From an optimization exercise on the open Yosys and OpenROAD flow, aimed at small area and a short achievable clock period; shortcuts taken in it are not production practice. RTL that was checked went through simulation tests only; none was proved equivalent to the original. Some runs may be left out. An edit can pass the tests and still lose a function that they never use. The RTL of run 9 was laid out without a check of its function. No driver is modelled on the clock port, so clocking that relies on it looks cheaper here than on a real chip. No activity file was given, so power comes from the tool's default toggle rates.

==> flow/design.v <==
`timescale 1ns/10ps
module IOTDF( clk, rst, in_en, iot_in, fn_sel, busy, valid, iot_out);
input        clk;
input        rst;
input        in_en;
input  [7:0] iot_in;
input  [2:0] fn_sel;
output     busy;
output reg valid;
output reg [127:0] iot_out;
parameter GRAY2BIN = 3'b001;
parameter FIR      = 3'b010;
assign busy = 1'b0;
reg [9:0] counter;
reg       e2;
reg [7:0] r1, r2, r3;
reg       par;
reg [127:0] fir_q;
wire       acc  = in_en;                              
wire       wrap = (counter[9:6] == 4'b1111);          
wire [3:0] lo   = counter[3:0];                       
wire       e1   = (lo == 4'd0) && (counter[9:4] != 6'd0);
always @(posedge clk or posedge rst) begin
    if (rst) begin
        counter <= 10'd0;
        e2      <= 1'b0;
        valid   <= 1'b0;
    end else if (acc) begin
        counter <= wrap ? 10'd0 : counter + 10'd1;
        e2      <= e1;
        valid   <= ((fn_sel == GRAY2BIN) && e1) || ((fn_sel == FIR) && e2);
    end
end
function [7:0] g2b;
    input [7:0] g;
    input       p;
    integer i;
    begin
        g2b[7] = p ^ g[7];
        for (i = 6; i >= 0; i = i - 1)
            g2b[i] = g2b[i+1] ^ g[i];
    end
endfunction
function [7:0] fir;
    input [7:0] a, b, c;
    reg [11:0] s;
    begin
        s = {a, 2'b00} + a + {b, 3'b000} + b + {c, 1'b0} + 12'd8;
        fir = s[11:4];
    end
endfunction
wire [7:0] fb = (lo == 4'd1) ? 8'd0 : r2;
wire [7:0] fc = (lo == 4'd1 || lo == 4'd2) ? 8'd0 : r3;
always @(posedge clk) begin
    if (acc) begin
        r1    <= iot_in;
        r2    <= r1;
        r3    <= r2;
        par   <= ((lo == 4'd1) ? 1'b0 : par) ^ (^r1);
        fir_q <= {fir_q[119:0], fir(r1, fb, fc)};
    end
end
wire [7:0] conv_r1 = g2b(r1, par);
wire [7:0] conv_r2 = g2b(r2, 1'b0);
genvar k;
generate
    for (k = 0; k < 16; k = k + 1) begin : lane
        wire       w  = (k == 0)  ? (lo == 4'd2) :
                        (k == 15) ? e1 :
                                    (lo == k + 1);
        wire [7:0] cv = (k == 0) ? conv_r2 : conv_r1;
        always @(posedge clk) begin
            if (acc) begin
                if (e2)
                    iot_out[127-8*k -: 8] <= fir_q[127-8*k -: 8];
                else if (w)
                    iot_out[127-8*k -: 8] <= cv;
            end
        end
    end
endgenerate
endmodule
==> flow/run.sh <==
#!/bin/bash
# synth_recipe.tcl (not shown) runs the flow's synth.tcl, then flattens the netlist and writes it again
# the make line also repeats each setting of config.mk as NAME=value (left out here)
make -C /OpenROAD-flow-scripts/flow DESIGN_CONFIG=/design/flow/config.mk WORK_HOME=/design/flow/orfs CLKGATE_MAP_FILE= SYNTH_SCRIPT=/design/flow/synth_recipe.tcl finish
==> flow/config.mk <==
export PLATFORM = sky130hd
export DESIGN_NAME = IOTDF
export DESIGN_NICKNAME = IOTDF
export VERILOG_FILES = /design/flow/design.v
export SDC_FILE = /design/flow/constraint.sdc
export NUM_CORES = 4
export LEC_CHECK = 0
export CAP_MARGIN = 20
export CORE_MARGIN = 2
export CORE_UTILIZATION = 40
export PLACE_DENSITY = 0.6
export SLEW_MARGIN = 20
==> flow/constraint.sdc <==
create_clock -name core_clock -period 10.0 [get_ports {clk}]
set_input_delay 2.0000 -clock core_clock [delete_from_list [all_inputs] [get_ports {clk}]]
set_output_delay 2.0000 -clock core_clock [all_outputs]
set_load 0.01 [all_outputs]
==> results.cfg, run 1 <==
[synth]
synth-seq-cells = 293
synth_area_um2 = 11760
synth_area_per_cell_um2 = 15.76
syn_nets = 802
yosysTopAreaCell = edfxtp_1
synth_top_cells_by_area = edfxtp_1, a21o_1, nand2_1, fa_1, dfrtp_1
netlist_top_cells_count = edfxtp_1, nand2_1, a21o_1
synth_top_flop_cell = edfxtp_1
synth_edf_count = 281

[placed_design]
numPortBuffers = 142
place_ws_ns = 5.141
place_inst = 1245

[clock_network]
ctsHoldBuffers = 0
cts.repair.resized = 0
clockBufferDepth = 3
cts_buffers = 30
clock-sinks = 293
clk_pin_slew_ns = 0.06
tritoncts = done
h-tree-depth = 1

[run_status]
status = finished clean

[layout]
dominant_cells = registers
num-multi-input-gates = 376
seq_cell_count = 293
multi_input_area_share_pct = 18.75
nNonClkBuffers = 147
regArea_um2 = 8742
buf_share_pct = 10.10
multi_input_area_um2 = 2711
fillers = 2506
final_cell_mix = edfxtp_1, clkdlybuf4s50_1, nand2_1
synthToLayoutAreaGrowth_pct = 23.00
layout.cells.non_filler = 1298

[setup_path]
worstPathCellList = inv_1, ha_1, nor3b_1, nor2b_1, inv_1, fa_1, fa_1, fa_1, inv_1, ha_1, nand2_1, o41ai_1, nor3_1, o21ai_0, xor2_1
required_ns = 10.30
endpoint_kind = flop
worst_path_largest_cell_delay_ns = 0.59

[grt]
antenna_found_initial = 0
grt_overflow = 0
grt-busiest-layer = met2
grt_use_total_pct = 16.33
grt_pass1_vias = 6365
grt_pass1_wl_um = 38150
grt_max_degree = 97

[sta]
rsz0062_at_grt = no
setup_viol = 0
final.period_utilization_pct = 48.54
hold_ws_ns = 0.4392
finalHoldViolations = 0
slew_viol_final = 0

[power]
total_power_mw = 4.419
p_leak_nw = 5.537

[flow_run]
max_cap_violations = 0

[detailed_routing]
drtAntennaViolNets = 0
top_layer = met4

[die]
tap_cells = 384
start_util_pct = 40.74
[run 1: power breakdown]
part	switching [mW]	leakage, nW	internal (mW)
Combinational	0.889	2.29	0.644
Clock	0.446	0.432	0.577
Sequential	0.129	2.81	1.73
Total	1.46	5.54	2.95
[run 1: worst paths after layout]
kind / from / cells past startpoint / end
worst max-delay path: counter[1] / 15 / fir_q[6]
worst min-delay path: fir_q[47] / 0 / fir_q[55]
worst max register to register: counter[1] / 15 / fir_q[6]
worst min register to register: fir_q[47] / 0 / fir_q[55]
max in group asynchronous: rst / 2 / e2
min in group asynchronous: rst / 2 / e2
[run 1: sequential cells by signal (all words and copies together) (netlist names), 8 cells and up]
name,cells
fir_q,128
iot_out,128
r3,8
r2,8
counter,10
r1,8
[run 1: logic make-up after synthesis]
logic type,after synthesis,synth area share [%]
AND/OR/NAND/NOR,172,6.450
AO/OA/AOI/OAI,112,6.599
other,1,0.03190
XOR/XNOR,42,3.555
adder cells (fa/ha/maj),42,5.683
multiplexers,7,0.6598
buffers and inverters,77,2.693
flip-flops,293,74.33
==> run_1/floorplan.png <==
Pins as bars on the die edge. Tap cells in gray.
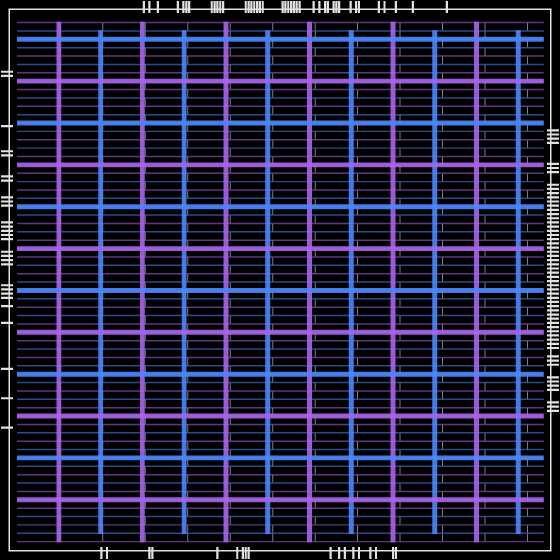
Purple stands for VSS. Blue stands for VDD.
The core has 62 rows. 63 met1 rails follow the rows. 12 straps on met5. 144 signal pins sit on the boundary. 384 tap cells.
Die X: 175.4 um
Core Area: 28860 um2

==> run_1/class_map.png <==
The bar under the picture is 50 um long. Fill, decap, tap and diode cells in gray.
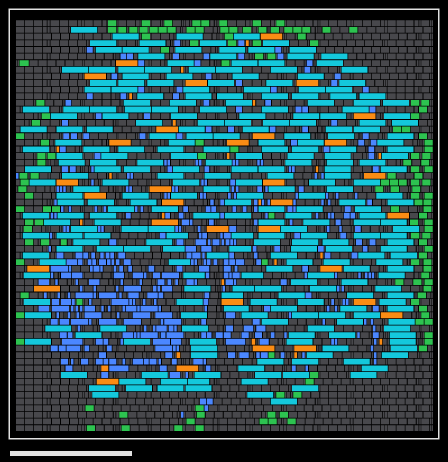
Cyan stands for sequential cells, cells 293, share of their area 63%. Orange stands for clock drivers and dummy loads, cells 53, share of their area 6.4%. Blue stands for remaining logic cells, cells 421, share of their area 21%. Green stands for remaining buffers and delay cells, cells 147, share of their area 10%.
num rows: 62
cell area after layout: 14460 um2
sequential share of cell area: 60.46%
utilization after layout: 50.11%

==> run_1/clock_wires.png <==
The bar under the picture is 50 um long.
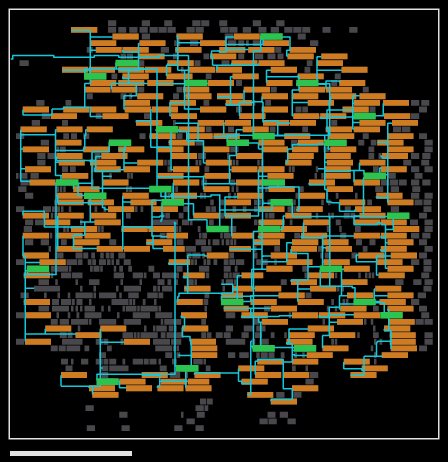
Cyan stands for clock wires, length 3370 um. Green stands for clock-net drivers, count 30. Orange stands for flip-flops, count 293.
Position of the flops: all over the die. There are 31 routed clock nets.
clock-net power: 1.02 mW
Worst Clk Skew: 0.01708 ns
clk latency of the worst-skew pair: 0.56 ns
part of the power in the clock network: 23.2%

==> run_1/routed.png <==
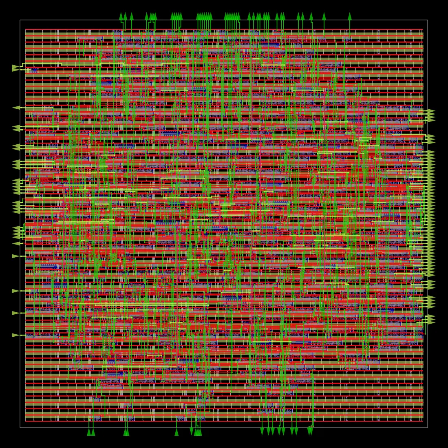

==> run 2: changes to the inputs <==
==> flow/design.v (replaced) <==
`timescale 1ns/10ps
module IOTDF( clk, rst, in_en, iot_in, fn_sel, busy, valid, iot_out);
input        clk;
input        rst;
input        in_en;
input  [7:0] iot_in;
input  [2:0] fn_sel;
output     busy;
output reg valid;
output reg [127:0] iot_out;
parameter GRAY2BIN = 3'b001;
parameter FIR      = 3'b010;
assign busy = 1'b0;
reg [9:0] counter;
reg       e2;
reg [7:0] r1, r2;
reg       par;
reg [11:0] part;
reg [127:0] fir_q;
wire       wrap = (counter[9:6] == 4'b1111);          
wire [3:0] lo   = counter[3:0];                       
wire       e1   = (lo == 4'd0) && (counter[9:4] != 6'd0);
always @(posedge clk or posedge rst) begin
    if (rst) begin
        counter <= 10'd0;
        e2      <= 1'b0;
        valid   <= 1'b0;
    end else if (in_en) begin
        counter <= wrap ? 10'd0 : counter + 10'd1;
        e2      <= e1;
        valid   <= ((fn_sel == GRAY2BIN) && e1) || ((fn_sel == FIR) && e2);
    end
end
function [7:0] g2b;
    input [7:0] g;
    input       p;
    integer i;
    begin
        g2b[7] = p ^ g[7];
        for (i = 6; i >= 0; i = i - 1)
            g2b[i] = g2b[i+1] ^ g[i];
    end
endfunction
wire [7:0]  pc       = (lo == 4'd1) ? 8'd0 : r2;
wire [11:0] part_nxt = (lo == 4'd0) ? 12'd8 :
                       ({1'b0, r1, 3'b000} + {4'b0, r1} + {3'b0, pc, 1'b0} + 12'd8);
wire [11:0] fsum     = {2'b0, r1, 2'b00} + {4'b0, r1} + part;
wire [7:0]  fir_nxt  = fsum[11:4];
always @(posedge clk) begin
    if (in_en) begin
        r1    <= iot_in;
        r2    <= r1;
        par   <= ((lo == 4'd1) ? 1'b0 : par) ^ (^r1);
        part  <= part_nxt;
        fir_q <= {fir_q[119:0], fir_nxt};
    end
end
wire [7:0] conv_r1 = g2b(r1, par);
wire [7:0] conv_r2 = g2b(r2, 1'b0);
genvar k;
generate
    for (k = 0; k < 16; k = k + 1) begin : lane
        wire       w  = (k == 0)  ? (lo == 4'd2) :
                        (k == 15) ? e1 :
                                    (lo == k + 1);
        wire [7:0] cv = (k == 0) ? conv_r2 : conv_r1;
        always @(posedge clk) begin
            if (in_en && (e2 || w))
                iot_out[127-8*k -: 8] <= e2 ? fir_q[127-8*k -: 8] : cv;
        end
    end
endgenerate
endmodule
==> run_2/routed.png <==
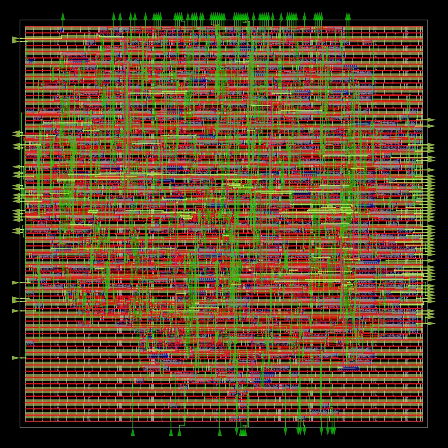
Avg WL per Cell: 20.09 um
Highest Signal Layer: met4
wl on met1: 11750 um

==> run_2/clock_wires.png <==
The bar under the picture is 50 um long.
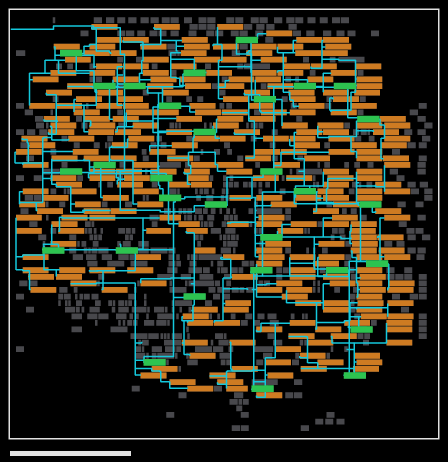
clock-net power: 1.18 mW
Worst Clk Skew: 0.02012 ns
part of the power in the clock network: 26.8%

==> run 2 against run 1 <==
Effect of this change: global-route usage up 0.53 points; via count up 2.3%; power down 0.44%; non-clock buffer count unchanged; clock skew up 0.0030 ns; routed wire length up 4.3%; synthesized cell count down 0.54%; worst setup slack better by 1.0 ns; cell count up 0.15%; utilization about the same; combinational power down 11%; design area up 2.5%; critical path type unchanged; critical endpoint is now part[9].
==> results.cfg, run 2 <==
[detailed_routing]
drtAntennaViolNets = 0

[clock_network]
clkLatencyLatePin_ns = 0.55
h-tree-depth = 1
cts.repair.resized = 0
clock-sinks = 297
clk_pin_slew_ns = 0.06
cts_buffers = 30
clockBufferDepth = 3
tritoncts = done
ctsHoldBuffers = 0

[setup_path]
crit_path_end = part[9]
required_ns = 10.27
endpoint_kind = flop
rr_endpoint = part[9]
worst_path_largest_cell_delay_ns = 0.44
critPathKind = flop to flop
r2r_setup_slack_ns = 6.19
worstPathCellList = inv_1, ha_1, nand2_1, and2_1, ha_1, inv_1, fa_1, inv_1, ha_1, inv_1, fa_1, nor2b_1, o21ai_0, a21boi_0, o21a_1, o21a_1, nor3_1
path_depth = 17
ff2ff_path_depth = 17
timing.rr.start = counter[1]

[grt]
grt_overflow = 0
antenna_found_initial = 0
grt_pass1_wl_um = 39760
grt_pass1_vias = 6570
grt_use_total_pct = 16.87

[flow_run]
max_cap_violations = 0

[sta]
slew_viol_final = 0
hold_ws_ns = 0.4320
finalHoldViolations = 0
setup_viol = 0
final.period_utilization_pct = 38.11
rsz0062_at_grt = no

[power]
p_sw_share_pct = 30.78
power_leader = sequential cells
p_leak_nw = 5.757
internal_power_mw = 3.045
p_seq_mw = 1.86
comb-power_mw = 1.36
power_frac_seq_pct = 42.3
power_frac_comb_pct = 30.9
total_power_mw = 4.399
power_density_nw_per_um2 = 296.8
p_sw_mw = 1.354

[layout]
layout.cells.non_filler = 1300
final_area_um2 = 14820
multi_input_area_um2 = 2860
post-route-util_pct = 50.14
synthToLayoutAreaGrowth_pct = 23.86
final_cell_mix = edfxtp_1, clkdlybuf4s50_1, a21o_1
regArea_um2 = 8862
largestRegisters = fir_q: 128 flops, iot_out: 128 flops, part: 12 flops

[min_path]
min_from = fir_q[48]
hold_path_depth = 0
hold_path_end = fir_q[56]

[run_status]
status = finished clean

[placed_design]
numPortBuffers = 142
place_inst = 1246

[die]
die_x_um = 177.0
start_util_pct = 40.48
num_rows = 63
core_um2 = 29560

[synth]
syn_nets = 803
yosysTopAreaCell = edfxtp_1
synth_area_um2 = 11970
netlist_top_cells_count = edfxtp_1, a21o_1, nand2_1
synth_top_cells_by_area = edfxtp_1, a21o_1, ha_1, dfrtp_1, fa_1
synth-seq-cells = 297
synth_area_per_cell_um2 = 16.13
synth_top_flop_cell = edfxtp_1
-- run 2: final cells by class --
cell class	count	share of cell area, %
multi-input cells	382	19.30
clock buffers	35	5.336
well taps	390	3.293
repair buffers	147	9.852
inverters	30	0.7598
clock inverters	19	1.663
flip-flops and latches	297	59.80
-- run 2: metal layers --
layer	up-vias	GRT usage (%)	routed length, um
li1	3035	-	-
met1	3229	24.11	11750
met2	221	27.27	12510
met3	35	2.899	1381
met4	0	3.478	470
met5	-	0	0
-- run 2: kinds of logic (layout without fill, tap and decap cells) --
kind of cell / after synthesis / in the layout / share of synthesized area [%]
buffers and inverters: 63 / 231 / 2.123
AND/OR/NAND/NOR: 134 / 134 / 5.354
adder cells (fa/ha/maj): 47 / 47 / 5.668
other: 1 / 1 / 0.03134
multiplexers: 7 / 7 / 0.6483
flip-flops: 297 / 297 / 74.04
XOR/XNOR: 34 / 34 / 2.897
AO/OA/AOI/OAI: 159 / 159 / 9.244
==> run_2/class_map.png <==
The bar under the picture is 50 um long. Fill, decap, tap and diode cells in gray.
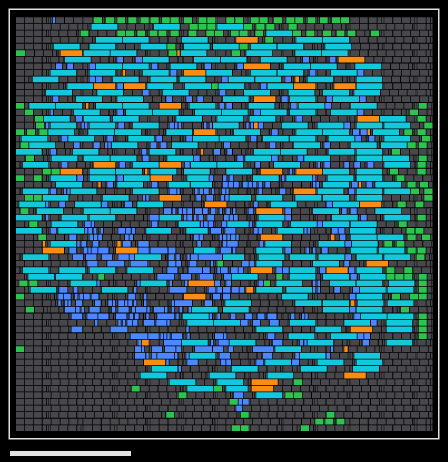

==> run 3: changes to the inputs <==
==> flow/flow/run.sh (new file) <==
#!/bin/bash
set -euo pipefail
MARGIN=$(cat flow/margin.txt)
bash standard.sh SETUP_SLACK_MARGIN=$MARGIN \
  "BUFFER_PORTS_ARGS=-buffer_cell sky130_fd_sc_hd__buf_2" finish > standard.log 2>&1
==> flow/flow/margin.txt (new file) <==
6.8
==> flow/standard.sh (new file) <==
#!/bin/bash
# synth_recipe.tcl (not shown) runs the flow's synth.tcl, then flattens the netlist and writes it again
# the make line also repeats each setting of config.mk as NAME=value (left out here)
make -C /OpenROAD-flow-scripts/flow DESIGN_CONFIG=/design/flow/config.mk WORK_HOME=/design/flow/orfs CLKGATE_MAP_FILE= SYNTH_SCRIPT=/design/flow/synth_recipe.tcl "${@:-finish}"
removed: flow/run.sh
==> run_3/class_map.png <==
The bar under the picture is 50 um long. Fill, decap, tap and diode cells in gray.
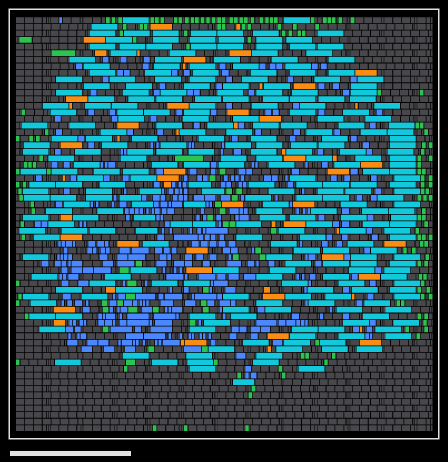
Orange stands for clock drivers and dummy loads, cells 56, share of their area 6.8%. Green stands for remaining buffers and delay cells, cells 175, share of their area 7.4%. Blue stands for remaining logic cells, cells 412, share of their area 23%. Cyan stands for sequential cells, cells 297, share of their area 63%.
cell area after layout: 14490 um2
num rows: 63
sequential share of cell area: 61.19%

==> run 3 against run 2 <==
Effect of this change: highest routed layer unchanged; largest power group unchanged; critical path depth is 16 lower; critical path type is now flop to output port; sequential power hardly changed; synthesized cell count stayed put; hold slack better by 0.012 ns; flip-flop and latch count stayed put; power is 2.0% lower; clock skew is 0.0086 ns lower; global-route usage is 0.50 points lower; die area stayed put; cell count is 2.3% higher; design area is 2.2% lower; still clean on timing, DRC and antenna; routed wire length is 2.2% lower.
==> results.cfg, run 3 <==
[layout]
dominant_cells = registers
regArea_um2 = 8866
final_cell_mix = edfxtp_1, buf_2, a21o_1
largestRegisters = fir_q: 128 flops, iot_out: 128 flops, part: 12 flops
multi_input_area_share_pct = 20.98
synthToLayoutAreaGrowth_pct = 21.09
clkCellAreaFrac_pct = 6.563
clockBufferCount = 44

[synth]
syn_nets = 803
synth_area_per_cell_um2 = 16.13
synth_top_cells_by_area = edfxtp_1, a21o_1, ha_1, dfrtp_1, fa_1
synth_area_um2 = 11970
synth-seq-cells = 297

[power]
p_sw_share_pct = 31.45
power_frac_comb_pct = 32.1
power_leader = sequential cells
clk-power_mw = 1.07
p_sw_mw = 1.356
p_leak_nw = 5.908
comb-power_mw = 1.38

[clock_network]
tritoncts = done
cts_buffers = 31
cts.repair.resized = 12
clkLatencyLatePin_ns = 0.55
ctsHoldBuffers = 0
h-tree-depth = 1
clock-sinks = 297
clk_pin_slew_ns = 0.06

[placed_design]
place_inst = 1247

[min_path]
min_from = fir_q[103]

[grt]
use_met3_pct = 2.298
grt_pass1_vias = 6457
grt-busiest-layer = met2
use_met2_pct = 25.28
use_met1_pct = 24.56
antenna_found_initial = 0

[detailed_routing]
dr_wl_met2_um = 11750
wl_met1_um = 12050
drtAntennaViolNets = 0
wl_per_cell_um = 19.20

[die]
core_um2 = 29560
start_util_pct = 40.48

[run_status]
status = finished clean

[setup_path]
worst_path_largest_cell_delay_ns = 0.45
timing.rr.start = counter[0]
required_ns = 8.00
path_depth = 1

[sta]
final.period_utilization_pct = 31.68
hold_ws_ns = 0.4444
fin_worst_skew_ns = 0.01152
rsz0062_at_grt = yes
slew_viol_final = 0
setup_viol = 0

[flow_run]
max_cap_violations = 0
==> run_3/critical_path.png <==
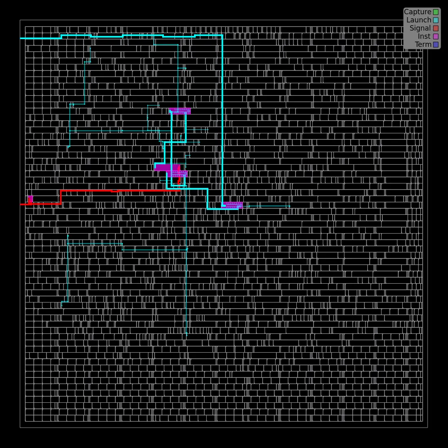
non-filler instance count after layout: 1330
min setup slack post-route: 6.832 ns
Tmin final: 3.168 ns
Total Neg Setup Slack: 0 ns

-- run 3: cell counts after synthesis --
Identical to the previous run, type by type.
-- run 3: cells by family after synthesis --
family | after synthesis | synth area share, %
AO/OA/AOI/OAI | 159 | 9.244
XOR/XNOR | 34 | 2.897
adder cells (fa/ha/maj) | 47 | 5.668
buffers and inverters | 63 | 2.123
flip-flops | 297 | 74.04
multiplexers | 7 | 0.6483
other | 1 | 0.03134
AND/OR/NAND/NOR | 134 | 5.354
-- run 3: worst min path at each step --
stage / cells past startpoint / to / slack, ns
finish: 0 / fir_q[111] / 0.44
global route: 0 / fir_q[37] / 0.46
CTS: 0 / fir_q[111] / 0.45
detailed placement: 0 / fir_q[35] / 0.43
global placement: 0 / fir_q[32] / 0.43
floorplan: 0 / fir_q[107] / 0.43
-- run 3: worst register-to-register path, stage by stage, from the launching register on --
cell	delay, ns
dfrtp_2	0.43
ha_4	0.18
nand2_4	0.08
and2_4	0.15
ha_4	0.12
inv_2	0.03
fa_1	0.48
inv_1	0.04
ha_2	0.18
inv_2	0.06
fa_2	0.21
nor2b_2	0.06
o21ai_2	0.15
a21boi_2	0.08
o21a_1	0.18
o21a_1	0.19
o31a_1	0.27
==> run_3/layers.png <==
Only two layers are drawn.
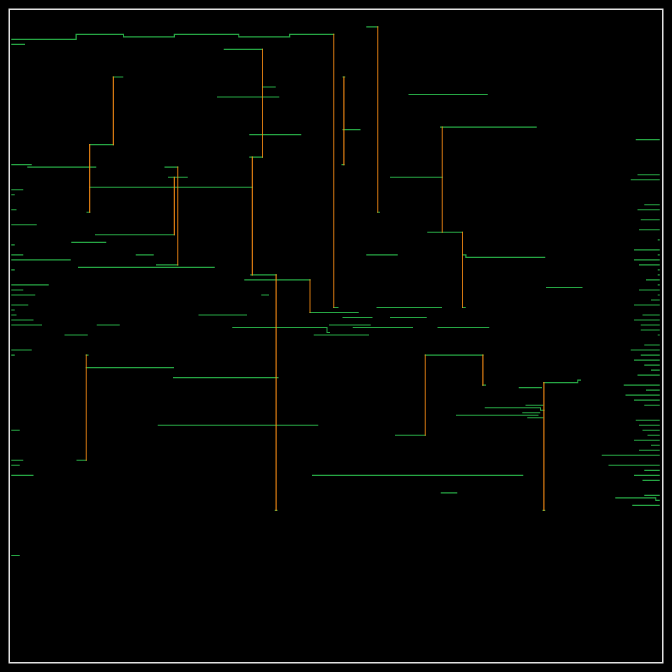

==> run 4: changes to the inputs <==
--- a/flow/config.mk
+++ b/flow/config.mk
@@ -8,5 +8,6 @@
 export CAP_MARGIN = 20
 export CORE_MARGIN = 2
 export CORE_UTILIZATION = 40
+export CTS_BUF_LIST = sky130_fd_sc_hd__clkbuf_4 sky130_fd_sc_hd__clkbuf_8
 export PLACE_DENSITY = 0.6
 export SLEW_MARGIN = 20
==> run_4/layers.png <==
Only two layers are drawn.
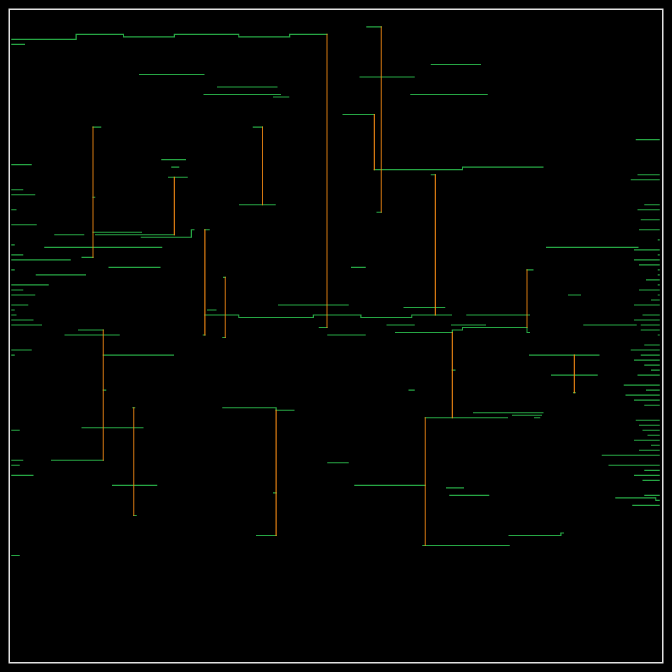
Green stands for M3, wire length 1290 um. Orange stands for M4, wire length 482 um.
final wirelength: 25830 um
via count: 6610
GRT Util Overall: 16.83%

==> run 4 against run 3 <==
Effect of this change: die area unchanged; count of clock-buffer cells in the layout up 25; register-to-register slack about the same; power down 1.9%; cell count up 2.2%; sequential power about the same; area after synthesis unchanged; first-iteration DRC count down 5.7%; highest routed layer unchanged.
==> results.cfg, run 4 <==
[clock_network]
clk_pin_slew_ns = 0.06
cts.repair.resized = 12
clock-sinks = 297
h-tree-depth = 2
tritoncts = done
cts_buffers = 48
ctsHoldBuffers = 0
clkLatencyLatePin_ns = 0.56

[synth]
synth-adder-area-share_pct = 5.668
synth_xor_area_share_pct = 2.897
synth_top_family_by_area = compound AO/OA/AOI/OAI gates
synth_top_cells_by_area = edfxtp_1, a21o_1, ha_1, dfrtp_1, fa_1
synth_area_um2 = 11970
synth_area_per_cell_um2 = 16.13
synth-seq-cells = 297
synth_compound_area_share_pct = 9.244
synth_mux_area_share_pct = 0.6483

[grt]
grt_pass1_vias = 6594
grt_max_degree = 91
grt-busiest-layer = met2
use_met2_pct = 25.54
antenna_found_initial = 0
grt_overflow = 0
use_met1_pct = 24.92

[die]
start_util_pct = 40.48
num_rows = 63
core_um2 = 29560

[sta]
setup_viol = 0
hold_ws_ns = 0.4458
post-route-min-period_ns = 3.169
slew_viol_final = 0
rsz0062_at_grt = yes

[setup_path]
path_depth = 1
worst_path_largest_cell_delay_ns = 0.45
critPathBufInv = 1
timing.rr.start = counter[0]

[placed_design]
place_inst = 1247

[layout]
synthToLayoutAreaGrowth_pct = 20.62
largestRegisters = fir_q: 128 flops, iot_out: 128 flops, part: 12 flops
layout.cells.non_filler = 1359
final_area_um2 = 14430
final_cell_mix = edfxtp_1, buf_2, a21o_1

[flow_run]
max_cap_violations = 0

[power]
p_leak_nw = 5.948

[run_status]
status = finished clean
==> run_4/routed.png <==
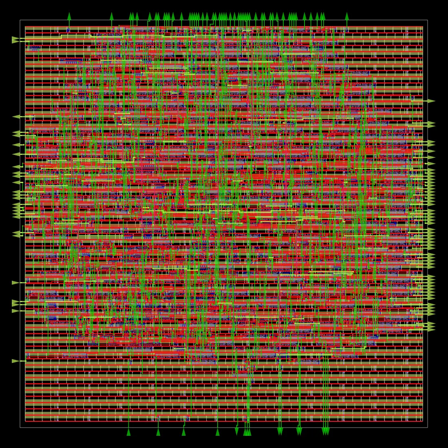
Avg WL per Cell: 19.00 um
wl on met1: 12150 um
routed wl met2: 11910 um
WL met3: 1287 um

## run 4: cell counts after synthesis
Identical to the previous run, type by type.
## run 4: final cells by class
| cell class | instances | area, um2 |
|---|---|---|
| Timing Repair Buffer | 176 | 1049 |
| Clock inverter | 15 | 72.57 |
| Tap cell | 390 | 488.0 |
| Inverter | 30 | 112.6 |
| Sequential cell | 297 | 8866 |
| Multi-Input combinational cell | 382 | 3002 |
| Clock buffer | 69 | 843.3 |
| Fill cell | 2547 | 15130 |
## run 4: worst min-delay path by stage
| stage | start | slack [ns] | endpoint | cells after the start |
|---|---|---|---|---|
| 4_1_cts | fir_q[51] | 0.45 | fir_q[59] | 0 |
| 5_1_grt | fir_q[52] | 0.46 | fir_q[60] | 0 |
| 6_report | fir_q[51] | 0.45 | fir_q[59] | 0 |
| 2_1_floorplan | fir_q[99] | 0.43 | fir_q[107] | 0 |
| 3_3_place_gp | fir_q[24] | 0.43 | fir_q[32] | 0 |
| 3_5_place_dp | fir_q[27] | 0.43 | fir_q[35] | 0 |
## run 4: power breakdown
group,internal (mW),total [mW],switching (mW),leakage (nW)
clock network,0.542,0.996,0.454,0.496
logic,0.587,1.38,0.792,2.60
registers,1.75,1.85,0.108,2.85
==> run_4/clock_wires.png <==
The bar under the picture is 50 um long.
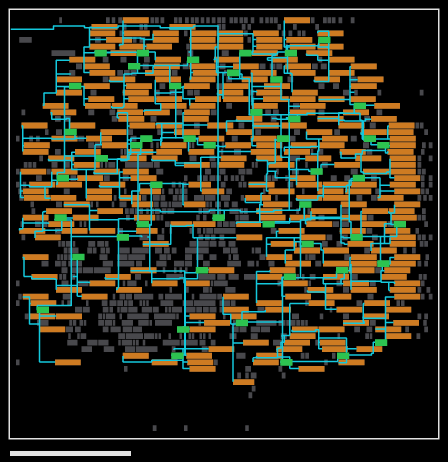

==> run 5: changes to the inputs <==
==> flow/flow/margin.txt (replaced) <==
7.0
==> run_5/clock_wires.png <==
The bar under the picture is 50 um long.
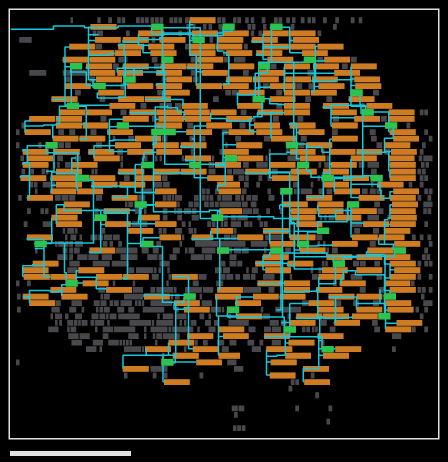
part of the power in the clock network: 24.2%
clock-net power: 1.03 mW
Worst Clk Skew: 0.02436 ns

==> run_5/floorplan.png <==
Pins as bars on the die edge. Tap cells in gray.
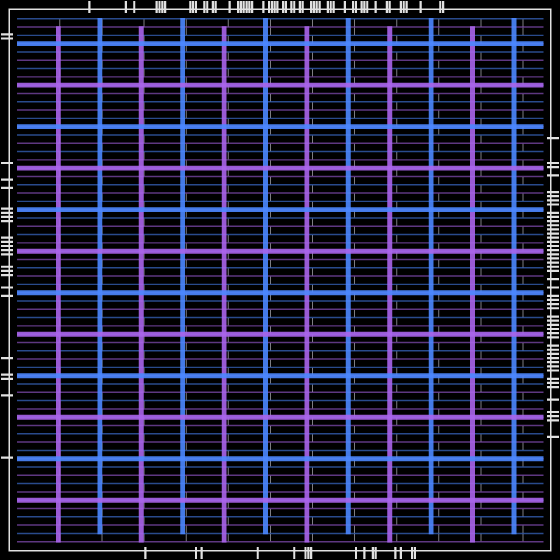
Blue stands for VDD. Purple stands for VSS.
12 straps on met4. 12 straps on met5.
Die X: 177.0 um
maximum vdd drop: 0.1431 mV
Die H: 177.0 um
Core Area: 29560 um2

==> run 5 against run 4 <==
Effect of this change: maximum frequency increased by 0.51%; hold slack got worse by 0.018 ns; sequential share of layout area decreased by 0.30 points; flip-flop and latch count unchanged; clock power about the same; combinational power about the same; clock skew increased by 0.0022 ns; largest cell class unchanged.
==> results.cfg, run 5 <==
[run_status]
status = finished clean

[detailed_routing]
firstDrtPassIters = 5
drtAntennaViolNets = 0
drcViolationCount = 0
routed_wl_um = 25580
wl_per_cell_um = 18.87
vias = 6647
route.met3.wl_um = 1435
drtIter0Drc = 590
dr_wl_met2_um = 12040
wl_met1_um = 11620
vias_per_cell = 4.902

[synth]
synth_top_family_by_area = compound AO/OA/AOI/OAI gates
synth-adder-area-share_pct = 5.668
synthArstFlopShare_pct = 4.040
synth_mux_area_share_pct = 0.6483
yosysUniqueCellTypes = 44
yosysTopAreaCell = edfxtp_1
synth_area_per_cell_um2 = 16.13
synth_top_flop_cell = edfxtp_1
synth_xor_area_share_pct = 2.897
synth-seq-cells = 297
synth_top_cells_by_area = edfxtp_1, a21o_1, ha_1, dfrtp_1, fa_1
synth_area_um2 = 11970
synth_compound_area_share_pct = 9.244

[min_path]
hp-class = flop to flop
min_from = fir_q[55]
hold_path_depth = 0
hold_path_end = fir_q[63]

[grt]
use_met2_pct = 26.25
use_met3_pct = 2.942
use_met1_pct = 24.03
grt_use_total_pct = 16.71
antenna_found_initial = 0
grt-busiest-layer = met2
grt_pass1_wl_um = 39360
grt_max_degree = 94
grt_pass1_vias = 6700
grt_overflow = 0

[power]
p_leak_nw = 5.923
power_density_nw_per_um2 = 294.2
total_power_mw = 4.268

[sta]
slew_viol_final = 0
post-route-min-period_ns = 3.153
clock.fmax_mhz = 317.2
setup_viol = 0
hold_ws_ns = 0.4281
final.setup.tns_ns = 0
slew_headroom_pct = 30.54
finalHoldViolations = 0
layout_setup_ws_ns = 6.847
rsz0062_at_grt = yes

[setup_path]
critPathBufInv = 1
worst_path_largest_cell_delay_ns = 0.44
timing.rr.start = counter[0]
rr_endpoint = part[11]
path_depth = 1
crit_path_end = iot_out[39]
endpoint_kind = output port
r2r_setup_slack_ns = 6.92

[flow_run]
max_cap_violations = 0

[clock_network]
cts-root-buf = clkbuf_8
tritoncts = done
clk_pin_slew_ns = 0.06
clock-sinks = 297
cts_buffers = 48
h-tree-depth = 2
clkLatencyLatePin_ns = 0.56

[layout]
fillers = 2580
final_area_um2 = 14510
synthToLayoutAreaGrowth_pct = 21.24
layout.cells.non_filler = 1356
post-route-util_pct = 49.08
final_cell_mix = edfxtp_1, buf_2, a21o_1
largestRegisters = fir_q: 128 flops, iot_out: 128 flops, part: 12 flops
diodes = 0

[placed_design]
hpwl_um = 17090
placed_area_um2 = 13190
place_inst = 1248

[die]
start_util_pct = 40.48
num_rows = 63
[run 5: changes by cell type in the layout (fill, tap and decap cells not counted), moves of 3 or more]
cell	previous run	this run
buf_6	4	8
buf_2	141	134
buf_4	27	22
clkbuf_4	17	9
inv_1	26	22
nor2b_4	2	12
clkbuf_8	52	48
bufinv_16	0	3
inv_2	4	8
nor2b_2	12	2
clkinv_1	7	21
[run 5: layout make-up]
| cell class | count | area [um2] | share of cell area, % |
|---|---|---|---|
| sequential | 297 | 8867 | 61.13 |
| multi-input combinational | 382 | 3094 | 21.33 |
| clock buffer | 57 | 728.2 | 5.020 |
| clock inverter | 32 | 215.2 | 1.484 |
| tap | 390 | 488.0 | 3.364 |
| timing repair buffer | 168 | 1001 | 6.900 |
| inverter | 30 | 112.6 | 0.7763 |
[run 5: timing repair]
item / 4_1_cts / 5_1_grt
resized for setup: 24 / 24
hold buffers: 0 / 0
endpoints found under the setup margin: 294 / 184
buffers inserted: 18 / 1
pin swaps: 12 / 4
[run 5: report_power, final]
part / switching (mW) / internal (mW) / total (mW)
sequential: 0.112 / 1.75 / 1.86
clock: 0.469 / 0.562 / 1.03
combinational: 0.791 / 0.588 / 1.38
total: 1.37 / 2.90 / 4.27
==> run_5/layers.png <==
Only two layers are drawn.
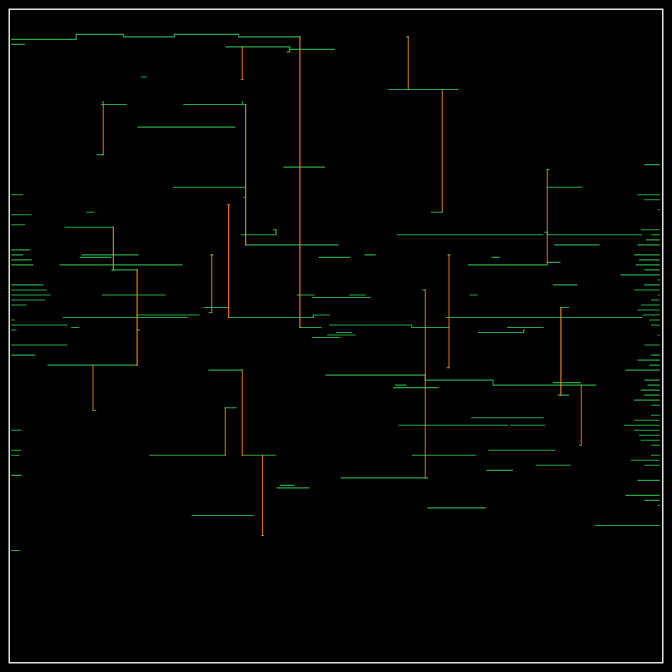

==> run 6: changes to the inputs <==
--- a/flow/config.mk
+++ b/flow/config.mk
@@ -9,5 +9,7 @@
 export CORE_MARGIN = 2
 export CORE_UTILIZATION = 40
 export CTS_BUF_LIST = sky130_fd_sc_hd__clkbuf_4 sky130_fd_sc_hd__clkbuf_8
+export CTS_CLUSTER_DIAMETER = 80
+export CTS_CLUSTER_SIZE = 20
 export PLACE_DENSITY = 0.6
 export SLEW_MARGIN = 20
==> run_6/layers.png <==
Only two layers are drawn.
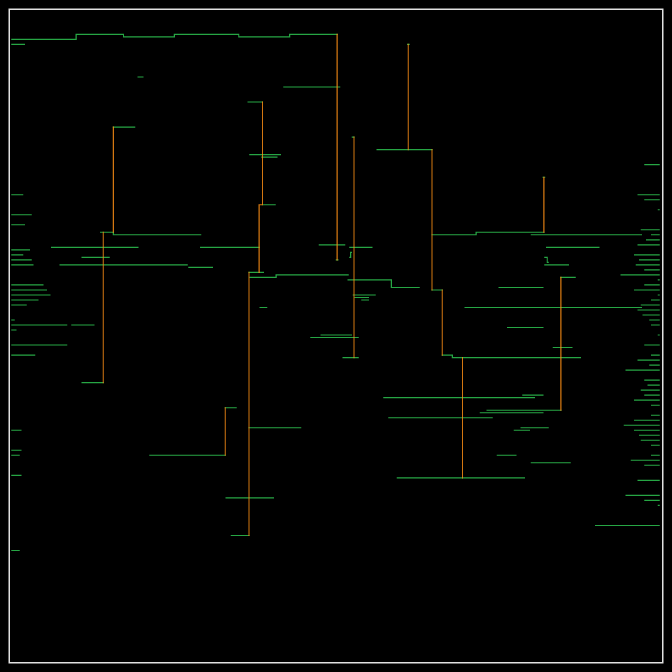
Green stands for M3, wire length 1170 um. Orange stands for M4, wire length 490 um.
GRT Util Overall: 16.19%
Avg WL per Cell: 19.36 um
via count: 6439
final wirelength: 25190 um

==> run 6 against run 5 <==
Effect of this change: critical path type unchanged; still clean on timing, DRC and antenna; first-iteration DRC count shrank 7.8%; sequential share of layout area grew 2.5 points; design area shrank 3.9%; largest power group unchanged; register-to-register slack is essentially flat.
==> results.cfg, run 6 <==
[run_status]
status = finished clean

[clock_network]
ctsHoldBuffers = 0
cts_setup_buffers = 16
cts-root-buf = clkbuf_8
cts.repair.resized = 23
h-tree-depth = 1
tritoncts = done
clkLatencyLatePin_ns = 0.54
cts_buffers = 19
clockBufferDepth = 3
clk_pin_slew_ns = 0.12
clock-sinks = 297

[sta]
post-route-min-period_ns = 3.187
worst_slew_pin_slew_ns = 1.060
finalHoldViolations = 0
slew_viol_final = 0
setup_viol = 0
layout_setup_ws_ns = 6.813
hold_ws_ns = 0.4605
rsz0062_at_grt = yes
final.period_utilization_pct = 31.87
fin_worst_skew_ns = 0.02845
clock.fmax_mhz = 313.7
slew_headroom_pct = 29.23
final.setup.tns_ns = 0

[die]
die_h_um = 177.0
num_rows = 63
ios = 144
start_util_pct = 40.48
core_um2 = 29560
tap_cells = 390
die_area_um2 = 31310
die_x_um = 177.0

[layout]
seq_cell_count = 297
synthToLayoutAreaGrowth_pct = 16.56
fillers = 2631
final_area_um2 = 13950
seq_area_share_pct = 63.58
final_common_cell = edfxtp_1
dominant_cells = registers
non_clock_inverter_count = 30
diodes = 0
num-multi-input-gates = 382
post-route-util_pct = 47.18
regArea_um2 = 8867
clockBufferCount = 31
multi_input_area_um2 = 3094
drive_gt1_share_pct = 28.76
nNonClkBuffers = 169
final_cell_mix = edfxtp_1, buf_2, a21o_1
buf_share_pct = 7.231
multi_input_area_share_pct = 22.19
nets = 960
largestRegisters = fir_q: 128 flops, iot_out: 128 flops, part: 12 flops
clkCellAreaFrac_pct = 2.700
layout.cells.non_filler = 1301

[synth]
synth_area_per_cell_um2 = 16.13
syn_inst = 742
synth-seq-area-share_pct = 74.04
yosysTopAreaCell = edfxtp_1
synth_area_um2 = 11970
yosysWarnings = 1
yosys.area.top_type_share_pct = 71.53
yosysUniqueCellTypes = 44
synth_top_cells_by_area = edfxtp_1, a21o_1, ha_1, dfrtp_1, fa_1
synth.most_common_cell = edfxtp_1
netlist_top_cells_count = edfxtp_1, a21o_1, nand2_1
synth_edf_count = 285
synth-seq-cells = 297
synth_top_flop_cell = edfxtp_1
synthArstFlopShare_pct = 4.040
syn_nets = 803

[grt]
grt_max_degree = 94
grt_pass1_wl_um = 38360
antenna_found_initial = 0
grt_overflow = 0
grt_pass1_vias = 6452

[power]
power_density_nw_per_um2 = 275.5
p_leak_nw = 5.641
total_power_mw = 3.842
max-vdd-ir-drop_mv = 0.1324

[setup_path]
endpoint_kind = output port
critPathTopFamily = flip-flops
crit_slowest_cell = edfxtp_1
worstPathCellList = buf_2
path_depth = 1
critPathKind = flop to output port
cp_max_fo = 1
ff2ff_path_depth = 16
r2r_setup_slack_ns = 6.92
setup.worst_path.start_class = flop
required_ns = 8.00
critPathBufInv = 1
worst_path_largest_cell_delay_ns = 0.48
crit_arrival_ns = 1.19

[placed_design]
place_congestion = 0.7801
numPortBuffers = 142
place_inst = 1248
placed_area_um2 = 13190
hpwl_um = 17090
place_ws_ns = 5.854

[detailed_routing]
drcViolationCount = 0
firstDrtPassIters = 5
drtAntennaViolNets = 0
vias_per_cell = 4.949
drtIter0Drc = 544

[min_path]
hp-class = flop to flop
hold_path_depth = 0

[flow_run]
max_cap_violations = 0
==> run_6/routed.png <==
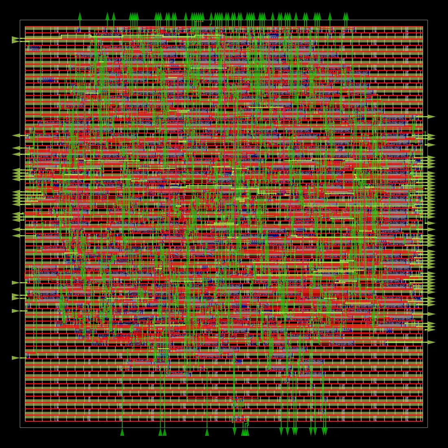
wl on met1: 11650 um
WL met3: 1167 um

-- run 6: power by group --
| part | switching, mW | leakage [nW] | internal [mW] |
|---|---|---|---|
| registers | 0.111 | 2.85 | 1.74 |
| clock network | 0.374 | 0.204 | 0.231 |
| logic | 0.794 | 2.59 | 0.590 |
-- run 6: path summary, 6_finish.rpt --
| check | startpoint | to |
|---|---|---|
| max | iot_out[39] | iot_out[39] |
| min | fir_q[55] | fir_q[63] |
| max reg2reg | counter[0] | part[11] |
| min reg2reg | fir_q[55] | fir_q[63] |
| max in group asynchronous | rst | e2 |
| min in group asynchronous | rst | e2 |
-- run 6: cells by family (layout without fill, tap and decap cells) --
group           count (synthesis)  after routing  share of synthesized area (%)
xor+xnor                       34             34                          2.897
mux                             7              7                         0.6483
compound gates                159            159                          9.244
flops                         297            297                          74.04
fa+ha+maj                      47             47                          5.668
buf+inv                        63            232                          2.123
simple gates                  134            134                          5.354
other cells                     1              1                        0.03134
-- run 6: routing by layer --
layer	global-route usage, %	wire length [um]	vias up
met4	3.409	489	0
li1	-	-	3025
met3	2.212	1167	30
met1	23.81	11650	3203
met5	0	0	-
met2	25.83	11890	181
==> run_6/clock_wires.png <==
The bar under the picture is 50 um long.
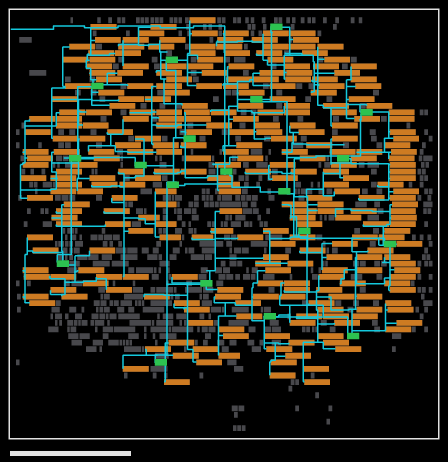

==> run 7: changes to the inputs <==
--- a/flow/config.mk
+++ b/flow/config.mk
@@ -8,8 +8,8 @@
 export CAP_MARGIN = 20
 export CORE_MARGIN = 2
 export CORE_UTILIZATION = 40
-export CTS_BUF_LIST = sky130_fd_sc_hd__clkbuf_4 sky130_fd_sc_hd__clkbuf_8
-export CTS_CLUSTER_DIAMETER = 80
-export CTS_CLUSTER_SIZE = 20
+export CTS_BUF_LIST = sky130_fd_sc_hd__clkbuf_8 sky130_fd_sc_hd__clkbuf_16
+export CTS_CLUSTER_DIAMETER = 100
+export CTS_CLUSTER_SIZE = 30
 export PLACE_DENSITY = 0.6
 export SLEW_MARGIN = 20
==> run_7/clock_wires.png <==
The bar under the picture is 50 um long.
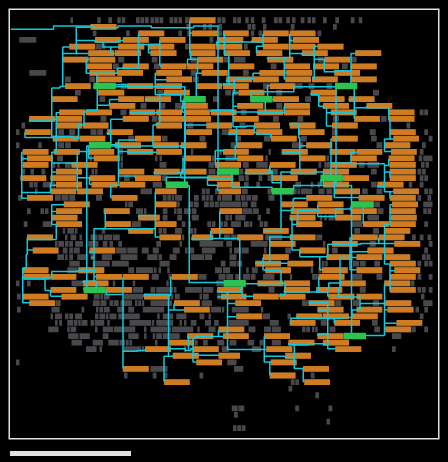
Green stands for clock-net drivers, count 13. Orange stands for flip-flops, count 297. Cyan stands for clock wires, length 3000 um.
There are 14 routed clock nets.
part of the power in the clock network: 15.4%
Worst Clk Skew: 0.02771 ns
clock-net power: 0.588 mW

==> run 7 against run 6 <==
Effect of this change: hold slack lost 0.0021 ns; clock skew shrank 0.00074 ns; routed wire length shrank 0.75%; count of clock-buffer cells in the layout shrank 18; die area is the same; via count shrank 0.42%; power shrank 0.61%; flip-flop and latch count is the same; clock power shrank 3%; first-iteration DRC count grew 28%; area after synthesis is the same.
==> results.cfg, run 7 <==
[synth]
yosysUniqueCellTypes = 44
synth_area_per_cell_um2 = 16.13
synth-seq-area-share_pct = 74.04
synth_edf_count = 285
syn_nets = 803
synth_top_flop_cell = edfxtp_1
yosysWarnings = 1
synth-seq-cells = 297

[setup_path]
rr_endpoint = part[11]
critPathTopFamily = flip-flops
worstPathCellList = buf_2
ff2ff_path_depth = 16
crit_slowest_cell = edfxtp_1
r2r_setup_slack_ns = 6.92
setup.worst_path.start_class = flop

[sta]
final.setup.tns_ns = 0
clock.fmax_mhz = 320.6
post-route-min-period_ns = 3.119
setup_viol = 0
slew_headroom_pct = 29.71
final.period_utilization_pct = 31.19
worst_slew_pin_slew_ns = 1.053

[power]
power_leader = sequential cells
p_sw_mw = 1.250
p_sw_share_pct = 32.74
internal_power_mw = 2.569
comb-power_mw = 1.38

[die]
die_x_um = 177.0
num_rows = 63
core_um2 = 29560
ios = 144
start_util_pct = 40.48
die_h_um = 177.0

[layout]
final_area_um2 = 13910
largestRegisters = fir_q: 128 flops, iot_out: 128 flops, part: 12 flops
diodes = 0
final_common_cell = edfxtp_1

[min_path]
min_from = fir_q[56]
hold_path_end = fir_q[64]

[grt]
grt_overflow = 0
use_met1_pct = 23.78

[detailed_routing]
drtAntennaViolNets = 0
firstDrtPassIters = 7
drtIter0Drc = 698

[run_status]
status = finished clean

[placed_design]
place_congestion = 0.7801
hpwl_um = 17090
placed_area_um2 = 13190

[clock_network]
tritoncts = done
h-tree-depth = 1
cts_buffers = 13
clockBufferDepth = 3
==> run_7/routed.png <==
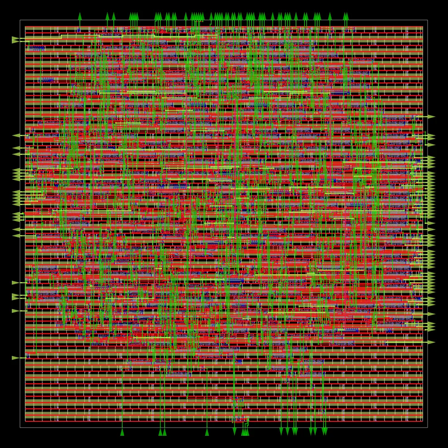
via count: 6412
wl on met1: 11570 um
Avg WL per Cell: 19.46 um

-- run 7: cell counts after synthesis --
Identical to the previous run, type by type.
-- run 7: what timing repair did --
action,in CTS,in global routing
setup buffers,18,2
gates resized for setup,29,16
endpoints found under the setup margin,340,228
pin swaps,12,5
-- run 7: layer usage --
metal | wire, um | part of all wire (%)
met3 | 1170 | 4.7
met1 | 11570 | 46
met4 | 412 | 1.6
met2 | 11850 | 47
met5 | 0 | 0
-- run 7: kinds of logic after synthesis --
family          count (synthesis)  synth area share [%]
flops                         297                 74.04
compound gates                159                 9.244
simple gates                  134                 5.354
buf+inv                        63                 2.123
fa+ha+maj                      47                 5.668
xor+xnor                       34                 2.897
mux                             7                0.6483
other cells                     1               0.03134
-- run 7: cell type report --
cell class	count	area [um2]	area share (%)
Clock inverter	4	15.01	0.1080
Tap cell	390	488.0	3.508
Sequential cell	297	8867	63.76
Timing Repair Buffer	169	1013	7.287
Inverter	30	112.6	0.8096
Clock buffer	13	325.3	2.339
Multi-Input combinational cell	382	3087	22.19
-- run 7: stage by stage --
step / util [%] / std cells
finish: 47.05 / 1285
detailed placement: 44.63 / 1248
floorplan: - / 742
global route: 47.05 / 1285
CTS: 46.72 / 1283
global placement: 44.63 / 1248
==> run_7/layers.png <==
Only two layers are drawn.
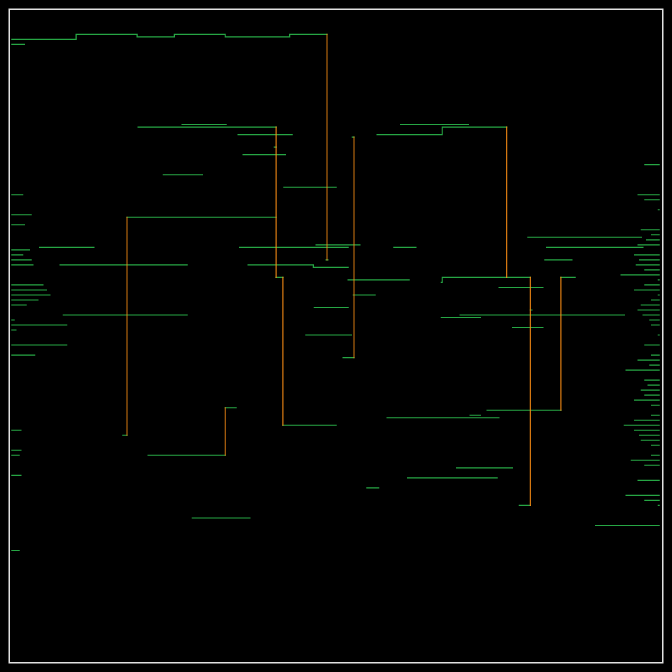

==> run 8: changes to the inputs <==
--- a/flow/design.v
+++ b/flow/design.v
@@ -13,6 +13,7 @@
 assign busy = 1'b0;
 reg [9:0] counter;
 reg       e2;
+reg       f0, f1;
 reg [7:0] r1, r2;
 reg       par;
 reg [11:0] part;
@@ -23,10 +24,14 @@
 always @(posedge clk or posedge rst) begin
     if (rst) begin
         counter <= 10'd0;
+        f0      <= 1'b1;
+        f1      <= 1'b0;
         e2      <= 1'b0;
         valid   <= 1'b0;
     end else if (in_en) begin
         counter <= wrap ? 10'd0 : counter + 10'd1;
+        f0      <= wrap || (lo == 4'd15);
+        f1      <= !wrap && (lo == 4'd0);
         e2      <= e1;
         valid   <= ((fn_sel == GRAY2BIN) && e1) || ((fn_sel == FIR) && e2);
     end
@@ -41,8 +46,8 @@
             g2b[i] = g2b[i+1] ^ g[i];
     end
 endfunction
-wire [7:0]  pc       = (lo == 4'd1) ? 8'd0 : r2;
-wire [11:0] part_nxt = (lo == 4'd0) ? 12'd8 :
+wire [7:0]  pc       = f1 ? 8'd0 : r2;
+wire [11:0] part_nxt = f0 ? 12'd8 :
                        ({1'b0, r1, 3'b000} + {4'b0, r1} + {3'b0, pc, 1'b0} + 12'd8);
 wire [11:0] fsum     = {2'b0, r1, 2'b00} + {4'b0, r1} + part;
 wire [7:0]  fir_nxt  = fsum[11:4];
@@ -50,7 +55,7 @@
     if (in_en) begin
         r1    <= iot_in;
         r2    <= r1;
-        par   <= ((lo == 4'd1) ? 1'b0 : par) ^ (^r1);
+        par   <= (f1 ? 1'b0 : par) ^ (^r1);
         part  <= part_nxt;
         fir_q <= {fir_q[119:0], fir_nxt};
     end
==> run_8/layers.png <==
Only two layers are drawn.
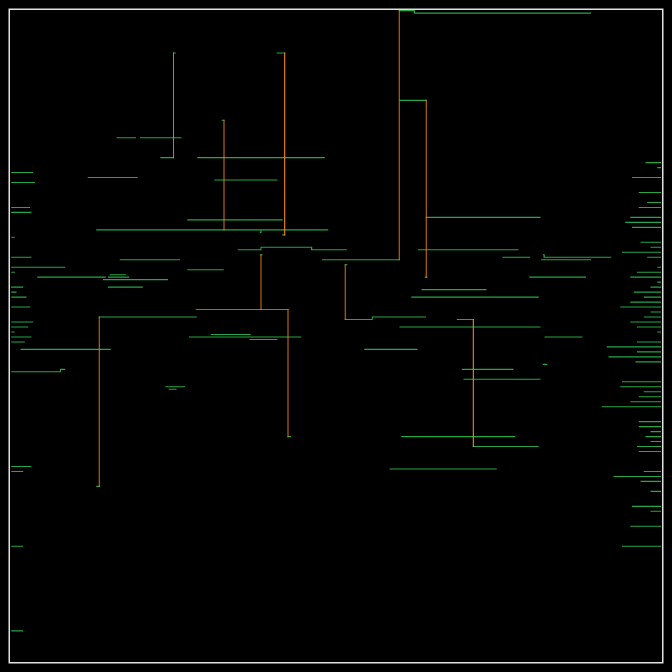
via count: 6423
GRT Util Overall: 15.74%

==> run_8/floorplan.png <==
Pins as bars on the die edge. Tap cells in gray.
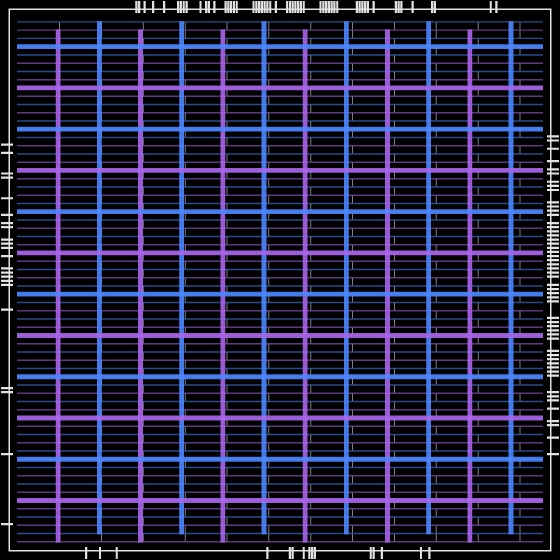
Blue stands for VDD. Purple stands for VSS.
390 tap cells. 144 signal pins sit on the boundary.
Die H: 178 um
Die X: 178 um
Core Area: 29720 um2
maximum vdd drop: 0.1218 mV

==> run 8 against run 7 <==
Effect of this change: count of clock-buffer cells in the layout rose by 2; largest power group unchanged; combinational power is about 20% lower; hold slack lost 0.0060 ns; highest routed layer unchanged; non-clock buffer count fell by 6; sequential power decreased by 3%; clock power grew 13%; die area increased by 1.2%; clock skew down 0.010 ns; still clean; critical path type unchanged; routed wire length is 1.0% higher; via count grew 0.17%; worst setup slack got worse by 0.044 ns.
==> results.cfg, run 8 <==
[synth]
synth_edf_count = 285
netlist_top_cells_count = edfxtp_1, a21o_1, inv_1
yosysTopAreaCell = edfxtp_1
synth_xor_area_share_pct = 3.843
synth-seq-cells = 299
synthArstFlopShare_pct = 4.682
synth_top_flop_cell = edfxtp_1
synth_mux_area_share_pct = 0.6509
syn_nets = 822
synth_top_family_by_area = compound AO/OA/AOI/OAI gates
yosysUniqueCellTypes = 50
yosysWarnings = 1
synth_area_per_cell_um2 = 15.91
synth-adder-area-share_pct = 5.600
yosys.area.top_type_share_pct = 70.67
synth-seq-area-share_pct = 73.57
synth_compound_area_share_pct = 8.617
synth.most_common_cell = edfxtp_1
synthSimpleGateAreaFrac_pct = 4.680

[detailed_routing]
drtAntennaViolNets = 0
routed_wl_um = 25260
vias_per_cell = 4.922
wl_per_cell_um = 19.35
firstDrtPassIters = 4
drtIter0Drc = 708

[setup_path]
rr_endpoint = part[10]
worstPathCellList = buf_2
crit_slowest_cell = edfxtp_1
cp-startpoint = iot_out[39]
ff2ff_path_depth = 10
crit_path_end = iot_out[39]
setup.worst_path.start_class = flop
required_ns = 8.00
r2r_setup_slack_ns = 7.10
cp_max_fo = 1
critPathBufInv = 1
critPathTopFamily = flip-flops
path_depth = 1
worst_path_largest_cell_delay_ns = 0.48

[sta]
slew_viol_final = 0
final.period_utilization_pct = 31.63
fin_worst_skew_ns = 0.01745
final.setup.tns_ns = 0
rsz0062_at_grt = yes
clock.fmax_mhz = 316.1
post-route-min-period_ns = 3.163
slew_headroom_pct = 29.67
setup_viol = 0
worst_slew_pin_slew_ns = 1.054

[clock_network]
tritoncts = done
cts.repair.resized = 14
ctsHoldBuffers = 0
cts_buffers = 14
h-tree-depth = 1
cts_setup_buffers = 8
clkLatencyLatePin_ns = 0.50
clockBufferDepth = 3

[power]
total_power_mw = 3.572
power_density_nw_per_um2 = 255.3
p_leak_nw = 5.652

[die]
start_util_pct = 40.75
ios = 144
num_rows = 63

[layout]
diodes = 0
largestRegisters = fir_q: 128 flops, iot_out: 128 flops, part: 12 flops
synthToLayoutAreaGrowth_pct = 15.52
drive_gt1_share_pct = 26.23
final_common_cell = edfxtp_1

[grt]
grt_pass1_vias = 6271
grt_overflow = 0
grt_pass1_wl_um = 37490

[min_path]
min_from = fir_q[49]
hold_path_depth = 0
hold_path_end = fir_q[57]

[placed_design]
hpwl_um = 16940
place_congestion = 0.7795
numPortBuffers = 142

[run_status]
status = finished clean
-- run 8: power by group --
group / internal, mW / leakage (nW) / switching, mW
registers: 1.70 / 2.87 / 0.0967
clock network: 0.283 / 0.233 / 0.380
logic: 0.461 / 2.55 / 0.650
-- run 8: through the flow --
stage / instances / hold WS (ns) / cell area [um2] / util, % / setup slack [ns]
after floorplan: 761 / 0.4264 / 12160 / - / 7.005
after global placement: 1268 / 0.4280 / 13270 / 44.64 / 5.696
after detailed placement: 1268 / 0.4327 / 13270 / 44.64 / 5.638
after CTS: 1300 / 0.4455 / 13850 / 46.60 / 6.802
after global routing: 1305 / 0.4442 / 13990 / 47.08 / 6.776
final: 1305 / 0.4524 / 13990 / 47.08 / 6.837
-- run 8: cell type report --
cell class,instances,area [um2]
clock buffers,15,375.4
clock inverters,8,58.81
flip-flops and latches,299,8915
repair buffers,163,996.0
well taps,390,488.0
multi-input cells,373,2943
inverters,57,214.0
fillers,2557,15730
-- run 8: metal layers --
metal	track usage [%]	routed length, um	share of wire, %	vias to the layer above
met5	0	0	0	-
met1	23.56	11730	46	3201
met4	2.835	369	1.5	0
li1	-	-	-	3028
met3	1.833	1309	5.2	21
met2	25.13	11850	47	173
==> run_8/routed.png <==
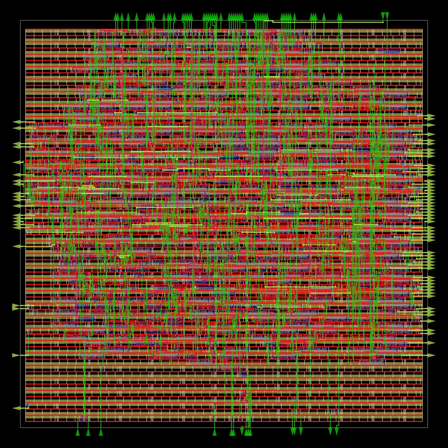

==> run 9: changes to the inputs <==
--- a/flow/design.v
+++ b/flow/design.v
@@ -69,10 +69,10 @@
                         (k == 15) ? e1 :
                                     (lo == k + 1);
         wire [7:0] cv = (k == 0) ? conv_r2 : conv_r1;
-        always @(posedge clk) begin
-            if (in_en && (e2 || w))
-                iot_out[127-8*k -: 8] <= e2 ? fir_q[127-8*k -: 8] : cv;
-        end
+        wire       ld = in_en && (e2 || w);
+        wire [7:0] nv = e2 ? fir_q[127-8*k -: 8] : cv;
+        always @(posedge clk)
+            iot_out[127-8*k -: 8] <= (nv & {8{ld}}) | (iot_out[127-8*k -: 8] & {8{~ld}});
     end
 endgenerate
 endmodule
==> run_9/routed.png <==
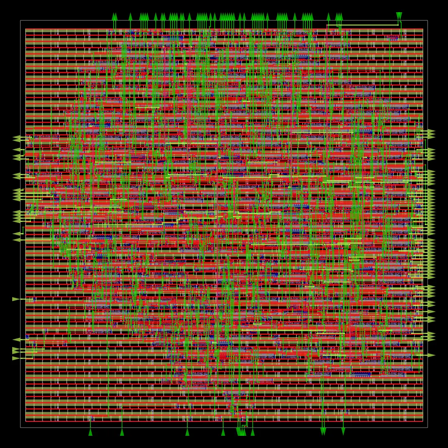
WL met3: 1013 um
wl on met1: 11900 um

==> run 9 against run 8 <==
Effect of this change: via count grew 0.64%; routed wire length shrank 0.17%; clock skew increased by 0.017 ns; synthesized cell count up 0.92%; maximum frequency grew 0.27%; hold slack worse by 0.013 ns; flip-flop and latch count is the same; design area grew 0.79%; clock power is 1% higher; first-iteration DRC count fell by 30%; highest routed layer unchanged.
==> results.cfg, run 9 <==
[grt]
grt_pass1_wl_um = 37500
grt-busiest-layer = met2
use_met3_pct = 1.799
grt_max_degree = 88
use_met1_pct = 23.43
grt_pass1_vias = 6272
grt_overflow = 0
antenna_found_initial = 0
use_met2_pct = 25.15
grt_use_total_pct = 15.79

[synth]
synth_area_um2 = 12090
netlist_top_cells_count = edfxtp_1, a21o_1, a21oi_1
yosysWarnings = 1
synthArstFlopShare_pct = 4.682
synth_top_flop_cell = edfxtp_1
syn_inst = 768
synth_edf_count = 285
synth.most_common_cell = edfxtp_1
syn_nets = 829
synth-seq-area-share_pct = 73.72
yosysUniqueCellTypes = 48
yosysTopAreaCell = edfxtp_1
yosys.area.top_type_share_pct = 70.81
synth_area_per_cell_um2 = 15.74
synth_top_cells_by_area = edfxtp_1, a21o_1, ha_1, dfrtp_1, a21oi_1
synth-seq-cells = 299

[detailed_routing]
drtIter0Drc = 499
wl_per_cell_um = 19.10
drtAntennaViolNets = 0
dr_wl_met2_um = 11820
vias = 6464
top_layer = met4
firstDrtPassIters = 5
vias_per_cell = 4.897
drcViolationCount = 0
routed_wl_um = 25210

[clock_network]
clock-sinks = 299
tritoncts = done
clk_pin_slew_ns = 0.11
ctsHoldBuffers = 0
cts_buffers = 14
cts-root-buf = clkbuf_16
h-tree-depth = 1
clockBufferDepth = 3

[min_path]
min_from = fir_q[31]
hp-class = flop to flop
hold_path_end = fir_q[39]
hold_path_depth = 0

[sta]
clock.fmax_mhz = 317.0
final.setup.tns_ns = 0
worst_slew_pin_slew_ns = 1.021
layout_setup_ws_ns = 6.846
slew_viol_final = 0
post-route-min-period_ns = 3.154
hold_ws_ns = 0.4390
final.period_utilization_pct = 31.54
rsz0062_at_grt = yes
setup_viol = 0
finalHoldViolations = 0
slew_headroom_pct = 31.85

[setup_path]
path_depth = 1
endpoint_kind = output port
critPathTopFamily = flip-flops
ff2ff_path_depth = 11
rr_endpoint = fir_q[6]
worstPathCellList = buf_6
crit_slowest_cell = edfxtp_1
critPathBufInv = 1
crit_arrival_ns = 1.15
worst_path_largest_cell_delay_ns = 0.48
cp_max_fo = 1
r2r_setup_slack_ns = 7.03
critPathKind = flop to output port
setup.worst_path.start_class = flop
crit_path_end = iot_out[31]
timing.rr.start = r1[0]
required_ns = 8.00

[die]
num_rows = 63
die_h_um = 177.8
die_area_um2 = 31620
core_um2 = 29720
start_util_pct = 40.67
ios = 144
die_x_um = 177.8

[layout]
final_area_um2 = 14100
fillers = 2582
final_cell_mix = edfxtp_1, buf_2, a21o_1
multi_input_area_um2 = 3008
synthToLayoutAreaGrowth_pct = 16.67
drive_gt1_share_pct = 25.59
layout.cells.non_filler = 1320
diodes = 0
final_common_cell = edfxtp_1
post-route-util_pct = 47.45
regArea_um2 = 8915
nets = 983

[power]
p_leak_nw = 5.702
total_power_mw = 3.563
max-vdd-ir-drop_mv = 0.1097
power_density_nw_per_um2 = 252.7

[placed_design]
place_ws_ns = 5.830
placed_area_um2 = 13250
hpwl_um = 17040
numPortBuffers = 142
place_congestion = 0.7336
place_inst = 1274

[run_status]
status = finished clean

[flow_run]
max_cap_violations = 0
==> run_9/clock_wires.png <==
The bar under the picture is 50 um long.
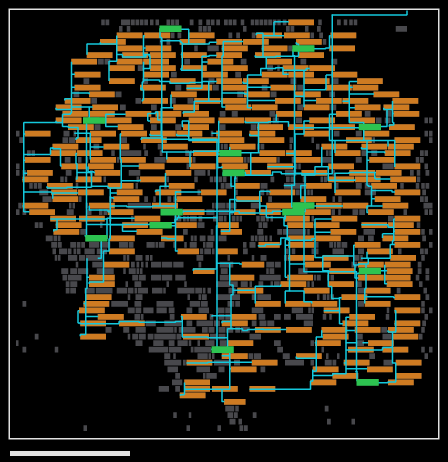
Cyan stands for clock wires, length 3250 um. Green stands for clock-net drivers, count 14. Orange stands for flip-flops, count 299.
There are 15 routed clock nets.
Worst Clk Skew: 0.03451 ns
clock-net power: 0.671 mW
clk latency of the worst-skew pair: 0.51 ns
part of the power in the clock network: 18.8%

==> run 9: cell types whose count changed after synthesis, sizes merged, moves of 2 or more <==
cell	delta
a21o	+2
a21oi	+3
inv	-5
a41oi	+2
nand3	+2
nor2	+2
==> run 9: final cells by class <==
type,count,area share [%]
Inverter,52,1.384
Clock inverter,9,0.3993
Timing Repair Buffer,170,7.534
Tap cell,390,3.461
Clock buffer,15,2.662
Sequential cell,299,63.23
Multi-Input combinational cell,385,21.33
==> run 9: power breakdown <==
part           switching, mW  internal, mW
clock network          0.387         0.283
registers             0.0904          1.69
logic                  0.655         0.454
==> run 9: kinds of logic after synthesis <==
| group | Yosys count | synth area share, % |
|---|---|---|
| flip-flops | 299 | 73.72 |
| AO/OA/AOI/OAI | 161 | 8.655 |
| AND/OR/NAND/NOR | 130 | 5.197 |
| buffers and inverters | 84 | 2.868 |
| adder cells (fa/ha/maj) | 47 | 5.611 |
| XOR/XNOR | 40 | 3.354 |
| multiplexers | 6 | 0.5590 |
| other | 1 | 0.03103 |
==> run 9: repair_timing <==
item                                    in CTS  in global routing
cloned                                       0                  2
resized for setup                           29                 13
buffers inserted                            13                  7
endpoints found under the setup margin     380                239
pin swaps                                    1                  7
==> run_9/critical_path.png <==
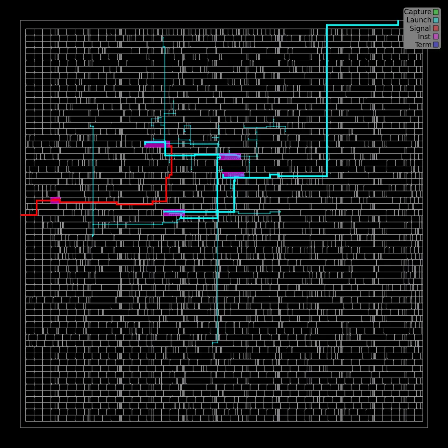

==> run 10: changes to the inputs <==
--- a/flow/design.v
+++ b/flow/design.v
@@ -69,10 +69,10 @@
                         (k == 15) ? e1 :
                                     (lo == k + 1);
         wire [7:0] cv = (k == 0) ? conv_r2 : conv_r1;
-        wire       ld = in_en && (e2 || w);
-        wire [7:0] nv = e2 ? fir_q[127-8*k -: 8] : cv;
-        always @(posedge clk)
-            iot_out[127-8*k -: 8] <= (nv & {8{ld}}) | (iot_out[127-8*k -: 8] & {8{~ld}});
+        always @(posedge clk) begin
+            if (in_en && (e2 || w))
+                iot_out[127-8*k -: 8] <= e2 ? fir_q[127-8*k -: 8] : cv;
+        end
     end
 endgenerate
 endmodule
==> flow/flow/run.sh (replaced) <==
#!/bin/bash
set -euo pipefail
MARGIN=$(cat flow/margin.txt)
bash standard.sh SETUP_SLACK_MARGIN=$MARGIN \
  "BUFFER_PORTS_ARGS=-buffer_cell sky130_fd_sc_hd__buf_2" \
  POST_CTS_TCL=$PWD/flow/post_cts.tcl finish > standard.log 2>&1
==> flow/flow/post_cts.tcl (new file) <==
set block [ord::get_db_block]
set root [$block findInst clkbuf_0_clk]
if {$root ne "NULL"} {
  set in_net  [[$root findITerm A] getNet]
  set out_net [[$root findITerm X] getNet]
  set loads {}
  foreach it [$out_net getITerms] {
    if {[$it getInst] ne $root} { lappend loads $it }
  }
  set nload [expr {[llength $loads] + [llength [$in_net getITerms]] - 1}]
  if {$nload <= 4} {
    foreach it $loads {
      $it disconnect
      $it connect $in_net
    }
    odb::dbInst_destroy $root
    odb::dbNet_destroy $out_net
    puts "post_cts: removed clkbuf_0_clk, clock port now drives $nload cell pins"
  } else {
    puts "post_cts: kept clkbuf_0_clk, port would drive $nload cell pins"
  }
}
==> run_10/critical_path.png <==
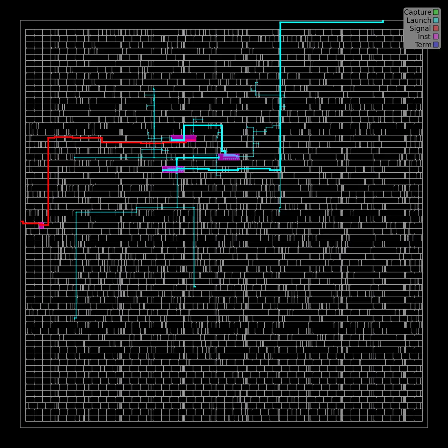
non-filler instance count after layout: 1304
utilization after layout: 46.93%
Tmin final: 3.031 ns
min setup slack post-route: 6.969 ns

==> run 10 against run 9 <==
Effect of this change: largest cell class unchanged; cell count decreased by 1.2%; utilization decreased by 0.52 points; power decreased by 0.54%; count of clock-buffer cells in the layout decreased by 1; clock power decreased by 5.1%; maximum frequency increased by 4.1%; synthesized cell count decreased by 0.91%; routed wire length decreased by 0.12%; non-clock buffer count decreased by 7; critical endpoint is now iot_out[39].
==> results.cfg, run 10 <==
[run_status]
status = finished clean

[synth]
synthSimpleGateAreaFrac_pct = 4.680
synth_top_cells_by_area = edfxtp_1, a21o_1, ha_1, dfrtp_1, a21oi_1
synth_mux_area_share_pct = 0.6509
yosys.area.top_type_share_pct = 70.67
synth_edf_count = 285
synth_area_per_cell_um2 = 15.91
synth-seq-cells = 299
synthArstFlopShare_pct = 4.682
netlist_top_cells_count = edfxtp_1, a21o_1, inv_1
yosysUniqueCellTypes = 50
synth.most_common_cell = edfxtp_1
synth_area_um2 = 12110
synth_xor_area_share_pct = 3.843
synth_top_family_by_area = compound AO/OA/AOI/OAI gates
synth-seq-area-share_pct = 73.57
syn_nets = 822
syn_inst = 761
yosysTopAreaCell = edfxtp_1
synth_compound_area_share_pct = 8.617
synth_top_flop_cell = edfxtp_1
synth-adder-area-share_pct = 5.600
yosysWarnings = 1

[min_path]
hp-class = flop to flop
min_from = fir_q[49]
hold_path_depth = 0
hold_path_end = fir_q[57]

[sta]
final.setup.tns_ns = 0
slew_headroom_pct = 29.50
worst_slew_pin_slew_ns = 1.056
setup_viol = 0
hold_ws_ns = 0.4532
rsz0062_at_grt = yes
finalHoldViolations = 0
final.period_utilization_pct = 30.31
fin_worst_skew_ns = 0.01561
slew_viol_final = 0
clock.fmax_mhz = 330.0

[grt]
grt-busiest-layer = met2
antenna_found_initial = 1
grt_overflow = 0
grt_pass1_vias = 6260
grt_max_degree = 89
grt_pass1_wl_um = 37440
grt_use_total_pct = 15.67
use_met1_pct = 23.57
use_met2_pct = 25.11
use_met3_pct = 1.577

[setup_path]
critPathBufInv = 1
path_depth = 1
ff2ff_path_depth = 10
critPathTopFamily = flip-flops
worstPathCellList = buf_2
rr_endpoint = part[10]
timing.rr.start = f1
r2r_setup_slack_ns = 7.10
setup.worst_path.start_class = flop
endpoint_kind = output port
cp_max_fo = 1
required_ns = 8.00
crit_arrival_ns = 1.03
worst_path_largest_cell_delay_ns = 0.48
crit_slowest_cell = edfxtp_1
critPathKind = flop to output port

[die]
die_h_um = 178
die_area_um2 = 31680
start_util_pct = 40.75
ios = 144
die_x_um = 178
num_rows = 63
core_um2 = 29720

[detailed_routing]
vias = 6404
firstDrtPassIters = 5
drcViolationCount = 0
top_layer = met4
dr_wl_met2_um = 11820
drtAntennaViolNets = 0
routed_wl_um = 25180
wl_per_cell_um = 19.31
route.met3.wl_um = 1193
wl_met1_um = 11810
vias_per_cell = 4.911
drtIter0Drc = 714

[power]
power_density_nw_per_um2 = 254.1
p_leak_nw = 5.633
max-vdd-ir-drop_mv = 0.1219
total_power_mw = 3.543

[layout]
final_common_cell = edfxtp_1
drive_gt1_share_pct = 26.37
nets = 968
fillers = 2559
synthToLayoutAreaGrowth_pct = 15.16
final_cell_mix = edfxtp_1, buf_2, a21o_1
diodes = 0

[clock_network]
clock-sinks = 299
tritoncts = done
clkLatencyLatePin_ns = 0.37
clk_pin_slew_ns = 0.11

[placed_design]
placed_area_um2 = 13270
hpwl_um = 16940
numPortBuffers = 142
place_congestion = 0.7795
place_ws_ns = 5.638

[flow_run]
max_cap_violations = 0
==> run_10/class_map.png <==
The bar under the picture is 50 um long. Fill, decap, tap and diode cells in gray.
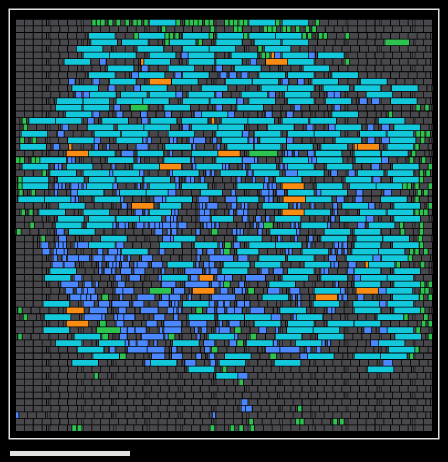
Cyan stands for sequential cells, cells 299, share of their area 66%. Green stands for remaining buffers and delay cells, cells 163, share of their area 7.2%. Orange stands for clock drivers and dummy loads, cells 22, share of their area 3.0%. Blue stands for remaining logic cells, cells 430, share of their area 24%.
sequential share of cell area: 63.92%
cell area after layout: 13950 um2

## run 10: changes by cell type after synthesis, sizes merged, moves of 2 or more
cell	delta
inv	+5
a21oi	-3
a21o	-2
a41oi	-2
nand3	-2
nor2	-2
## run 10: where the power goes
part	leakage (nW)	total (mW)	switching (mW)	internal, mW
sequential	2.87	1.80	0.0960	1.70
clock	0.221	0.637	0.371	0.266
combinational	2.54	1.11	0.650	0.460
## run 10: final cells by class
type / count / area (um2) / area share [%]
Clock buffer: 14 / 350.3 / 2.512
Clock inverter: 8 / 58.81 / 0.4217
Inverter: 57 / 214.0 / 1.534
Multi-Input combinational cell: 373 / 2950 / 21.16
Sequential cell: 299 / 8915 / 63.92
Tap cell: 390 / 488.0 / 3.499
Timing Repair Buffer: 163 / 969.7 / 6.953
## run 10: how the worst max path moves through the flow
stage	endpoint	start
detailed placement	counter[8]	in_en
floorplan	part[11]	r1[3]
finish	iot_out[39]	iot_out[39]
global route	iot_out[39]	iot_out[39]
global placement	counter[8]	in_en
## run 10: through the flow
| stage | utilization [%] | cells |
|---|---|---|
| floorplan | - | 761 |
| global placement | 44.64 | 1268 |
| detailed placement | 44.64 | 1268 |
| global route | 46.93 | 1304 |
| finish | 46.93 | 1304 |
==> run_10/clock_wires.png <==
The bar under the picture is 50 um long.
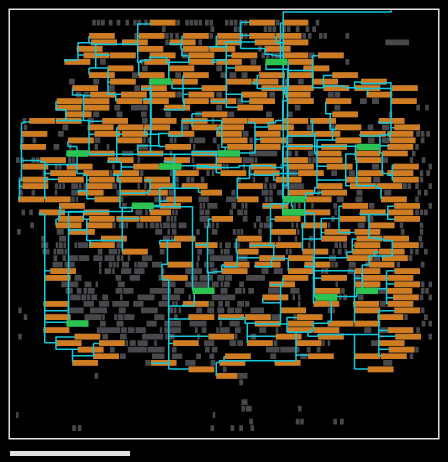

==> run 11: changes to the inputs <==
--- a/flow/config.mk
+++ b/flow/config.mk
@@ -7,9 +7,9 @@
 export LEC_CHECK = 0
 export CAP_MARGIN = 20
 export CORE_MARGIN = 2
-export CORE_UTILIZATION = 40
+export CORE_UTILIZATION = 65
 export CTS_BUF_LIST = sky130_fd_sc_hd__clkbuf_8 sky130_fd_sc_hd__clkbuf_16
 export CTS_CLUSTER_DIAMETER = 100
 export CTS_CLUSTER_SIZE = 30
-export PLACE_DENSITY = 0.6
+export PLACE_DENSITY = 0.75
 export SLEW_MARGIN = 20
==> run_11/clock_wires.png <==
The bar under the picture is 50 um long.
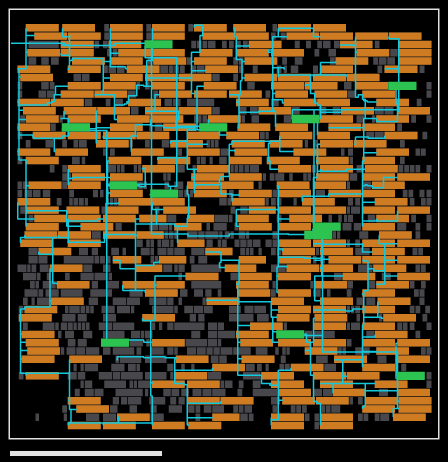
Orange stands for flip-flops, count 299. Green stands for clock-net drivers, count 12. Cyan stands for clock wires, length 2700 um.
There are 13 routed clock nets.
part of the power in the clock network: 16.2%
clock-net power: 0.564 mW
clk latency of the worst-skew pair: 0.36 ns
Worst Clk Skew: 0.01642 ns

==> run_11/class_map.png <==
The bar under the picture is 50 um long. Fill, decap, tap and diode cells in gray.
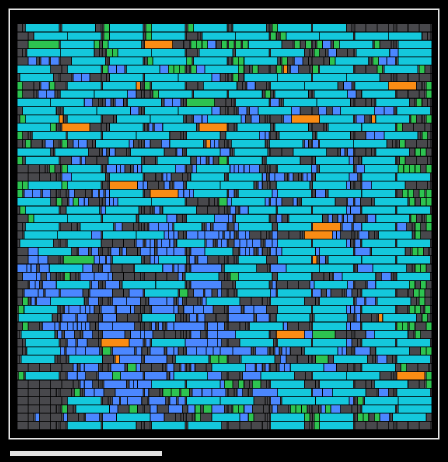
Orange stands for clock drivers and dummy loads, cells 20, share of their area 2.5%. Blue stands for remaining logic cells, cells 430, share of their area 24%. Green stands for remaining buffers and delay cells, cells 162, share of their area 7.0%. Cyan stands for sequential cells, cells 299, share of their area 67%.
Core Area: 18150 um2
sequential share of cell area: 65.38%
num rows: 49
utilization after layout: 75.14%
cell area after layout: 13640 um2

==> run 11 against run 10 <==
Effect of this change: sequential share of layout area grew 1.5 points; hold slack gained 0.0034 ns; first-iteration DRC count grew 0.42%; cell count shrank 13%; count of clock-buffer cells in the layout shrank 2; global-route usage grew 9.1 points; clock skew grew 0.00082 ns; highest routed layer unchanged.
==> results.cfg, run 11 <==
[run_status]
status = finished clean

[setup_path]
ff2ff_path_depth = 12
cp-startpoint = iot_out[35]
endpoint_kind = output port
crit_arrival_ns = 0.98
timing.rr.start = r1[0]
worstPathCellList = buf_2
path_depth = 1
critPathTopFamily = flip-flops
r2r_setup_slack_ns = 7.03
cp_max_fo = 1
setup.worst_path.start_class = flop
critPathKind = flop to output port
critPathBufInv = 1
worst_path_largest_cell_delay_ns = 0.46
rr_endpoint = part[11]
crit_path_end = iot_out[35]
crit_slowest_cell = edfxtp_1
required_ns = 8.00

[layout]
fillers = 1097
nets = 966
final_common_cell = edfxtp_1
layout.cells.non_filler = 1140
diodes = 0
synthToLayoutAreaGrowth_pct = 12.59
final_cell_mix = edfxtp_1, buf_2, inv_1
drive_gt1_share_pct = 26.02

[die]
die_h_um = 140.5
die_x_um = 140.5
ios = 144
die_area_um2 = 19740
start_util_pct = 66.73

[sta]
hold_ws_ns = 0.4566
slew_viol_final = 0
finalHoldViolations = 0
layout_setup_ws_ns = 7.023
clock.fmax_mhz = 335.9
final.setup.tns_ns = 0
slew_headroom_pct = 24.83
post-route-min-period_ns = 2.977
setup_viol = 0
worst_slew_pin_slew_ns = 1.127
rsz0062_at_grt = yes
final.period_utilization_pct = 29.77

[placed_design]
numPortBuffers = 142
place_ws_ns = 5.780
place_inst = 1105
placed_area_um2 = 13060
hpwl_um = 16010
place_congestion = 0.8453

[detailed_routing]
drtAntennaViolNets = 0
routed_wl_um = 24530
firstDrtPassIters = 5
drtIter0Drc = 717
wl_per_cell_um = 21.51
vias_per_cell = 5.710
drcViolationCount = 0
vias = 6509

[min_path]
hold_path_depth = 0
hold_path_end = fir_q[37]
hp-class = flop to flop
min_from = fir_q[29]

[synth]
synth.most_common_cell = edfxtp_1
synth-seq-cells = 299
synth-seq-area-share_pct = 73.57
synth_area_um2 = 12110
yosysWarnings = 1
synth_area_per_cell_um2 = 15.91
yosysTopAreaCell = edfxtp_1
synth_top_cells_by_area = edfxtp_1, a21o_1, ha_1, dfrtp_1, a21oi_1
yosysUniqueCellTypes = 50
synthArstFlopShare_pct = 4.682
synth_top_flop_cell = edfxtp_1
syn_inst = 761
yosys.area.top_type_share_pct = 70.67
synth_edf_count = 285
netlist_top_cells_count = edfxtp_1, a21o_1, inv_1
syn_nets = 822

[grt]
grt_overflow = 0
grt_pass1_wl_um = 37320
grt_max_degree = 112
antenna_found_initial = 0
grt_use_total_pct = 24.80
grt_pass1_vias = 6475

[clock_network]
clk_pin_slew_ns = 0.11
clock-sinks = 299
tritoncts = done

[flow_run]
max_cap_violations = 0

[power]
power_density_nw_per_um2 = 256.2
total_power_mw = 3.494
p_leak_nw = 5.579
max-vdd-ir-drop_mv = 0.1661
[run 11: power by group]
group          total [mW]  internal (mW)  switching (mW)
registers            1.80           1.70          0.0953
clock network       0.564          0.223           0.341
logic                1.13          0.464           0.670
[run 11: layout make-up]
type | count | area, um2 | share of cell area (%)
tap | 229 | 286.5 | 2.101
sequential | 299 | 8915 | 65.38
multi-input combinational | 373 | 2953 | 21.66
timing repair buffer | 162 | 937.1 | 6.873
clock inverter | 8 | 30.03 | 0.2202
clock buffer | 12 | 300.3 | 2.202
inverter | 57 | 214.0 | 1.569
[run 11: logic make-up (layout without fill, tap and decap cells)]
| group | count (synthesis) | in the layout | synth area share [%] |
|---|---|---|---|
| mux | 7 | 7 | 0.6509 |
| xor+xnor | 41 | 41 | 3.843 |
| flops | 299 | 299 | 73.57 |
| simple gates | 120 | 120 | 4.680 |
| compound gates | 157 | 157 | 8.617 |
| buf+inv | 89 | 239 | 3.007 |
| other cells | 1 | 1 | 0.03097 |
| fa+ha+maj | 47 | 47 | 5.600 |
[run 11: metal layers]
metal	track usage, %	wire length [um]	vias to the layer above
met5	0	0	-
met4	4.368	418	0
met3	3.521	1400	26
met2	42.00	12240	221
met1	35.71	10470	3247
li1	-	-	3015
==> run_11/routed.png <==
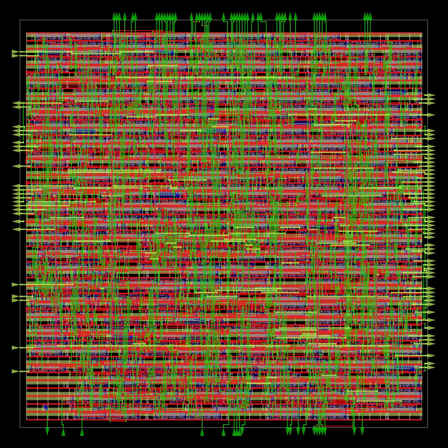

==> run 12: changes to the inputs <==
--- a/flow/design.v
+++ b/flow/design.v
@@ -17,7 +17,7 @@
 reg [7:0] r1, r2;
 reg       par;
 reg [11:0] part;
-reg [127:0] fir_q;
+reg [127:0] fir_n;
 wire       wrap = (counter[9:6] == 4'b1111);          
 wire [3:0] lo   = counter[3:0];                       
 wire       e1   = (lo == 4'd0) && (counter[9:4] != 6'd0);
@@ -57,7 +57,7 @@
         r2    <= r1;
         par   <= (f1 ? 1'b0 : par) ^ (^r1);
         part  <= part_nxt;
-        fir_q <= {fir_q[119:0], fir_nxt};
+        fir_n <= {fir_n[119:0], ~fir_nxt};
     end
 end
 wire [7:0] conv_r1 = g2b(r1, par);
@@ -71,7 +71,7 @@
         wire [7:0] cv = (k == 0) ? conv_r2 : conv_r1;
         always @(posedge clk) begin
             if (in_en && (e2 || w))
-                iot_out[127-8*k -: 8] <= e2 ? fir_q[127-8*k -: 8] : cv;
+                iot_out[127-8*k -: 8] <= e2 ? ~fir_n[127-8*k -: 8] : cv;
         end
     end
 endgenerate
==> run_12/routed.png <==
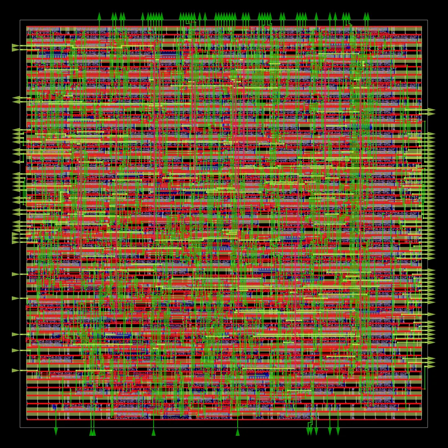
routed wl met2: 11720 um
via count: 6464

==> run 12 against run 11 <==
Effect of this change: register-to-register slack barely moved; global-route usage fell by 0.37 points; maximum frequency about the same; worst setup slack got worse by 0.0014 ns; first-iteration DRC count fell by 13%; cell count fell by 3.0%; power decreased by 4.4%; synthesized cell count is 5.4% lower; flip-flop and latch count did not move; largest cell class unchanged.
==> results.cfg, run 12 <==
[grt]
grt_overflow = 0
grt_use_total_pct = 24.43
antenna_found_initial = 0
grt_pass1_wl_um = 36220
grt_max_degree = 97

[sta]
hold_ws_ns = 0.4498
setup_viol = 0
slew_viol_final = 0
finalHoldViolations = 0
slew_headroom_pct = 44.51
clock.fmax_mhz = 335.8
fin_worst_skew_ns = 0.02046
rsz0062_at_grt = yes

[synth]
synth-seq-cells = 299
synth_area_um2 = 11710
synthArstFlopShare_pct = 4.682
synth_top_cells_by_area = edfxtp_1, o21ai_0, ha_1, dfrtp_1, fa_1
synth_area_per_cell_um2 = 16.27
yosysUniqueCellTypes = 47
synth_mux_area_share_pct = 0.6195
synth_top_flop_cell = edfxtp_1
synth_compound_area_share_pct = 7.850
synth-adder-area-share_pct = 5.789
syn_nets = 781
synth_xor_area_share_pct = 3.354

[detailed_routing]
wl_per_cell_um = 21.44
vias_per_cell = 5.844
routed_wl_um = 23710
drtAntennaViolNets = 0

[setup_path]
critPathKind = flop to flop
cp_max_fo = 2
r2r_setup_slack_ns = 7.02
required_ns = 10.11
cp-startpoint = r2[1]
critPathBufInv = 0
crit_path_end = part[9]
crit_arrival_ns = 3.09
ff2ff_path_depth = 11
crit_slowest_cell = fa_1

[min_path]
min_from = fir_n[22]
hold_path_depth = 0

[layout]
final_common_cell = edfxtp_1
fillers = 1088
final_cell_mix = edfxtp_1, buf_2, o21ai_0
drive_gt1_share_pct = 26.26
synthToLayoutAreaGrowth_pct = 14.07

[placed_design]
placed_area_um2 = 12660
numPortBuffers = 142
place_inst = 1064
hpwl_um = 15700

[die]
num_rows = 49
ios = 144
start_util_pct = 65.66

[clock_network]
clkLatencyLatePin_ns = 0.37
tritoncts = done

[power]
total_power_mw = 3.340
p_leak_nw = 5.012
power_density_nw_per_um2 = 249.9

[run_status]
status = finished clean
==> run_12/critical_path.png <==
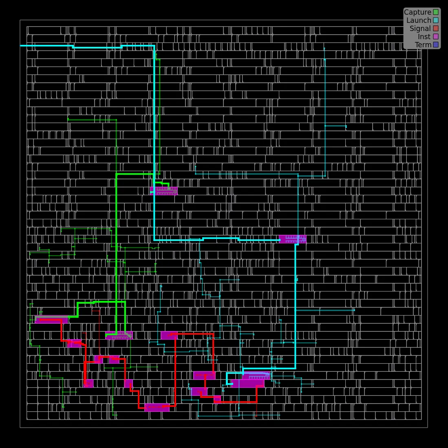
Tmin final: 2.978 ns
utilization after layout: 74.90%

run 12: cell types whose count changed in the layout (fill, tap and decap cells not counted), moves of 5 or more:
cell,delta
inv_1,-35
nor2b_4,+5
a21o_1,-60
a21oi_1,-15
o21ai_0,+96
o21ai_1,+6
mux2i_1,+5
a21o_2,-15
nand2_1,-30
mux2_2,-5
run 12: final cells by class:
type / count / area [um2] / area share, %
diodes: 1 / 2.502 / 0.01873
multi-input cells: 364 / 2721 / 20.37
well taps: 229 / 286.5 / 2.144
inverters: 25 / 93.84 / 0.7022
clock buffers: 12 / 300.3 / 2.247
repair buffers: 167 / 1008 / 7.547
clock inverters: 9 / 38.79 / 0.2903
flip-flops and latches: 299 / 8911 / 66.69
run 12: metal layers:
layer | global-route usage (%) | part of all wire, % | vias up
met4 | 7.304 | 2.8 | 0
met1 | 34.94 | 40 | 3189
met2 | 39.71 | 49 | 278
li1 | - | - | 2960
met3 | 4.122 | 7.5 | 37
met5 | 0 | 0 | -
run 12: power breakdown:
group	leakage (nW)	internal, mW	switching (mW)
sequential	2.87	1.70	0.0922
combinational	1.95	0.342	0.640
clock	0.195	0.225	0.339
total	5.01	2.27	1.07
==> run_12/layers.png <==
Only two layers are drawn.
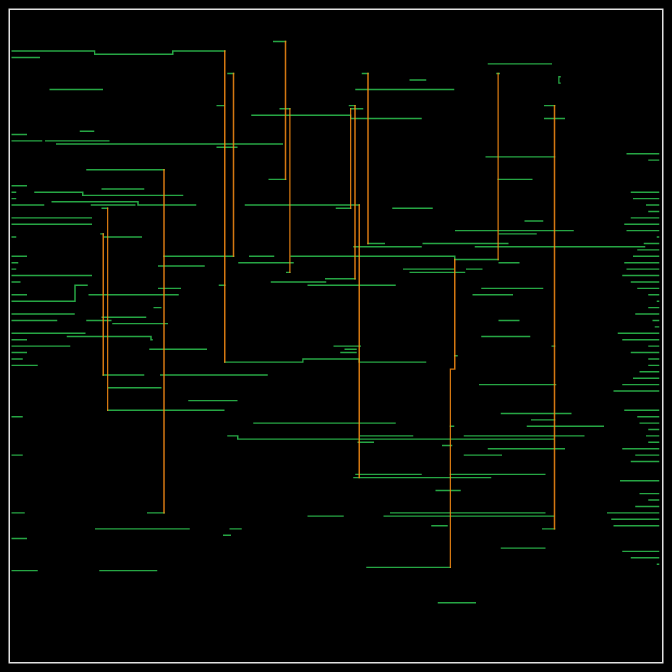

==> run 13: changes to the inputs <==
==> flow/flow/run.sh (replaced) <==
#!/bin/bash
set -euo pipefail
MARGIN=$(cat flow/margin.txt)
bash standard.sh SETUP_SLACK_MARGIN=$MARGIN \
  "BUFFER_PORTS_ARGS=-buffer_cell sky130_fd_sc_hd__buf_1" \
  POST_CTS_TCL=$PWD/flow/post_cts.tcl finish > standard.log 2>&1
==> flow/flow/margin.txt (replaced) <==
6.9
==> run_13/layers.png <==
Only two layers are drawn.
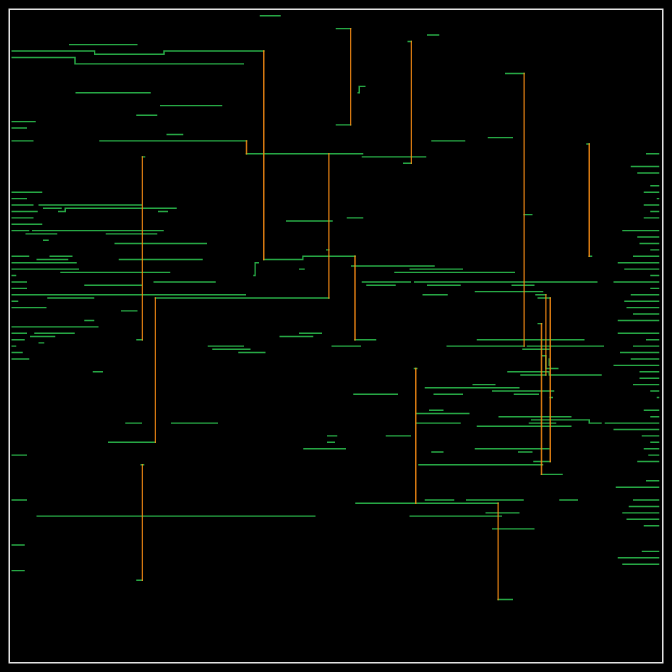
Green stands for M3, wire length 1670 um. Orange stands for M4, wire length 450 um.
final wirelength: 23080 um
Avg WL per Cell: 20.94 um
GRT Util Overall: 24.09%
via count: 6546

==> run_13/routed.png <==
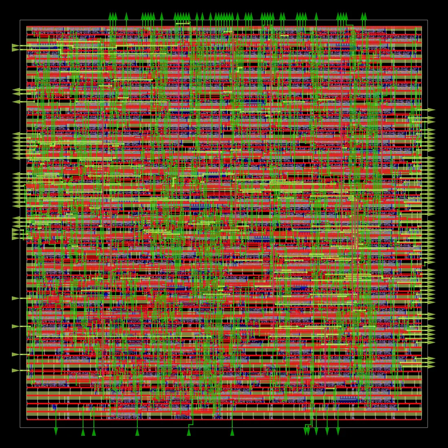
wl on met1: 9653 um
routed wl met2: 11310 um
WL met3: 1667 um

==> run 13 against run 12 <==
Effect of this change: via count rose by 1.3%; flip-flop and latch count did not move; area after synthesis unchanged; worst setup slack lost 0.019 ns; global-route usage shrank 0.34 points; clock power hardly changed; maximum frequency decreased by 0.62%; critical path type unchanged; highest routed layer unchanged.
==> results.cfg, run 13 <==
[sta]
fin_worst_skew_ns = 0.01958
post-route-min-period_ns = 2.997
hold_ws_ns = 0.4488
final.setup.tns_ns = 0
setup_viol = 0
worst_slew_pin_slew_ns = 0.8557
final.period_utilization_pct = 29.97
finalHoldViolations = 0
layout_setup_ws_ns = 7.003
slew_viol_final = 0
clock.fmax_mhz = 333.7
slew_headroom_pct = 42.87
rsz0062_at_grt = no

[clock_network]
clock-sinks = 299
clkLatencyLatePin_ns = 0.36
tritoncts = done
clk_pin_slew_ns = 0.12

[synth]
synth_area_per_cell_um2 = 16.27
yosysTopAreaCell = edfxtp_1
synth-seq-area-share_pct = 76.05
synth-adder-area-share_pct = 5.789
netlist_top_cells_count = edfxtp_1, o21ai_0, a21oi_1
synth_top_cells_by_area = edfxtp_1, o21ai_0, ha_1, dfrtp_1, fa_1
yosysWarnings = 1
synth_mux_area_share_pct = 0.6195
syn_inst = 720
synth_top_family_by_area = compound AO/OA/AOI/OAI gates
synth_area_um2 = 11710
syn_nets = 781
synth_edf_count = 285
synth_compound_area_share_pct = 7.850
synth_top_flop_cell = edfxtp_1
synth-seq-cells = 299
synthSimpleGateAreaFrac_pct = 4.283
synth.most_common_cell = edfxtp_1
yosys.area.top_type_share_pct = 73.05
synthArstFlopShare_pct = 4.682
synth_xor_area_share_pct = 3.354
yosysUniqueCellTypes = 47

[placed_design]
numPortBuffers = 142
place_inst = 1064
hpwl_um = 15330
place_ws_ns = 5.242
place_congestion = 0.8402

[setup_path]
worstPathCellList = fa_1, ha_1, ha_1, a21o_1, a21oi_2, o21bai_2, a21oi_2, a21oi_1, mux2_2
crit_arrival_ns = 3.11
setup.worst_path.start_class = flop
critPathBufInv = 0
critPathKind = flop to flop
worst_path_largest_cell_delay_ns = 0.53
endpoint_kind = flop
required_ns = 10.11
crit_slowest_cell = edfxtp_1
critPathTopFamily = adder cells
cp_max_fo = 6

[layout]
final_cell_mix = edfxtp_1, buf_1, o21ai_0
regArea_um2 = 8911
fillers = 1161
diodes = 0
multi_input_area_um2 = 2639
largestRegisters = fir_n: 128 flops, iot_out: 128 flops, part: 12 flops
synthToLayoutAreaGrowth_pct = 11.43
drive_gt1_share_pct = 8.247
final_common_cell = edfxtp_1
nets = 928
layout.cells.non_filler = 1102

[grt]
use_met2_pct = 39.53
use_met3_pct = 4.364
grt_pass1_vias = 6564
grt_max_degree = 69
antenna_found_initial = 0
grt-busiest-layer = met2
grt_overflow = 0
use_met1_pct = 34.88
grt_pass1_wl_um = 36180

[die]
die_x_um = 138.3
core_um2 = 17840
num_rows = 49
ios = 144
die_area_um2 = 19110
start_util_pct = 65.66
die_h_um = 138.3

[min_path]
hp-class = flop to flop

[detailed_routing]
drtIter0Drc = 638
top_layer = met4
firstDrtPassIters = 5
drcViolationCount = 0
drtAntennaViolNets = 0
vias_per_cell = 5.940

[power]
p_leak_nw = 4.584
max-vdd-ir-drop_mv = 0.1817
power_density_nw_per_um2 = 251.9

[run_status]
status = finished clean

[flow_run]
max_cap_violations = 0
[run 13: cell counts after synthesis]
Identical to the previous run, type by type.
[run 13: worst paths after layout]
kind / start / end / slack, ns / depth (start not counted)
max reg2reg: r1[1] / part[10] / 7.00 / 9
min: fir_n[48] / fir_n[56] / 0.45 / 0
min reg2reg: fir_n[48] / fir_n[56] / 0.45 / 0
max in group asynchronous: rst / f1 / 7.90 / 2
max: r1[1] / part[10] / 7.00 / 9
min in group asynchronous: rst / counter[2] / 1.69 / 2
[run 13: through the flow]
| stage | power (mW) | util, % | area [um2] |
|---|---|---|---|
| global route | 3.463 | 73.17 | 13050 |
| detailed placement | 2.722 | 69.76 | 12450 |
| global placement | 2.666 | 69.70 | 12430 |
| finish | 3.288 | 73.17 | 13050 |
| floorplan | 2.398 | - | 11720 |
[run 13: power breakdown]
part | switching [mW] | internal (mW)
Combinational | 0.610 | 0.320
Clock | 0.338 | 0.223
Sequential | 0.0954 | 1.70
[run 13: area by class of cell]
class	instances	area share, %
inverters	25	0.7189
well taps	229	2.195
flip-flops and latches	299	68.26
repair buffers	165	6.077
clock inverters	8	0.2300
multi-input cells	364	20.21
clock buffers	12	2.300
==> run_13/floorplan.png <==
Pins as bars on the die edge. Tap cells in gray.
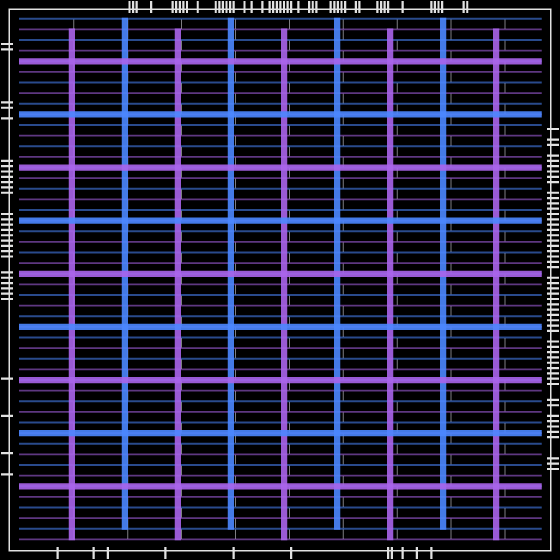

==> run 14: changes to the inputs <==
==> flow/flow/margin.txt (replaced) <==
7.2
==> run_14/floorplan.png <==
Pins as bars on the die edge. Tap cells in gray.
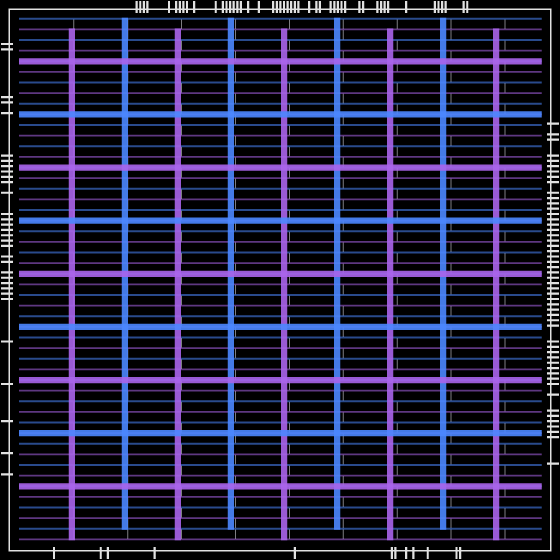
Die H: 138.3 um
maximum vdd drop: 0.1905 mV
Die X: 138.3 um
Core Area: 17840 um2

==> run 14 against run 13 <==
Effect of this change: largest power group unchanged; global-route usage increased by 0.27 points; sequential power about the same; via count is 1.1% higher; clock skew fell by 0.0063 ns; still clean on timing, DRC and antenna; sequential share of layout area shrank 3.1 points.
==> results.cfg, run 14 <==
[sta]
rsz0062_at_grt = yes
slew_headroom_pct = 49.80
final.setup.tns_ns = 0
layout_setup_ws_ns = 7.045
fin_worst_skew_ns = 0.01332
hold_ws_ns = 0.4514
finalHoldViolations = 0
clock.fmax_mhz = 338.4
post-route-min-period_ns = 2.955
slew_viol_final = 0
final.period_utilization_pct = 29.55
setup_viol = 0
worst_slew_pin_slew_ns = 0.7531

[die]
start_util_pct = 65.66
num_rows = 49
die_area_um2 = 19110
ios = 144

[setup_path]
timing.rr.start = r1[0]
r2r_setup_slack_ns = 7.15
required_ns = 8.00
rr_endpoint = fir_n[6]
endpoint_kind = output port
critPathBufInv = 1
critPathTopFamily = flip-flops
worst_path_largest_cell_delay_ns = 0.45
critPathKind = flop to output port
cp_max_fo = 1
crit_arrival_ns = 0.96
worstPathCellList = buf_1
setup.worst_path.start_class = flop
ff2ff_path_depth = 12
path_depth = 1
crit_slowest_cell = edfxtp_1
crit_path_end = iot_out[55]
cp-startpoint = iot_out[55]

[placed_design]
numPortBuffers = 142
place_congestion = 0.8260
place_inst = 1064
place_ws_ns = 5.674
placed_area_um2 = 12500
hpwl_um = 15250

[synth]
synth_top_flop_cell = edfxtp_1
yosys.area.top_type_share_pct = 73.05
synth_area_um2 = 11710
synth-seq-cells = 299
yosysTopAreaCell = edfxtp_1
synth_top_cells_by_area = edfxtp_1, o21ai_0, ha_1, dfrtp_1, fa_1
yosysUniqueCellTypes = 47
netlist_top_cells_count = edfxtp_1, o21ai_0, a21oi_1
synth_area_per_cell_um2 = 16.27
synth_edf_count = 285
syn_nets = 781
yosysWarnings = 1
synth.most_common_cell = edfxtp_1
syn_inst = 720
synth-seq-area-share_pct = 76.05
synthArstFlopShare_pct = 4.682

[power]
power_density_nw_per_um2 = 251.4
p_leak_nw = 5.037
total_power_mw = 3.437

[layout]
fillers = 1054
post-route-util_pct = 76.64
layout.cells.non_filler = 1118
drive_gt1_share_pct = 26.32
synthToLayoutAreaGrowth_pct = 16.71
largestRegisters = fir_n: 128 flops, iot_out: 128 flops, part: 12 flops
final_area_um2 = 13670
final_common_cell = edfxtp_1
final_cell_mix = edfxtp_1, clkbuf_2, o21ai_0
nets = 943
diodes = 0

[detailed_routing]
firstDrtPassIters = 5
vias = 6620
drtIter0Drc = 650
drtAntennaViolNets = 0
vias_per_cell = 5.921
drcViolationCount = 0
routed_wl_um = 24250
wl_per_cell_um = 21.69

[min_path]
hold_path_depth = 0
min_from = fir_n[57]
hold_path_end = fir_n[65]
hp-class = flop to flop

[grt]
grt_pass1_vias = 6513
grt_max_degree = 85
grt_overflow = 0
antenna_found_initial = 0
grt_pass1_wl_um = 36230

[flow_run]
max_cap_violations = 0

[clock_network]
clk_pin_slew_ns = 0.10
tritoncts = done
clkLatencyLatePin_ns = 0.36
clock-sinks = 299

[run_status]
status = finished clean
==> run_14/routed.png <==
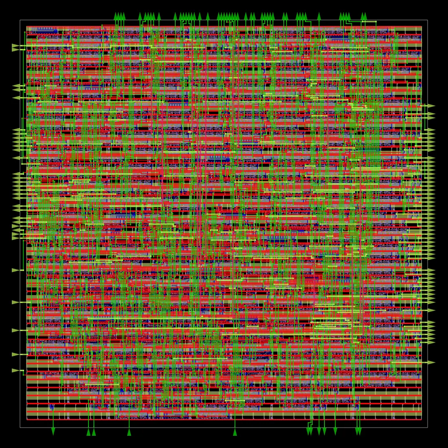
routed wl met2: 12100 um
GRT Util Overall: 24.36%
wl on met1: 9836 um

==> run 14: area by class of cell <==
class | count | area [um2] | share of cell area [%]
tap | 229 | 286.5 | 2.096
clock buffer | 12 | 300.3 | 2.196
sequential | 299 | 8911 | 65.17
clock inverter | 9 | 38.79 | 0.2837
timing repair buffer | 180 | 1099 | 8.034
multi-input combinational | 364 | 2944 | 21.53
inverter | 25 | 93.84 | 0.6863
==> run 14: layer usage <==
metal / up-vias / global-route usage [%] / share of wire (%)
li1: 2982 / - / -
met1: 3292 / 35.00 / 41
met2: 310 / 40.96 / 50
met3: 36 / 3.256 / 7.4
met4: 0 / 5.478 / 2.2
met5: - / 0 / 0
==> run 14: cell families after synthesis <==
logic type               after synthesis  synth area share, %
flip-flops                           299                76.05
AO/OA/AOI/OAI                        172                7.850
AND/OR/NAND/NOR                       99                4.283
buffers and inverters                 57                2.019
adder cells (fa/ha/maj)               47                5.789
XOR/XNOR                              38                3.354
multiplexers                           7               0.6195
other                                  1              0.03201
==> run 14: report_power, final <==
part           leakage (nW)  internal (mW)  switching (mW)  total (mW)
clock network         0.195          0.226           0.341       0.566
registers              2.87           1.70          0.0962        1.80
logic                  1.97          0.411           0.661        1.07
total                  5.04           2.34            1.10        3.44
==> run_14/class_map.png <==
The bar under the picture is 50 um long. Fill, decap, tap and diode cells in gray.
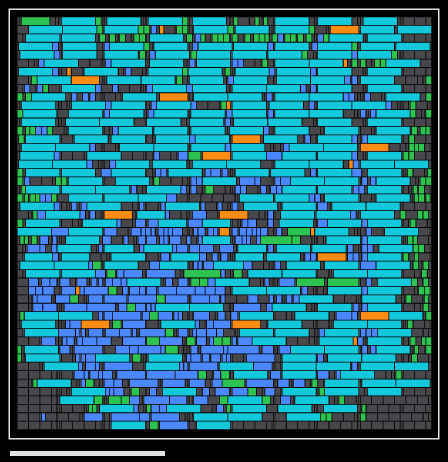

==> run 15: changes to the inputs <==
==> flow/flow/margin.txt (replaced) <==
7.0
--- a/flow/config.mk
+++ b/flow/config.mk
@@ -11,5 +11,6 @@
 export CTS_BUF_LIST = sky130_fd_sc_hd__clkbuf_8 sky130_fd_sc_hd__clkbuf_16
 export CTS_CLUSTER_DIAMETER = 100
 export CTS_CLUSTER_SIZE = 30
+export GPL_TIMING_DRIVEN = 1
 export PLACE_DENSITY = 0.75
 export SLEW_MARGIN = 20
==> run_15/class_map.png <==
The bar under the picture is 50 um long. Fill, decap, tap and diode cells in gray.
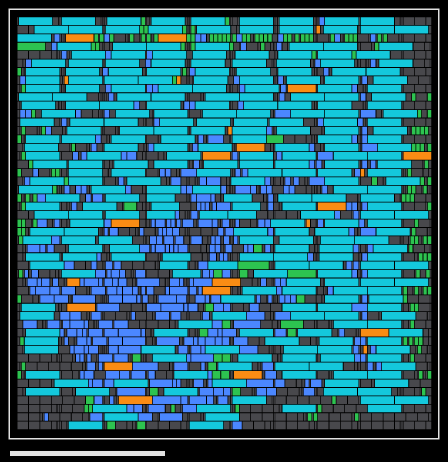
sequential share of cell area: 67.22%
utilization after layout: 74.30%
cell area after layout: 13260 um2

==> run_15/floorplan.png <==
Pins as bars on the die edge. Tap cells in gray.
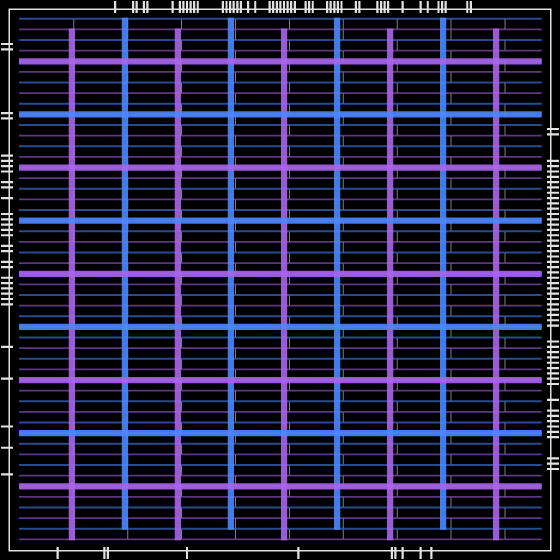
Blue stands for VDD. Purple stands for VSS.
The core has 49 rows. 9 straps on met4. 144 signal pins sit on the boundary. 9 straps on met5.
maximum vdd drop: 0.2618 mV

==> run 15 against run 14 <==
Effect of this change: via count shrank 1.9%; synthesized cell count stayed put; flip-flop and latch count stayed put; count of clock-buffer cells in the layout is 2 higher; utilization down 2.3 points; hold slack got worse by 0.0041 ns; power is 1.7% lower; combinational power fell by 11%; cell count fell by 1.1%; critical path type unchanged; non-clock buffer count fell by 14.
==> results.cfg, run 15 <==
[synth]
synthSimpleGateAreaFrac_pct = 4.283
synth-adder-area-share_pct = 5.789
synth_xor_area_share_pct = 3.354
synth_top_family_by_area = compound AO/OA/AOI/OAI gates
synth_top_flop_cell = edfxtp_1
synth_area_um2 = 11710
synthArstFlopShare_pct = 4.682
yosysTopAreaCell = edfxtp_1
synth_edf_count = 285
synth_compound_area_share_pct = 7.850
synth_area_per_cell_um2 = 16.27
synth-seq-area-share_pct = 76.05
netlist_top_cells_count = edfxtp_1, o21ai_0, a21oi_1
yosysWarnings = 1
syn_nets = 781
yosys.area.top_type_share_pct = 73.05
syn_inst = 720
synth_top_cells_by_area = edfxtp_1, o21ai_0, ha_1, dfrtp_1, fa_1
synth_mux_area_share_pct = 0.6195
synth.most_common_cell = edfxtp_1
synth-seq-cells = 299

[detailed_routing]
drtIter0Drc = 615
vias_per_cell = 5.872
routed_wl_um = 23060
drcViolationCount = 0
wl_per_cell_um = 20.85
drtAntennaViolNets = 0

[layout]
buf_share_pct = 6.012
dominant_cells = registers
fillers = 1110
final_cell_mix = edfxtp_1, buf_1, o21ai_0
seq_cell_count = 299
drive_gt1_share_pct = 11.06
synthToLayoutAreaGrowth_pct = 13.16
non_clock_inverter_count = 25
regArea_um2 = 8911
multi_input_area_um2 = 2749
final_common_cell = edfxtp_1
clkCellAreaFrac_pct = 3.152
clockBufferCount = 14
num-multi-input-gates = 364
largestRegisters = fir_n: 128 flops, iot_out: 128 flops, part: 12 flops
multi_input_area_share_pct = 20.74
nets = 930
nNonClkBuffers = 166
layout.cells.non_filler = 1106
diodes = 0

[sta]
setup_viol = 0
final.period_utilization_pct = 29.57
worst_slew_pin_slew_ns = 0.8587
hold_ws_ns = 0.4473
slew_viol_final = 0
post-route-min-period_ns = 2.957
final.setup.tns_ns = 0
fin_worst_skew_ns = 0.02383
finalHoldViolations = 0
slew_headroom_pct = 42.61
clock.fmax_mhz = 338.1
layout_setup_ws_ns = 7.043

[placed_design]
placed_area_um2 = 12470
place_inst = 1063
place_ws_ns = 5.357

[grt]
grt_pass1_vias = 6454
grt_overflow = 0
grt_max_degree = 88
grt_use_total_pct = 23.81
antenna_found_initial = 0
grt_pass1_wl_um = 35640

[setup_path]
critPathTopFamily = flip-flops
ff2ff_path_depth = 10
worst_path_largest_cell_delay_ns = 0.44
timing.rr.start = f1
r2r_setup_slack_ns = 7.07
cp_max_fo = 1
rr_endpoint = part[10]
worstPathCellList = buf_1
critPathBufInv = 1
endpoint_kind = output port
cp-startpoint = iot_out[55]
crit_arrival_ns = 0.96
critPathKind = flop to output port

[die]
core_um2 = 17840
die_area_um2 = 19110
ios = 144
die_x_um = 138.3
num_rows = 49
start_util_pct = 65.66
die_h_um = 138.3

[clock_network]
clk_pin_slew_ns = 0.11
clkLatencyLatePin_ns = 0.37
tritoncts = done
clock-sinks = 299

[power]
p_leak_nw = 4.655
power_density_nw_per_um2 = 254.8
total_power_mw = 3.378

[flow_run]
max_cap_violations = 0

[min_path]
hold_path_depth = 0

[run_status]
status = finished clean
run 15: cell count changes in the layout (fill, tap and decap cells not counted), moves of 2 or more:
cell       previous run  this run
inv_2                 5         2
o21ai_0             102       104
ha_1                 19        31
ha_4                 14         2
clkbuf_2            107         0
nor2b_4               8        11
nor2b_2               9         7
clkbuf_16            14        16
buf_1                32       140
buf_4                28        19
buf_6                 4         1
run 15: power by group:
group / total [mW] / internal [mW] / switching, mW
combinational: 0.956 / 0.330 / 0.626
sequential: 1.79 / 1.70 / 0.0918
clock: 0.629 / 0.266 / 0.362
total: 3.38 / 2.30 / 1.08
run 15: worst min-delay path by stage:
stage	from	to	slack (ns)
after floorplan	fir_n[92]	fir_n[100]	0.42
after global placement	fir_n[18]	fir_n[26]	0.42
after detailed placement	fir_n[103]	fir_n[111]	0.43
after global routing	fir_n[70]	fir_n[78]	0.46
final	fir_n[63]	fir_n[71]	0.45
run 15: routing by layer:
metal	wire length (um)	up-vias	track usage (%)
li1	-	2957	-
met1	9674	3213	35.10
met2	11130	280	37.57
met3	1681	44	4.122
met4	567	0	7.143
met5	0	-	0
==> run 16: changes to the inputs <==
--- a/flow/config.mk
+++ b/flow/config.mk
@@ -11,6 +11,5 @@
 export CTS_BUF_LIST = sky130_fd_sc_hd__clkbuf_8 sky130_fd_sc_hd__clkbuf_16
 export CTS_CLUSTER_DIAMETER = 100
 export CTS_CLUSTER_SIZE = 30
-export GPL_TIMING_DRIVEN = 1
 export PLACE_DENSITY = 0.75
 export SLEW_MARGIN = 20
==> run_16/layers.png <==
Only two layers are drawn.
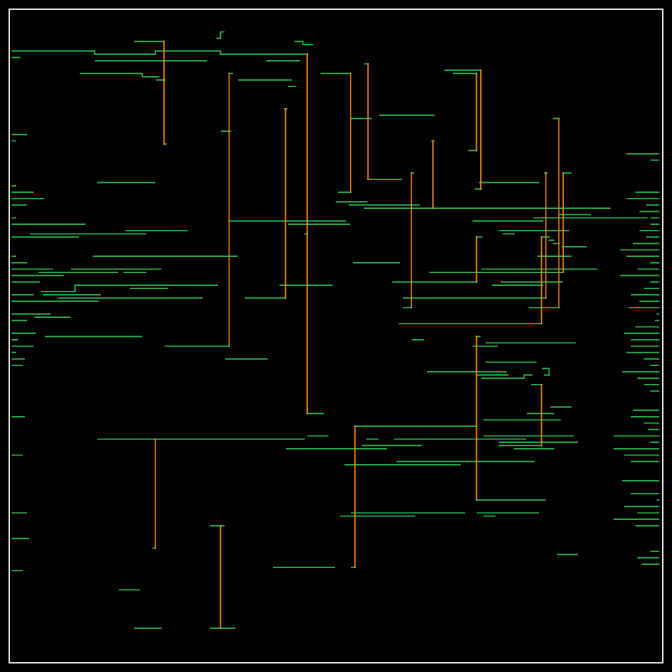
Orange stands for M4, wire length 568 um. Green stands for M3, wire length 1680 um.
GRT Util Overall: 23.81%
final wirelength: 23060 um
via count: 6494
Avg WL per Cell: 20.85 um

==> run_16/critical_path.png <==
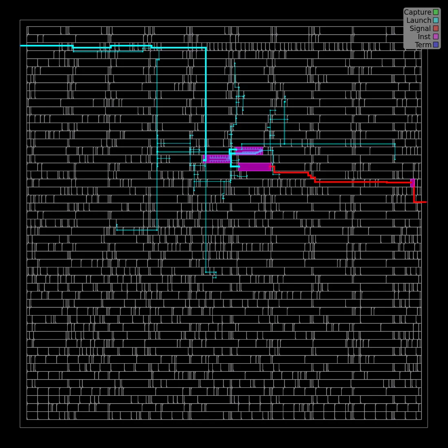
min setup slack post-route: 7.043 ns
Tmin final: 2.957 ns
non-filler instance count after layout: 1106

==> run 16 against run 15 <==
Effect of this change: combinational power hardly changed; count of clock-buffer cells in the layout stayed put; still clean; worst setup slack stayed put; maximum frequency stayed put; critical path type unchanged; die area stayed put; highest routed layer unchanged; via count stayed put; routed wire length stayed put; global-route usage stayed put; clock power hardly changed; non-clock buffer count stayed put; critical path depth stayed put.
==> results.cfg, run 16 <==
[layout]
drive_gt1_share_pct = 11.06
post-route-util_pct = 74.30
largestRegisters = fir_n: 128 flops, iot_out: 128 flops, part: 12 flops
non_clock_inverter_count = 25
seq_area_share_pct = 67.22
final_cell_mix = edfxtp_1, buf_1, o21ai_0
diodes = 0
clkCellAreaFrac_pct = 3.152
nNonClkBuffers = 166
seq_cell_count = 299
multi_input_area_um2 = 2749
buf_share_pct = 6.012
nets = 930
final_common_cell = edfxtp_1
clockBufferCount = 14
final_area_um2 = 13260
multi_input_area_share_pct = 20.74
num-multi-input-gates = 364
regArea_um2 = 8911

[clock_network]
clkLatencyLatePin_ns = 0.37
tritoncts = done
clk_pin_slew_ns = 0.11
clock-sinks = 299

[placed_design]
placed_area_um2 = 12470
place_ws_ns = 5.357
place_inst = 1063

[power]
max-vdd-ir-drop_mv = 0.2618
p_leak_nw = 4.655
total_power_mw = 3.378

[die]
core_um2 = 17840
start_util_pct = 65.66
num_rows = 49
die_h_um = 138.3
die_area_um2 = 19110

[setup_path]
worstPathCellList = buf_1
ff2ff_path_depth = 10
timing.rr.start = f1
crit_arrival_ns = 0.96
worst_path_largest_cell_delay_ns = 0.44
r2r_setup_slack_ns = 7.07
cp-startpoint = iot_out[55]
critPathKind = flop to output port
critPathTopFamily = flip-flops
rr_endpoint = part[10]
critPathBufInv = 1
cp_max_fo = 1

[sta]
final.setup.tns_ns = 0
worst_slew_pin_slew_ns = 0.8587
slew_viol_final = 0
slew_headroom_pct = 42.61
hold_ws_ns = 0.4473
fin_worst_skew_ns = 0.02383
setup_viol = 0

[detailed_routing]
drtAntennaViolNets = 0
drcViolationCount = 0
drtIter0Drc = 615
vias_per_cell = 5.872

[synth]
synth_top_flop_cell = edfxtp_1
netlist_top_cells_count = edfxtp_1, o21ai_0, a21oi_1
synth_area_per_cell_um2 = 16.27
syn_nets = 781
synth_top_cells_by_area = edfxtp_1, o21ai_0, ha_1, dfrtp_1, fa_1
synth-seq-cells = 299
synth_area_um2 = 11710
yosysWarnings = 1
syn_inst = 720
yosys.area.top_type_share_pct = 73.05
synth-seq-area-share_pct = 76.05
yosysTopAreaCell = edfxtp_1
synth_edf_count = 285
synth.most_common_cell = edfxtp_1
synthArstFlopShare_pct = 4.682

[flow_run]
max_cap_violations = 0

[min_path]
min_from = fir_n[63]
hold_path_depth = 0
hold_path_end = fir_n[71]

[run_status]
status = finished clean

[grt]
grt_pass1_wl_um = 35640
grt_pass1_vias = 6454
antenna_found_initial = 0
grt_max_degree = 88
grt_overflow = 0
[run 16: power by group]
group          leakage (nW)  total [mW]  switching [mW]  internal [mW]
Sequential             2.87        1.79          0.0918           1.70
Combinational          1.56       0.956           0.626          0.330
Clock                 0.227       0.629           0.362          0.266
[run 16: cell families (layout without fill, tap and decap cells)]
| family | after synthesis | in the layout | share of synthesized area (%) |
|---|---|---|---|
| flops | 299 | 299 | 76.05 |
| compound gates | 172 | 172 | 7.850 |
| simple gates | 99 | 99 | 4.283 |
| buf+inv | 57 | 214 | 2.019 |
| fa+ha+maj | 47 | 47 | 5.789 |
| xor+xnor | 38 | 38 | 3.354 |
| mux | 7 | 7 | 0.6195 |
| other cells | 1 | 1 | 0.03201 |
[run 16: routing by layer]
layer / GRT usage (%) / share of wire, % / vias to the layer above
li1: - / - / 2957
met4: 7.143 / 2.5 / 0
met5: 0 / 0 / -
met3: 4.122 / 7.3 / 44
met2: 37.57 / 48 / 280
met1: 35.10 / 42 / 3213
[run 16: worst reg2reg max path, delay by kind of cell, from the launching register on]
kind | cells | cell delay, ns
mux | 1 | 0.34
flops | 1 | 0.48
fa+ha+maj | 3 | 1.05
buf+inv | 2 | 0.25
simple gates | 1 | 0.13
compound gates | 3 | 0.42
==> run_16/clock_wires.png <==
The bar under the picture is 50 um long.
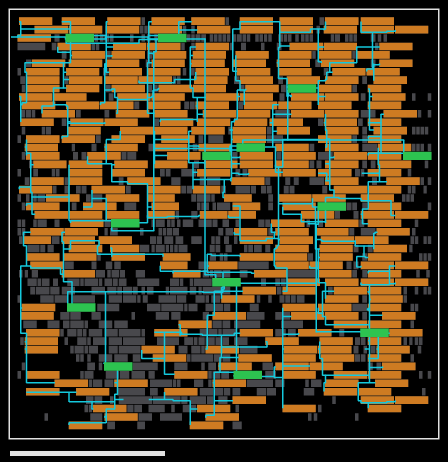

==> run 17: changes to the inputs <==
--- a/flow/config.mk
+++ b/flow/config.mk
@@ -9,7 +9,7 @@
 export CORE_MARGIN = 2
 export CORE_UTILIZATION = 65
 export CTS_BUF_LIST = sky130_fd_sc_hd__clkbuf_8 sky130_fd_sc_hd__clkbuf_16
-export CTS_CLUSTER_DIAMETER = 100
-export CTS_CLUSTER_SIZE = 30
+export CTS_CLUSTER_DIAMETER = 70
+export CTS_CLUSTER_SIZE = 24
 export PLACE_DENSITY = 0.75
 export SLEW_MARGIN = 20
==> run_17/clock_wires.png <==
The bar under the picture is 50 um long.
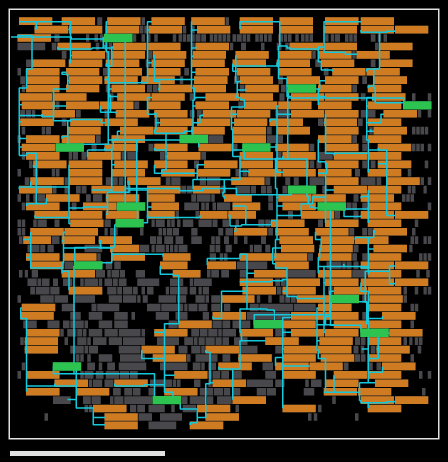
Cyan stands for clock wires, length 2580 um. Orange stands for flip-flops, count 299. Green stands for clock-net drivers, count 16.
There are 17 routed clock nets. Position of the flops: all over the die.
part of the power in the clock network: 20.2%
Worst Clk Skew: 0.01371 ns
clock-net power: 0.695 mW

==> run 17 against run 16 <==
Effect of this change: power increased by 1.9%; clock skew down 0.010 ns; cell count is 0.27% higher; synthesized cell count unchanged; die area unchanged; worst setup slack worse by 0.012 ns; clock power increased by about 10%; count of clock-buffer cells in the layout increased by 2; flip-flop and latch count is the same.
==> results.cfg, run 17 <==
[run_status]
status = finished clean

[setup_path]
worst_path_largest_cell_delay_ns = 0.48
critPathTopFamily = adder cells
cp_max_fo = 4
worstPathCellList = nor2b_1, fa_1, ha_4, ha_1, a21o_1, a21oi_2, o21bai_1, a21oi_2, a21oi_2, mux2_2
setup.worst_path.start_class = flop
endpoint_kind = flop
critPathKind = flop to flop
crit_arrival_ns = 3.07
path_common_cell = a21oi_2
critPathBufInv = 0
required_ns = 10.10
crit_slowest_cell = fa_1

[die]
die_area_um2 = 19110
core_um2 = 17840
die_h_um = 138.3
start_util_pct = 65.66
ios = 144
die_x_um = 138.3
num_rows = 49

[flow_run]
max_cap_violations = 0

[sta]
final.period_utilization_pct = 29.69
setup_viol = 0
post-route-min-period_ns = 2.969
hold_ws_ns = 0.4459
worst_slew_pin_slew_ns = 0.9214
slew_headroom_pct = 38.49
final.setup.tns_ns = 0
layout_setup_ws_ns = 7.031
rsz0062_at_grt = yes
slew_viol_final = 0
clock.fmax_mhz = 336.8
finalHoldViolations = 0

[power]
total_power_mw = 3.440
power_density_nw_per_um2 = 257.6
max-vdd-ir-drop_mv = 0.2070
p_leak_nw = 4.689

[synth]
yosysTopAreaCell = edfxtp_1
synth_area_um2 = 11710
synthSimpleGateAreaFrac_pct = 4.283
synth-adder-area-share_pct = 5.789
synth_xor_area_share_pct = 3.354
synthArstFlopShare_pct = 4.682
yosysWarnings = 1
syn_inst = 720
synth_area_per_cell_um2 = 16.27
synth.most_common_cell = edfxtp_1
netlist_top_cells_count = edfxtp_1, o21ai_0, a21oi_1
synth-seq-cells = 299
synth-seq-area-share_pct = 76.05
synth_compound_area_share_pct = 7.850
synth_edf_count = 285
synth_top_cells_by_area = edfxtp_1, o21ai_0, ha_1, dfrtp_1, fa_1
synth_top_family_by_area = compound AO/OA/AOI/OAI gates
syn_nets = 781
synth_mux_area_share_pct = 0.6195
yosysUniqueCellTypes = 47
synth_top_flop_cell = edfxtp_1
yosys.area.top_type_share_pct = 73.05

[grt]
grt_use_total_pct = 23.86
grt_max_degree = 88
grt_pass1_vias = 6496
grt_pass1_wl_um = 35770
antenna_found_initial = 0
grt_overflow = 0

[detailed_routing]
vias_per_cell = 5.905
routed_wl_um = 22970
drtIter0Drc = 639
vias = 6549
firstDrtPassIters = 5
wl_per_cell_um = 20.71
drtAntennaViolNets = 0
drcViolationCount = 0

[placed_design]
place_inst = 1063
place_congestion = 0.8208
place_ws_ns = 5.357
numPortBuffers = 142
placed_area_um2 = 12470
hpwl_um = 15190

[layout]
diodes = 0
final_area_um2 = 13350
multi_input_area_um2 = 2773
final_cell_mix = edfxtp_1, buf_1, o21ai_0
regArea_um2 = 8911
final_common_cell = edfxtp_1
fillers = 1103
synthToLayoutAreaGrowth_pct = 13.99
largestRegisters = fir_n: 128 flops, iot_out: 128 flops, part: 12 flops
drive_gt1_share_pct = 11.48
nets = 932

[min_path]
hp-class = flop to flop

[clock_network]
clock-sinks = 299
clkLatencyLatePin_ns = 0.36
tritoncts = done
clk_pin_slew_ns = 0.09
==> run_17/critical_path.png <==
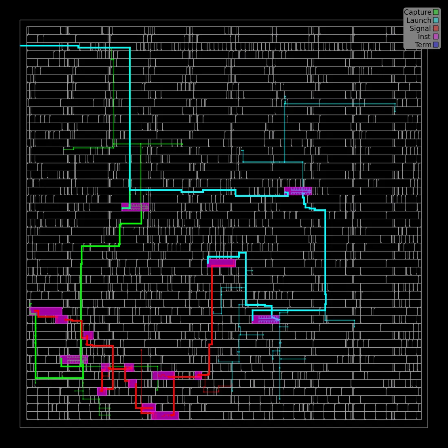
non-filler instance count after layout: 1109
utilization after layout: 74.85%

run 17: cell counts after synthesis:
Identical to the previous run, type by type.
run 17: metal layers:
| layer | global-route usage, % | share of wire [%] |
|---|---|---|
| met5 | 0 | 0 |
| met4 | 5.961 | 2.1 |
| met3 | 3.741 | 7.9 |
| met2 | 38.14 | 49 |
| met1 | 35.56 | 41 |
run 17: cell type report:
class                           count  area share, %
Clock buffer                       16          2.998
Multi-Input combinational cell    364          20.76
Inverter                           25         0.7027
Clock inverter                     11         0.7496
Tap cell                          229          2.146
Timing Repair Buffer              165          5.912
Sequential cell                   299          66.73
run 17: worst paths after layout:
check / to / from / slack [ns] / depth (start not counted)
worst max register to register: part[10] / f1 / 7.03 / 10
worst max-delay path: part[10] / f1 / 7.03 / 10
worst min-delay path: fir_n[71] / fir_n[63] / 0.45 / 0
min in group asynchronous: e2 / rst / 1.66 / 2
max in group asynchronous: f1 / rst / 7.93 / 2
worst min register to register: fir_n[71] / fir_n[63] / 0.45 / 0
run 17: power by group:
part | leakage, nW | switching [mW] | internal, mW | total (mW)
Combinational | 1.55 | 0.621 | 0.331 | 0.952
Clock | 0.268 | 0.368 | 0.328 | 0.695
Sequential | 2.87 | 0.0913 | 1.70 | 1.79

separate check: timing with driven ports:
The flow's constraints put no driver on any port. The routed layouts listed below were extracted and timed again, unchanged, in two steps. Step 1 sets driving cells, clkbuf_16 on the clock port and buf_2 on the other inputs (assumed; they add their load-dependent delay and slew). Step 2, shift: input delay + t, output delay - t, t = (earliest + latest rising clock arrival at the registers) / 2. This alone moves slack from input paths to output paths. Slacks: ideal / step 1 / step 2; pairs: ideal / step 1.
run	shift t [ns]	setup WS [ns]	cell pins on the clock port's net
run 1	0.603	5.146 / 5.146 / 5.146	1
run 2	0.589	6.189 / 6.189 / 5.671	1
run 3	0.596	6.832 / 6.779 / 6.342	1
run 4	0.595	6.831 / 6.781 / 6.327	1
run 5	0.591	6.847 / 6.802 / 6.473	1
run 6	0.569	6.813 / 6.768 / 6.503	1
run 7	0.528	6.881 / 6.833 / 6.575	1
run 8	0.540	6.837 / 6.791 / 6.505	1
run 9	0.540	6.846 / 6.798 / 6.598	1
run 10	0.418	6.969 / 6.909 / 6.554	2
run 11	0.409	7.023 / 6.964 / 6.603	2
run 12	0.416	7.022 / 6.981 / 6.663	2
run 13	0.404	7.003 / 6.958 / 6.554	2
run 14	0.406	7.045 / 6.993 / 6.764	2
run 15	0.417	7.043 / 6.985 / 6.695	2
run 16	0.417	7.043 / 6.985 / 6.695	2
run 17	0.407	7.031 / 6.990 / 6.708	2
After both steps every run listed still meets setup and hold. The setup slack of run 2, which loses most, moves by 0.000 ns with the drivers and by -0.518 ns with both steps.
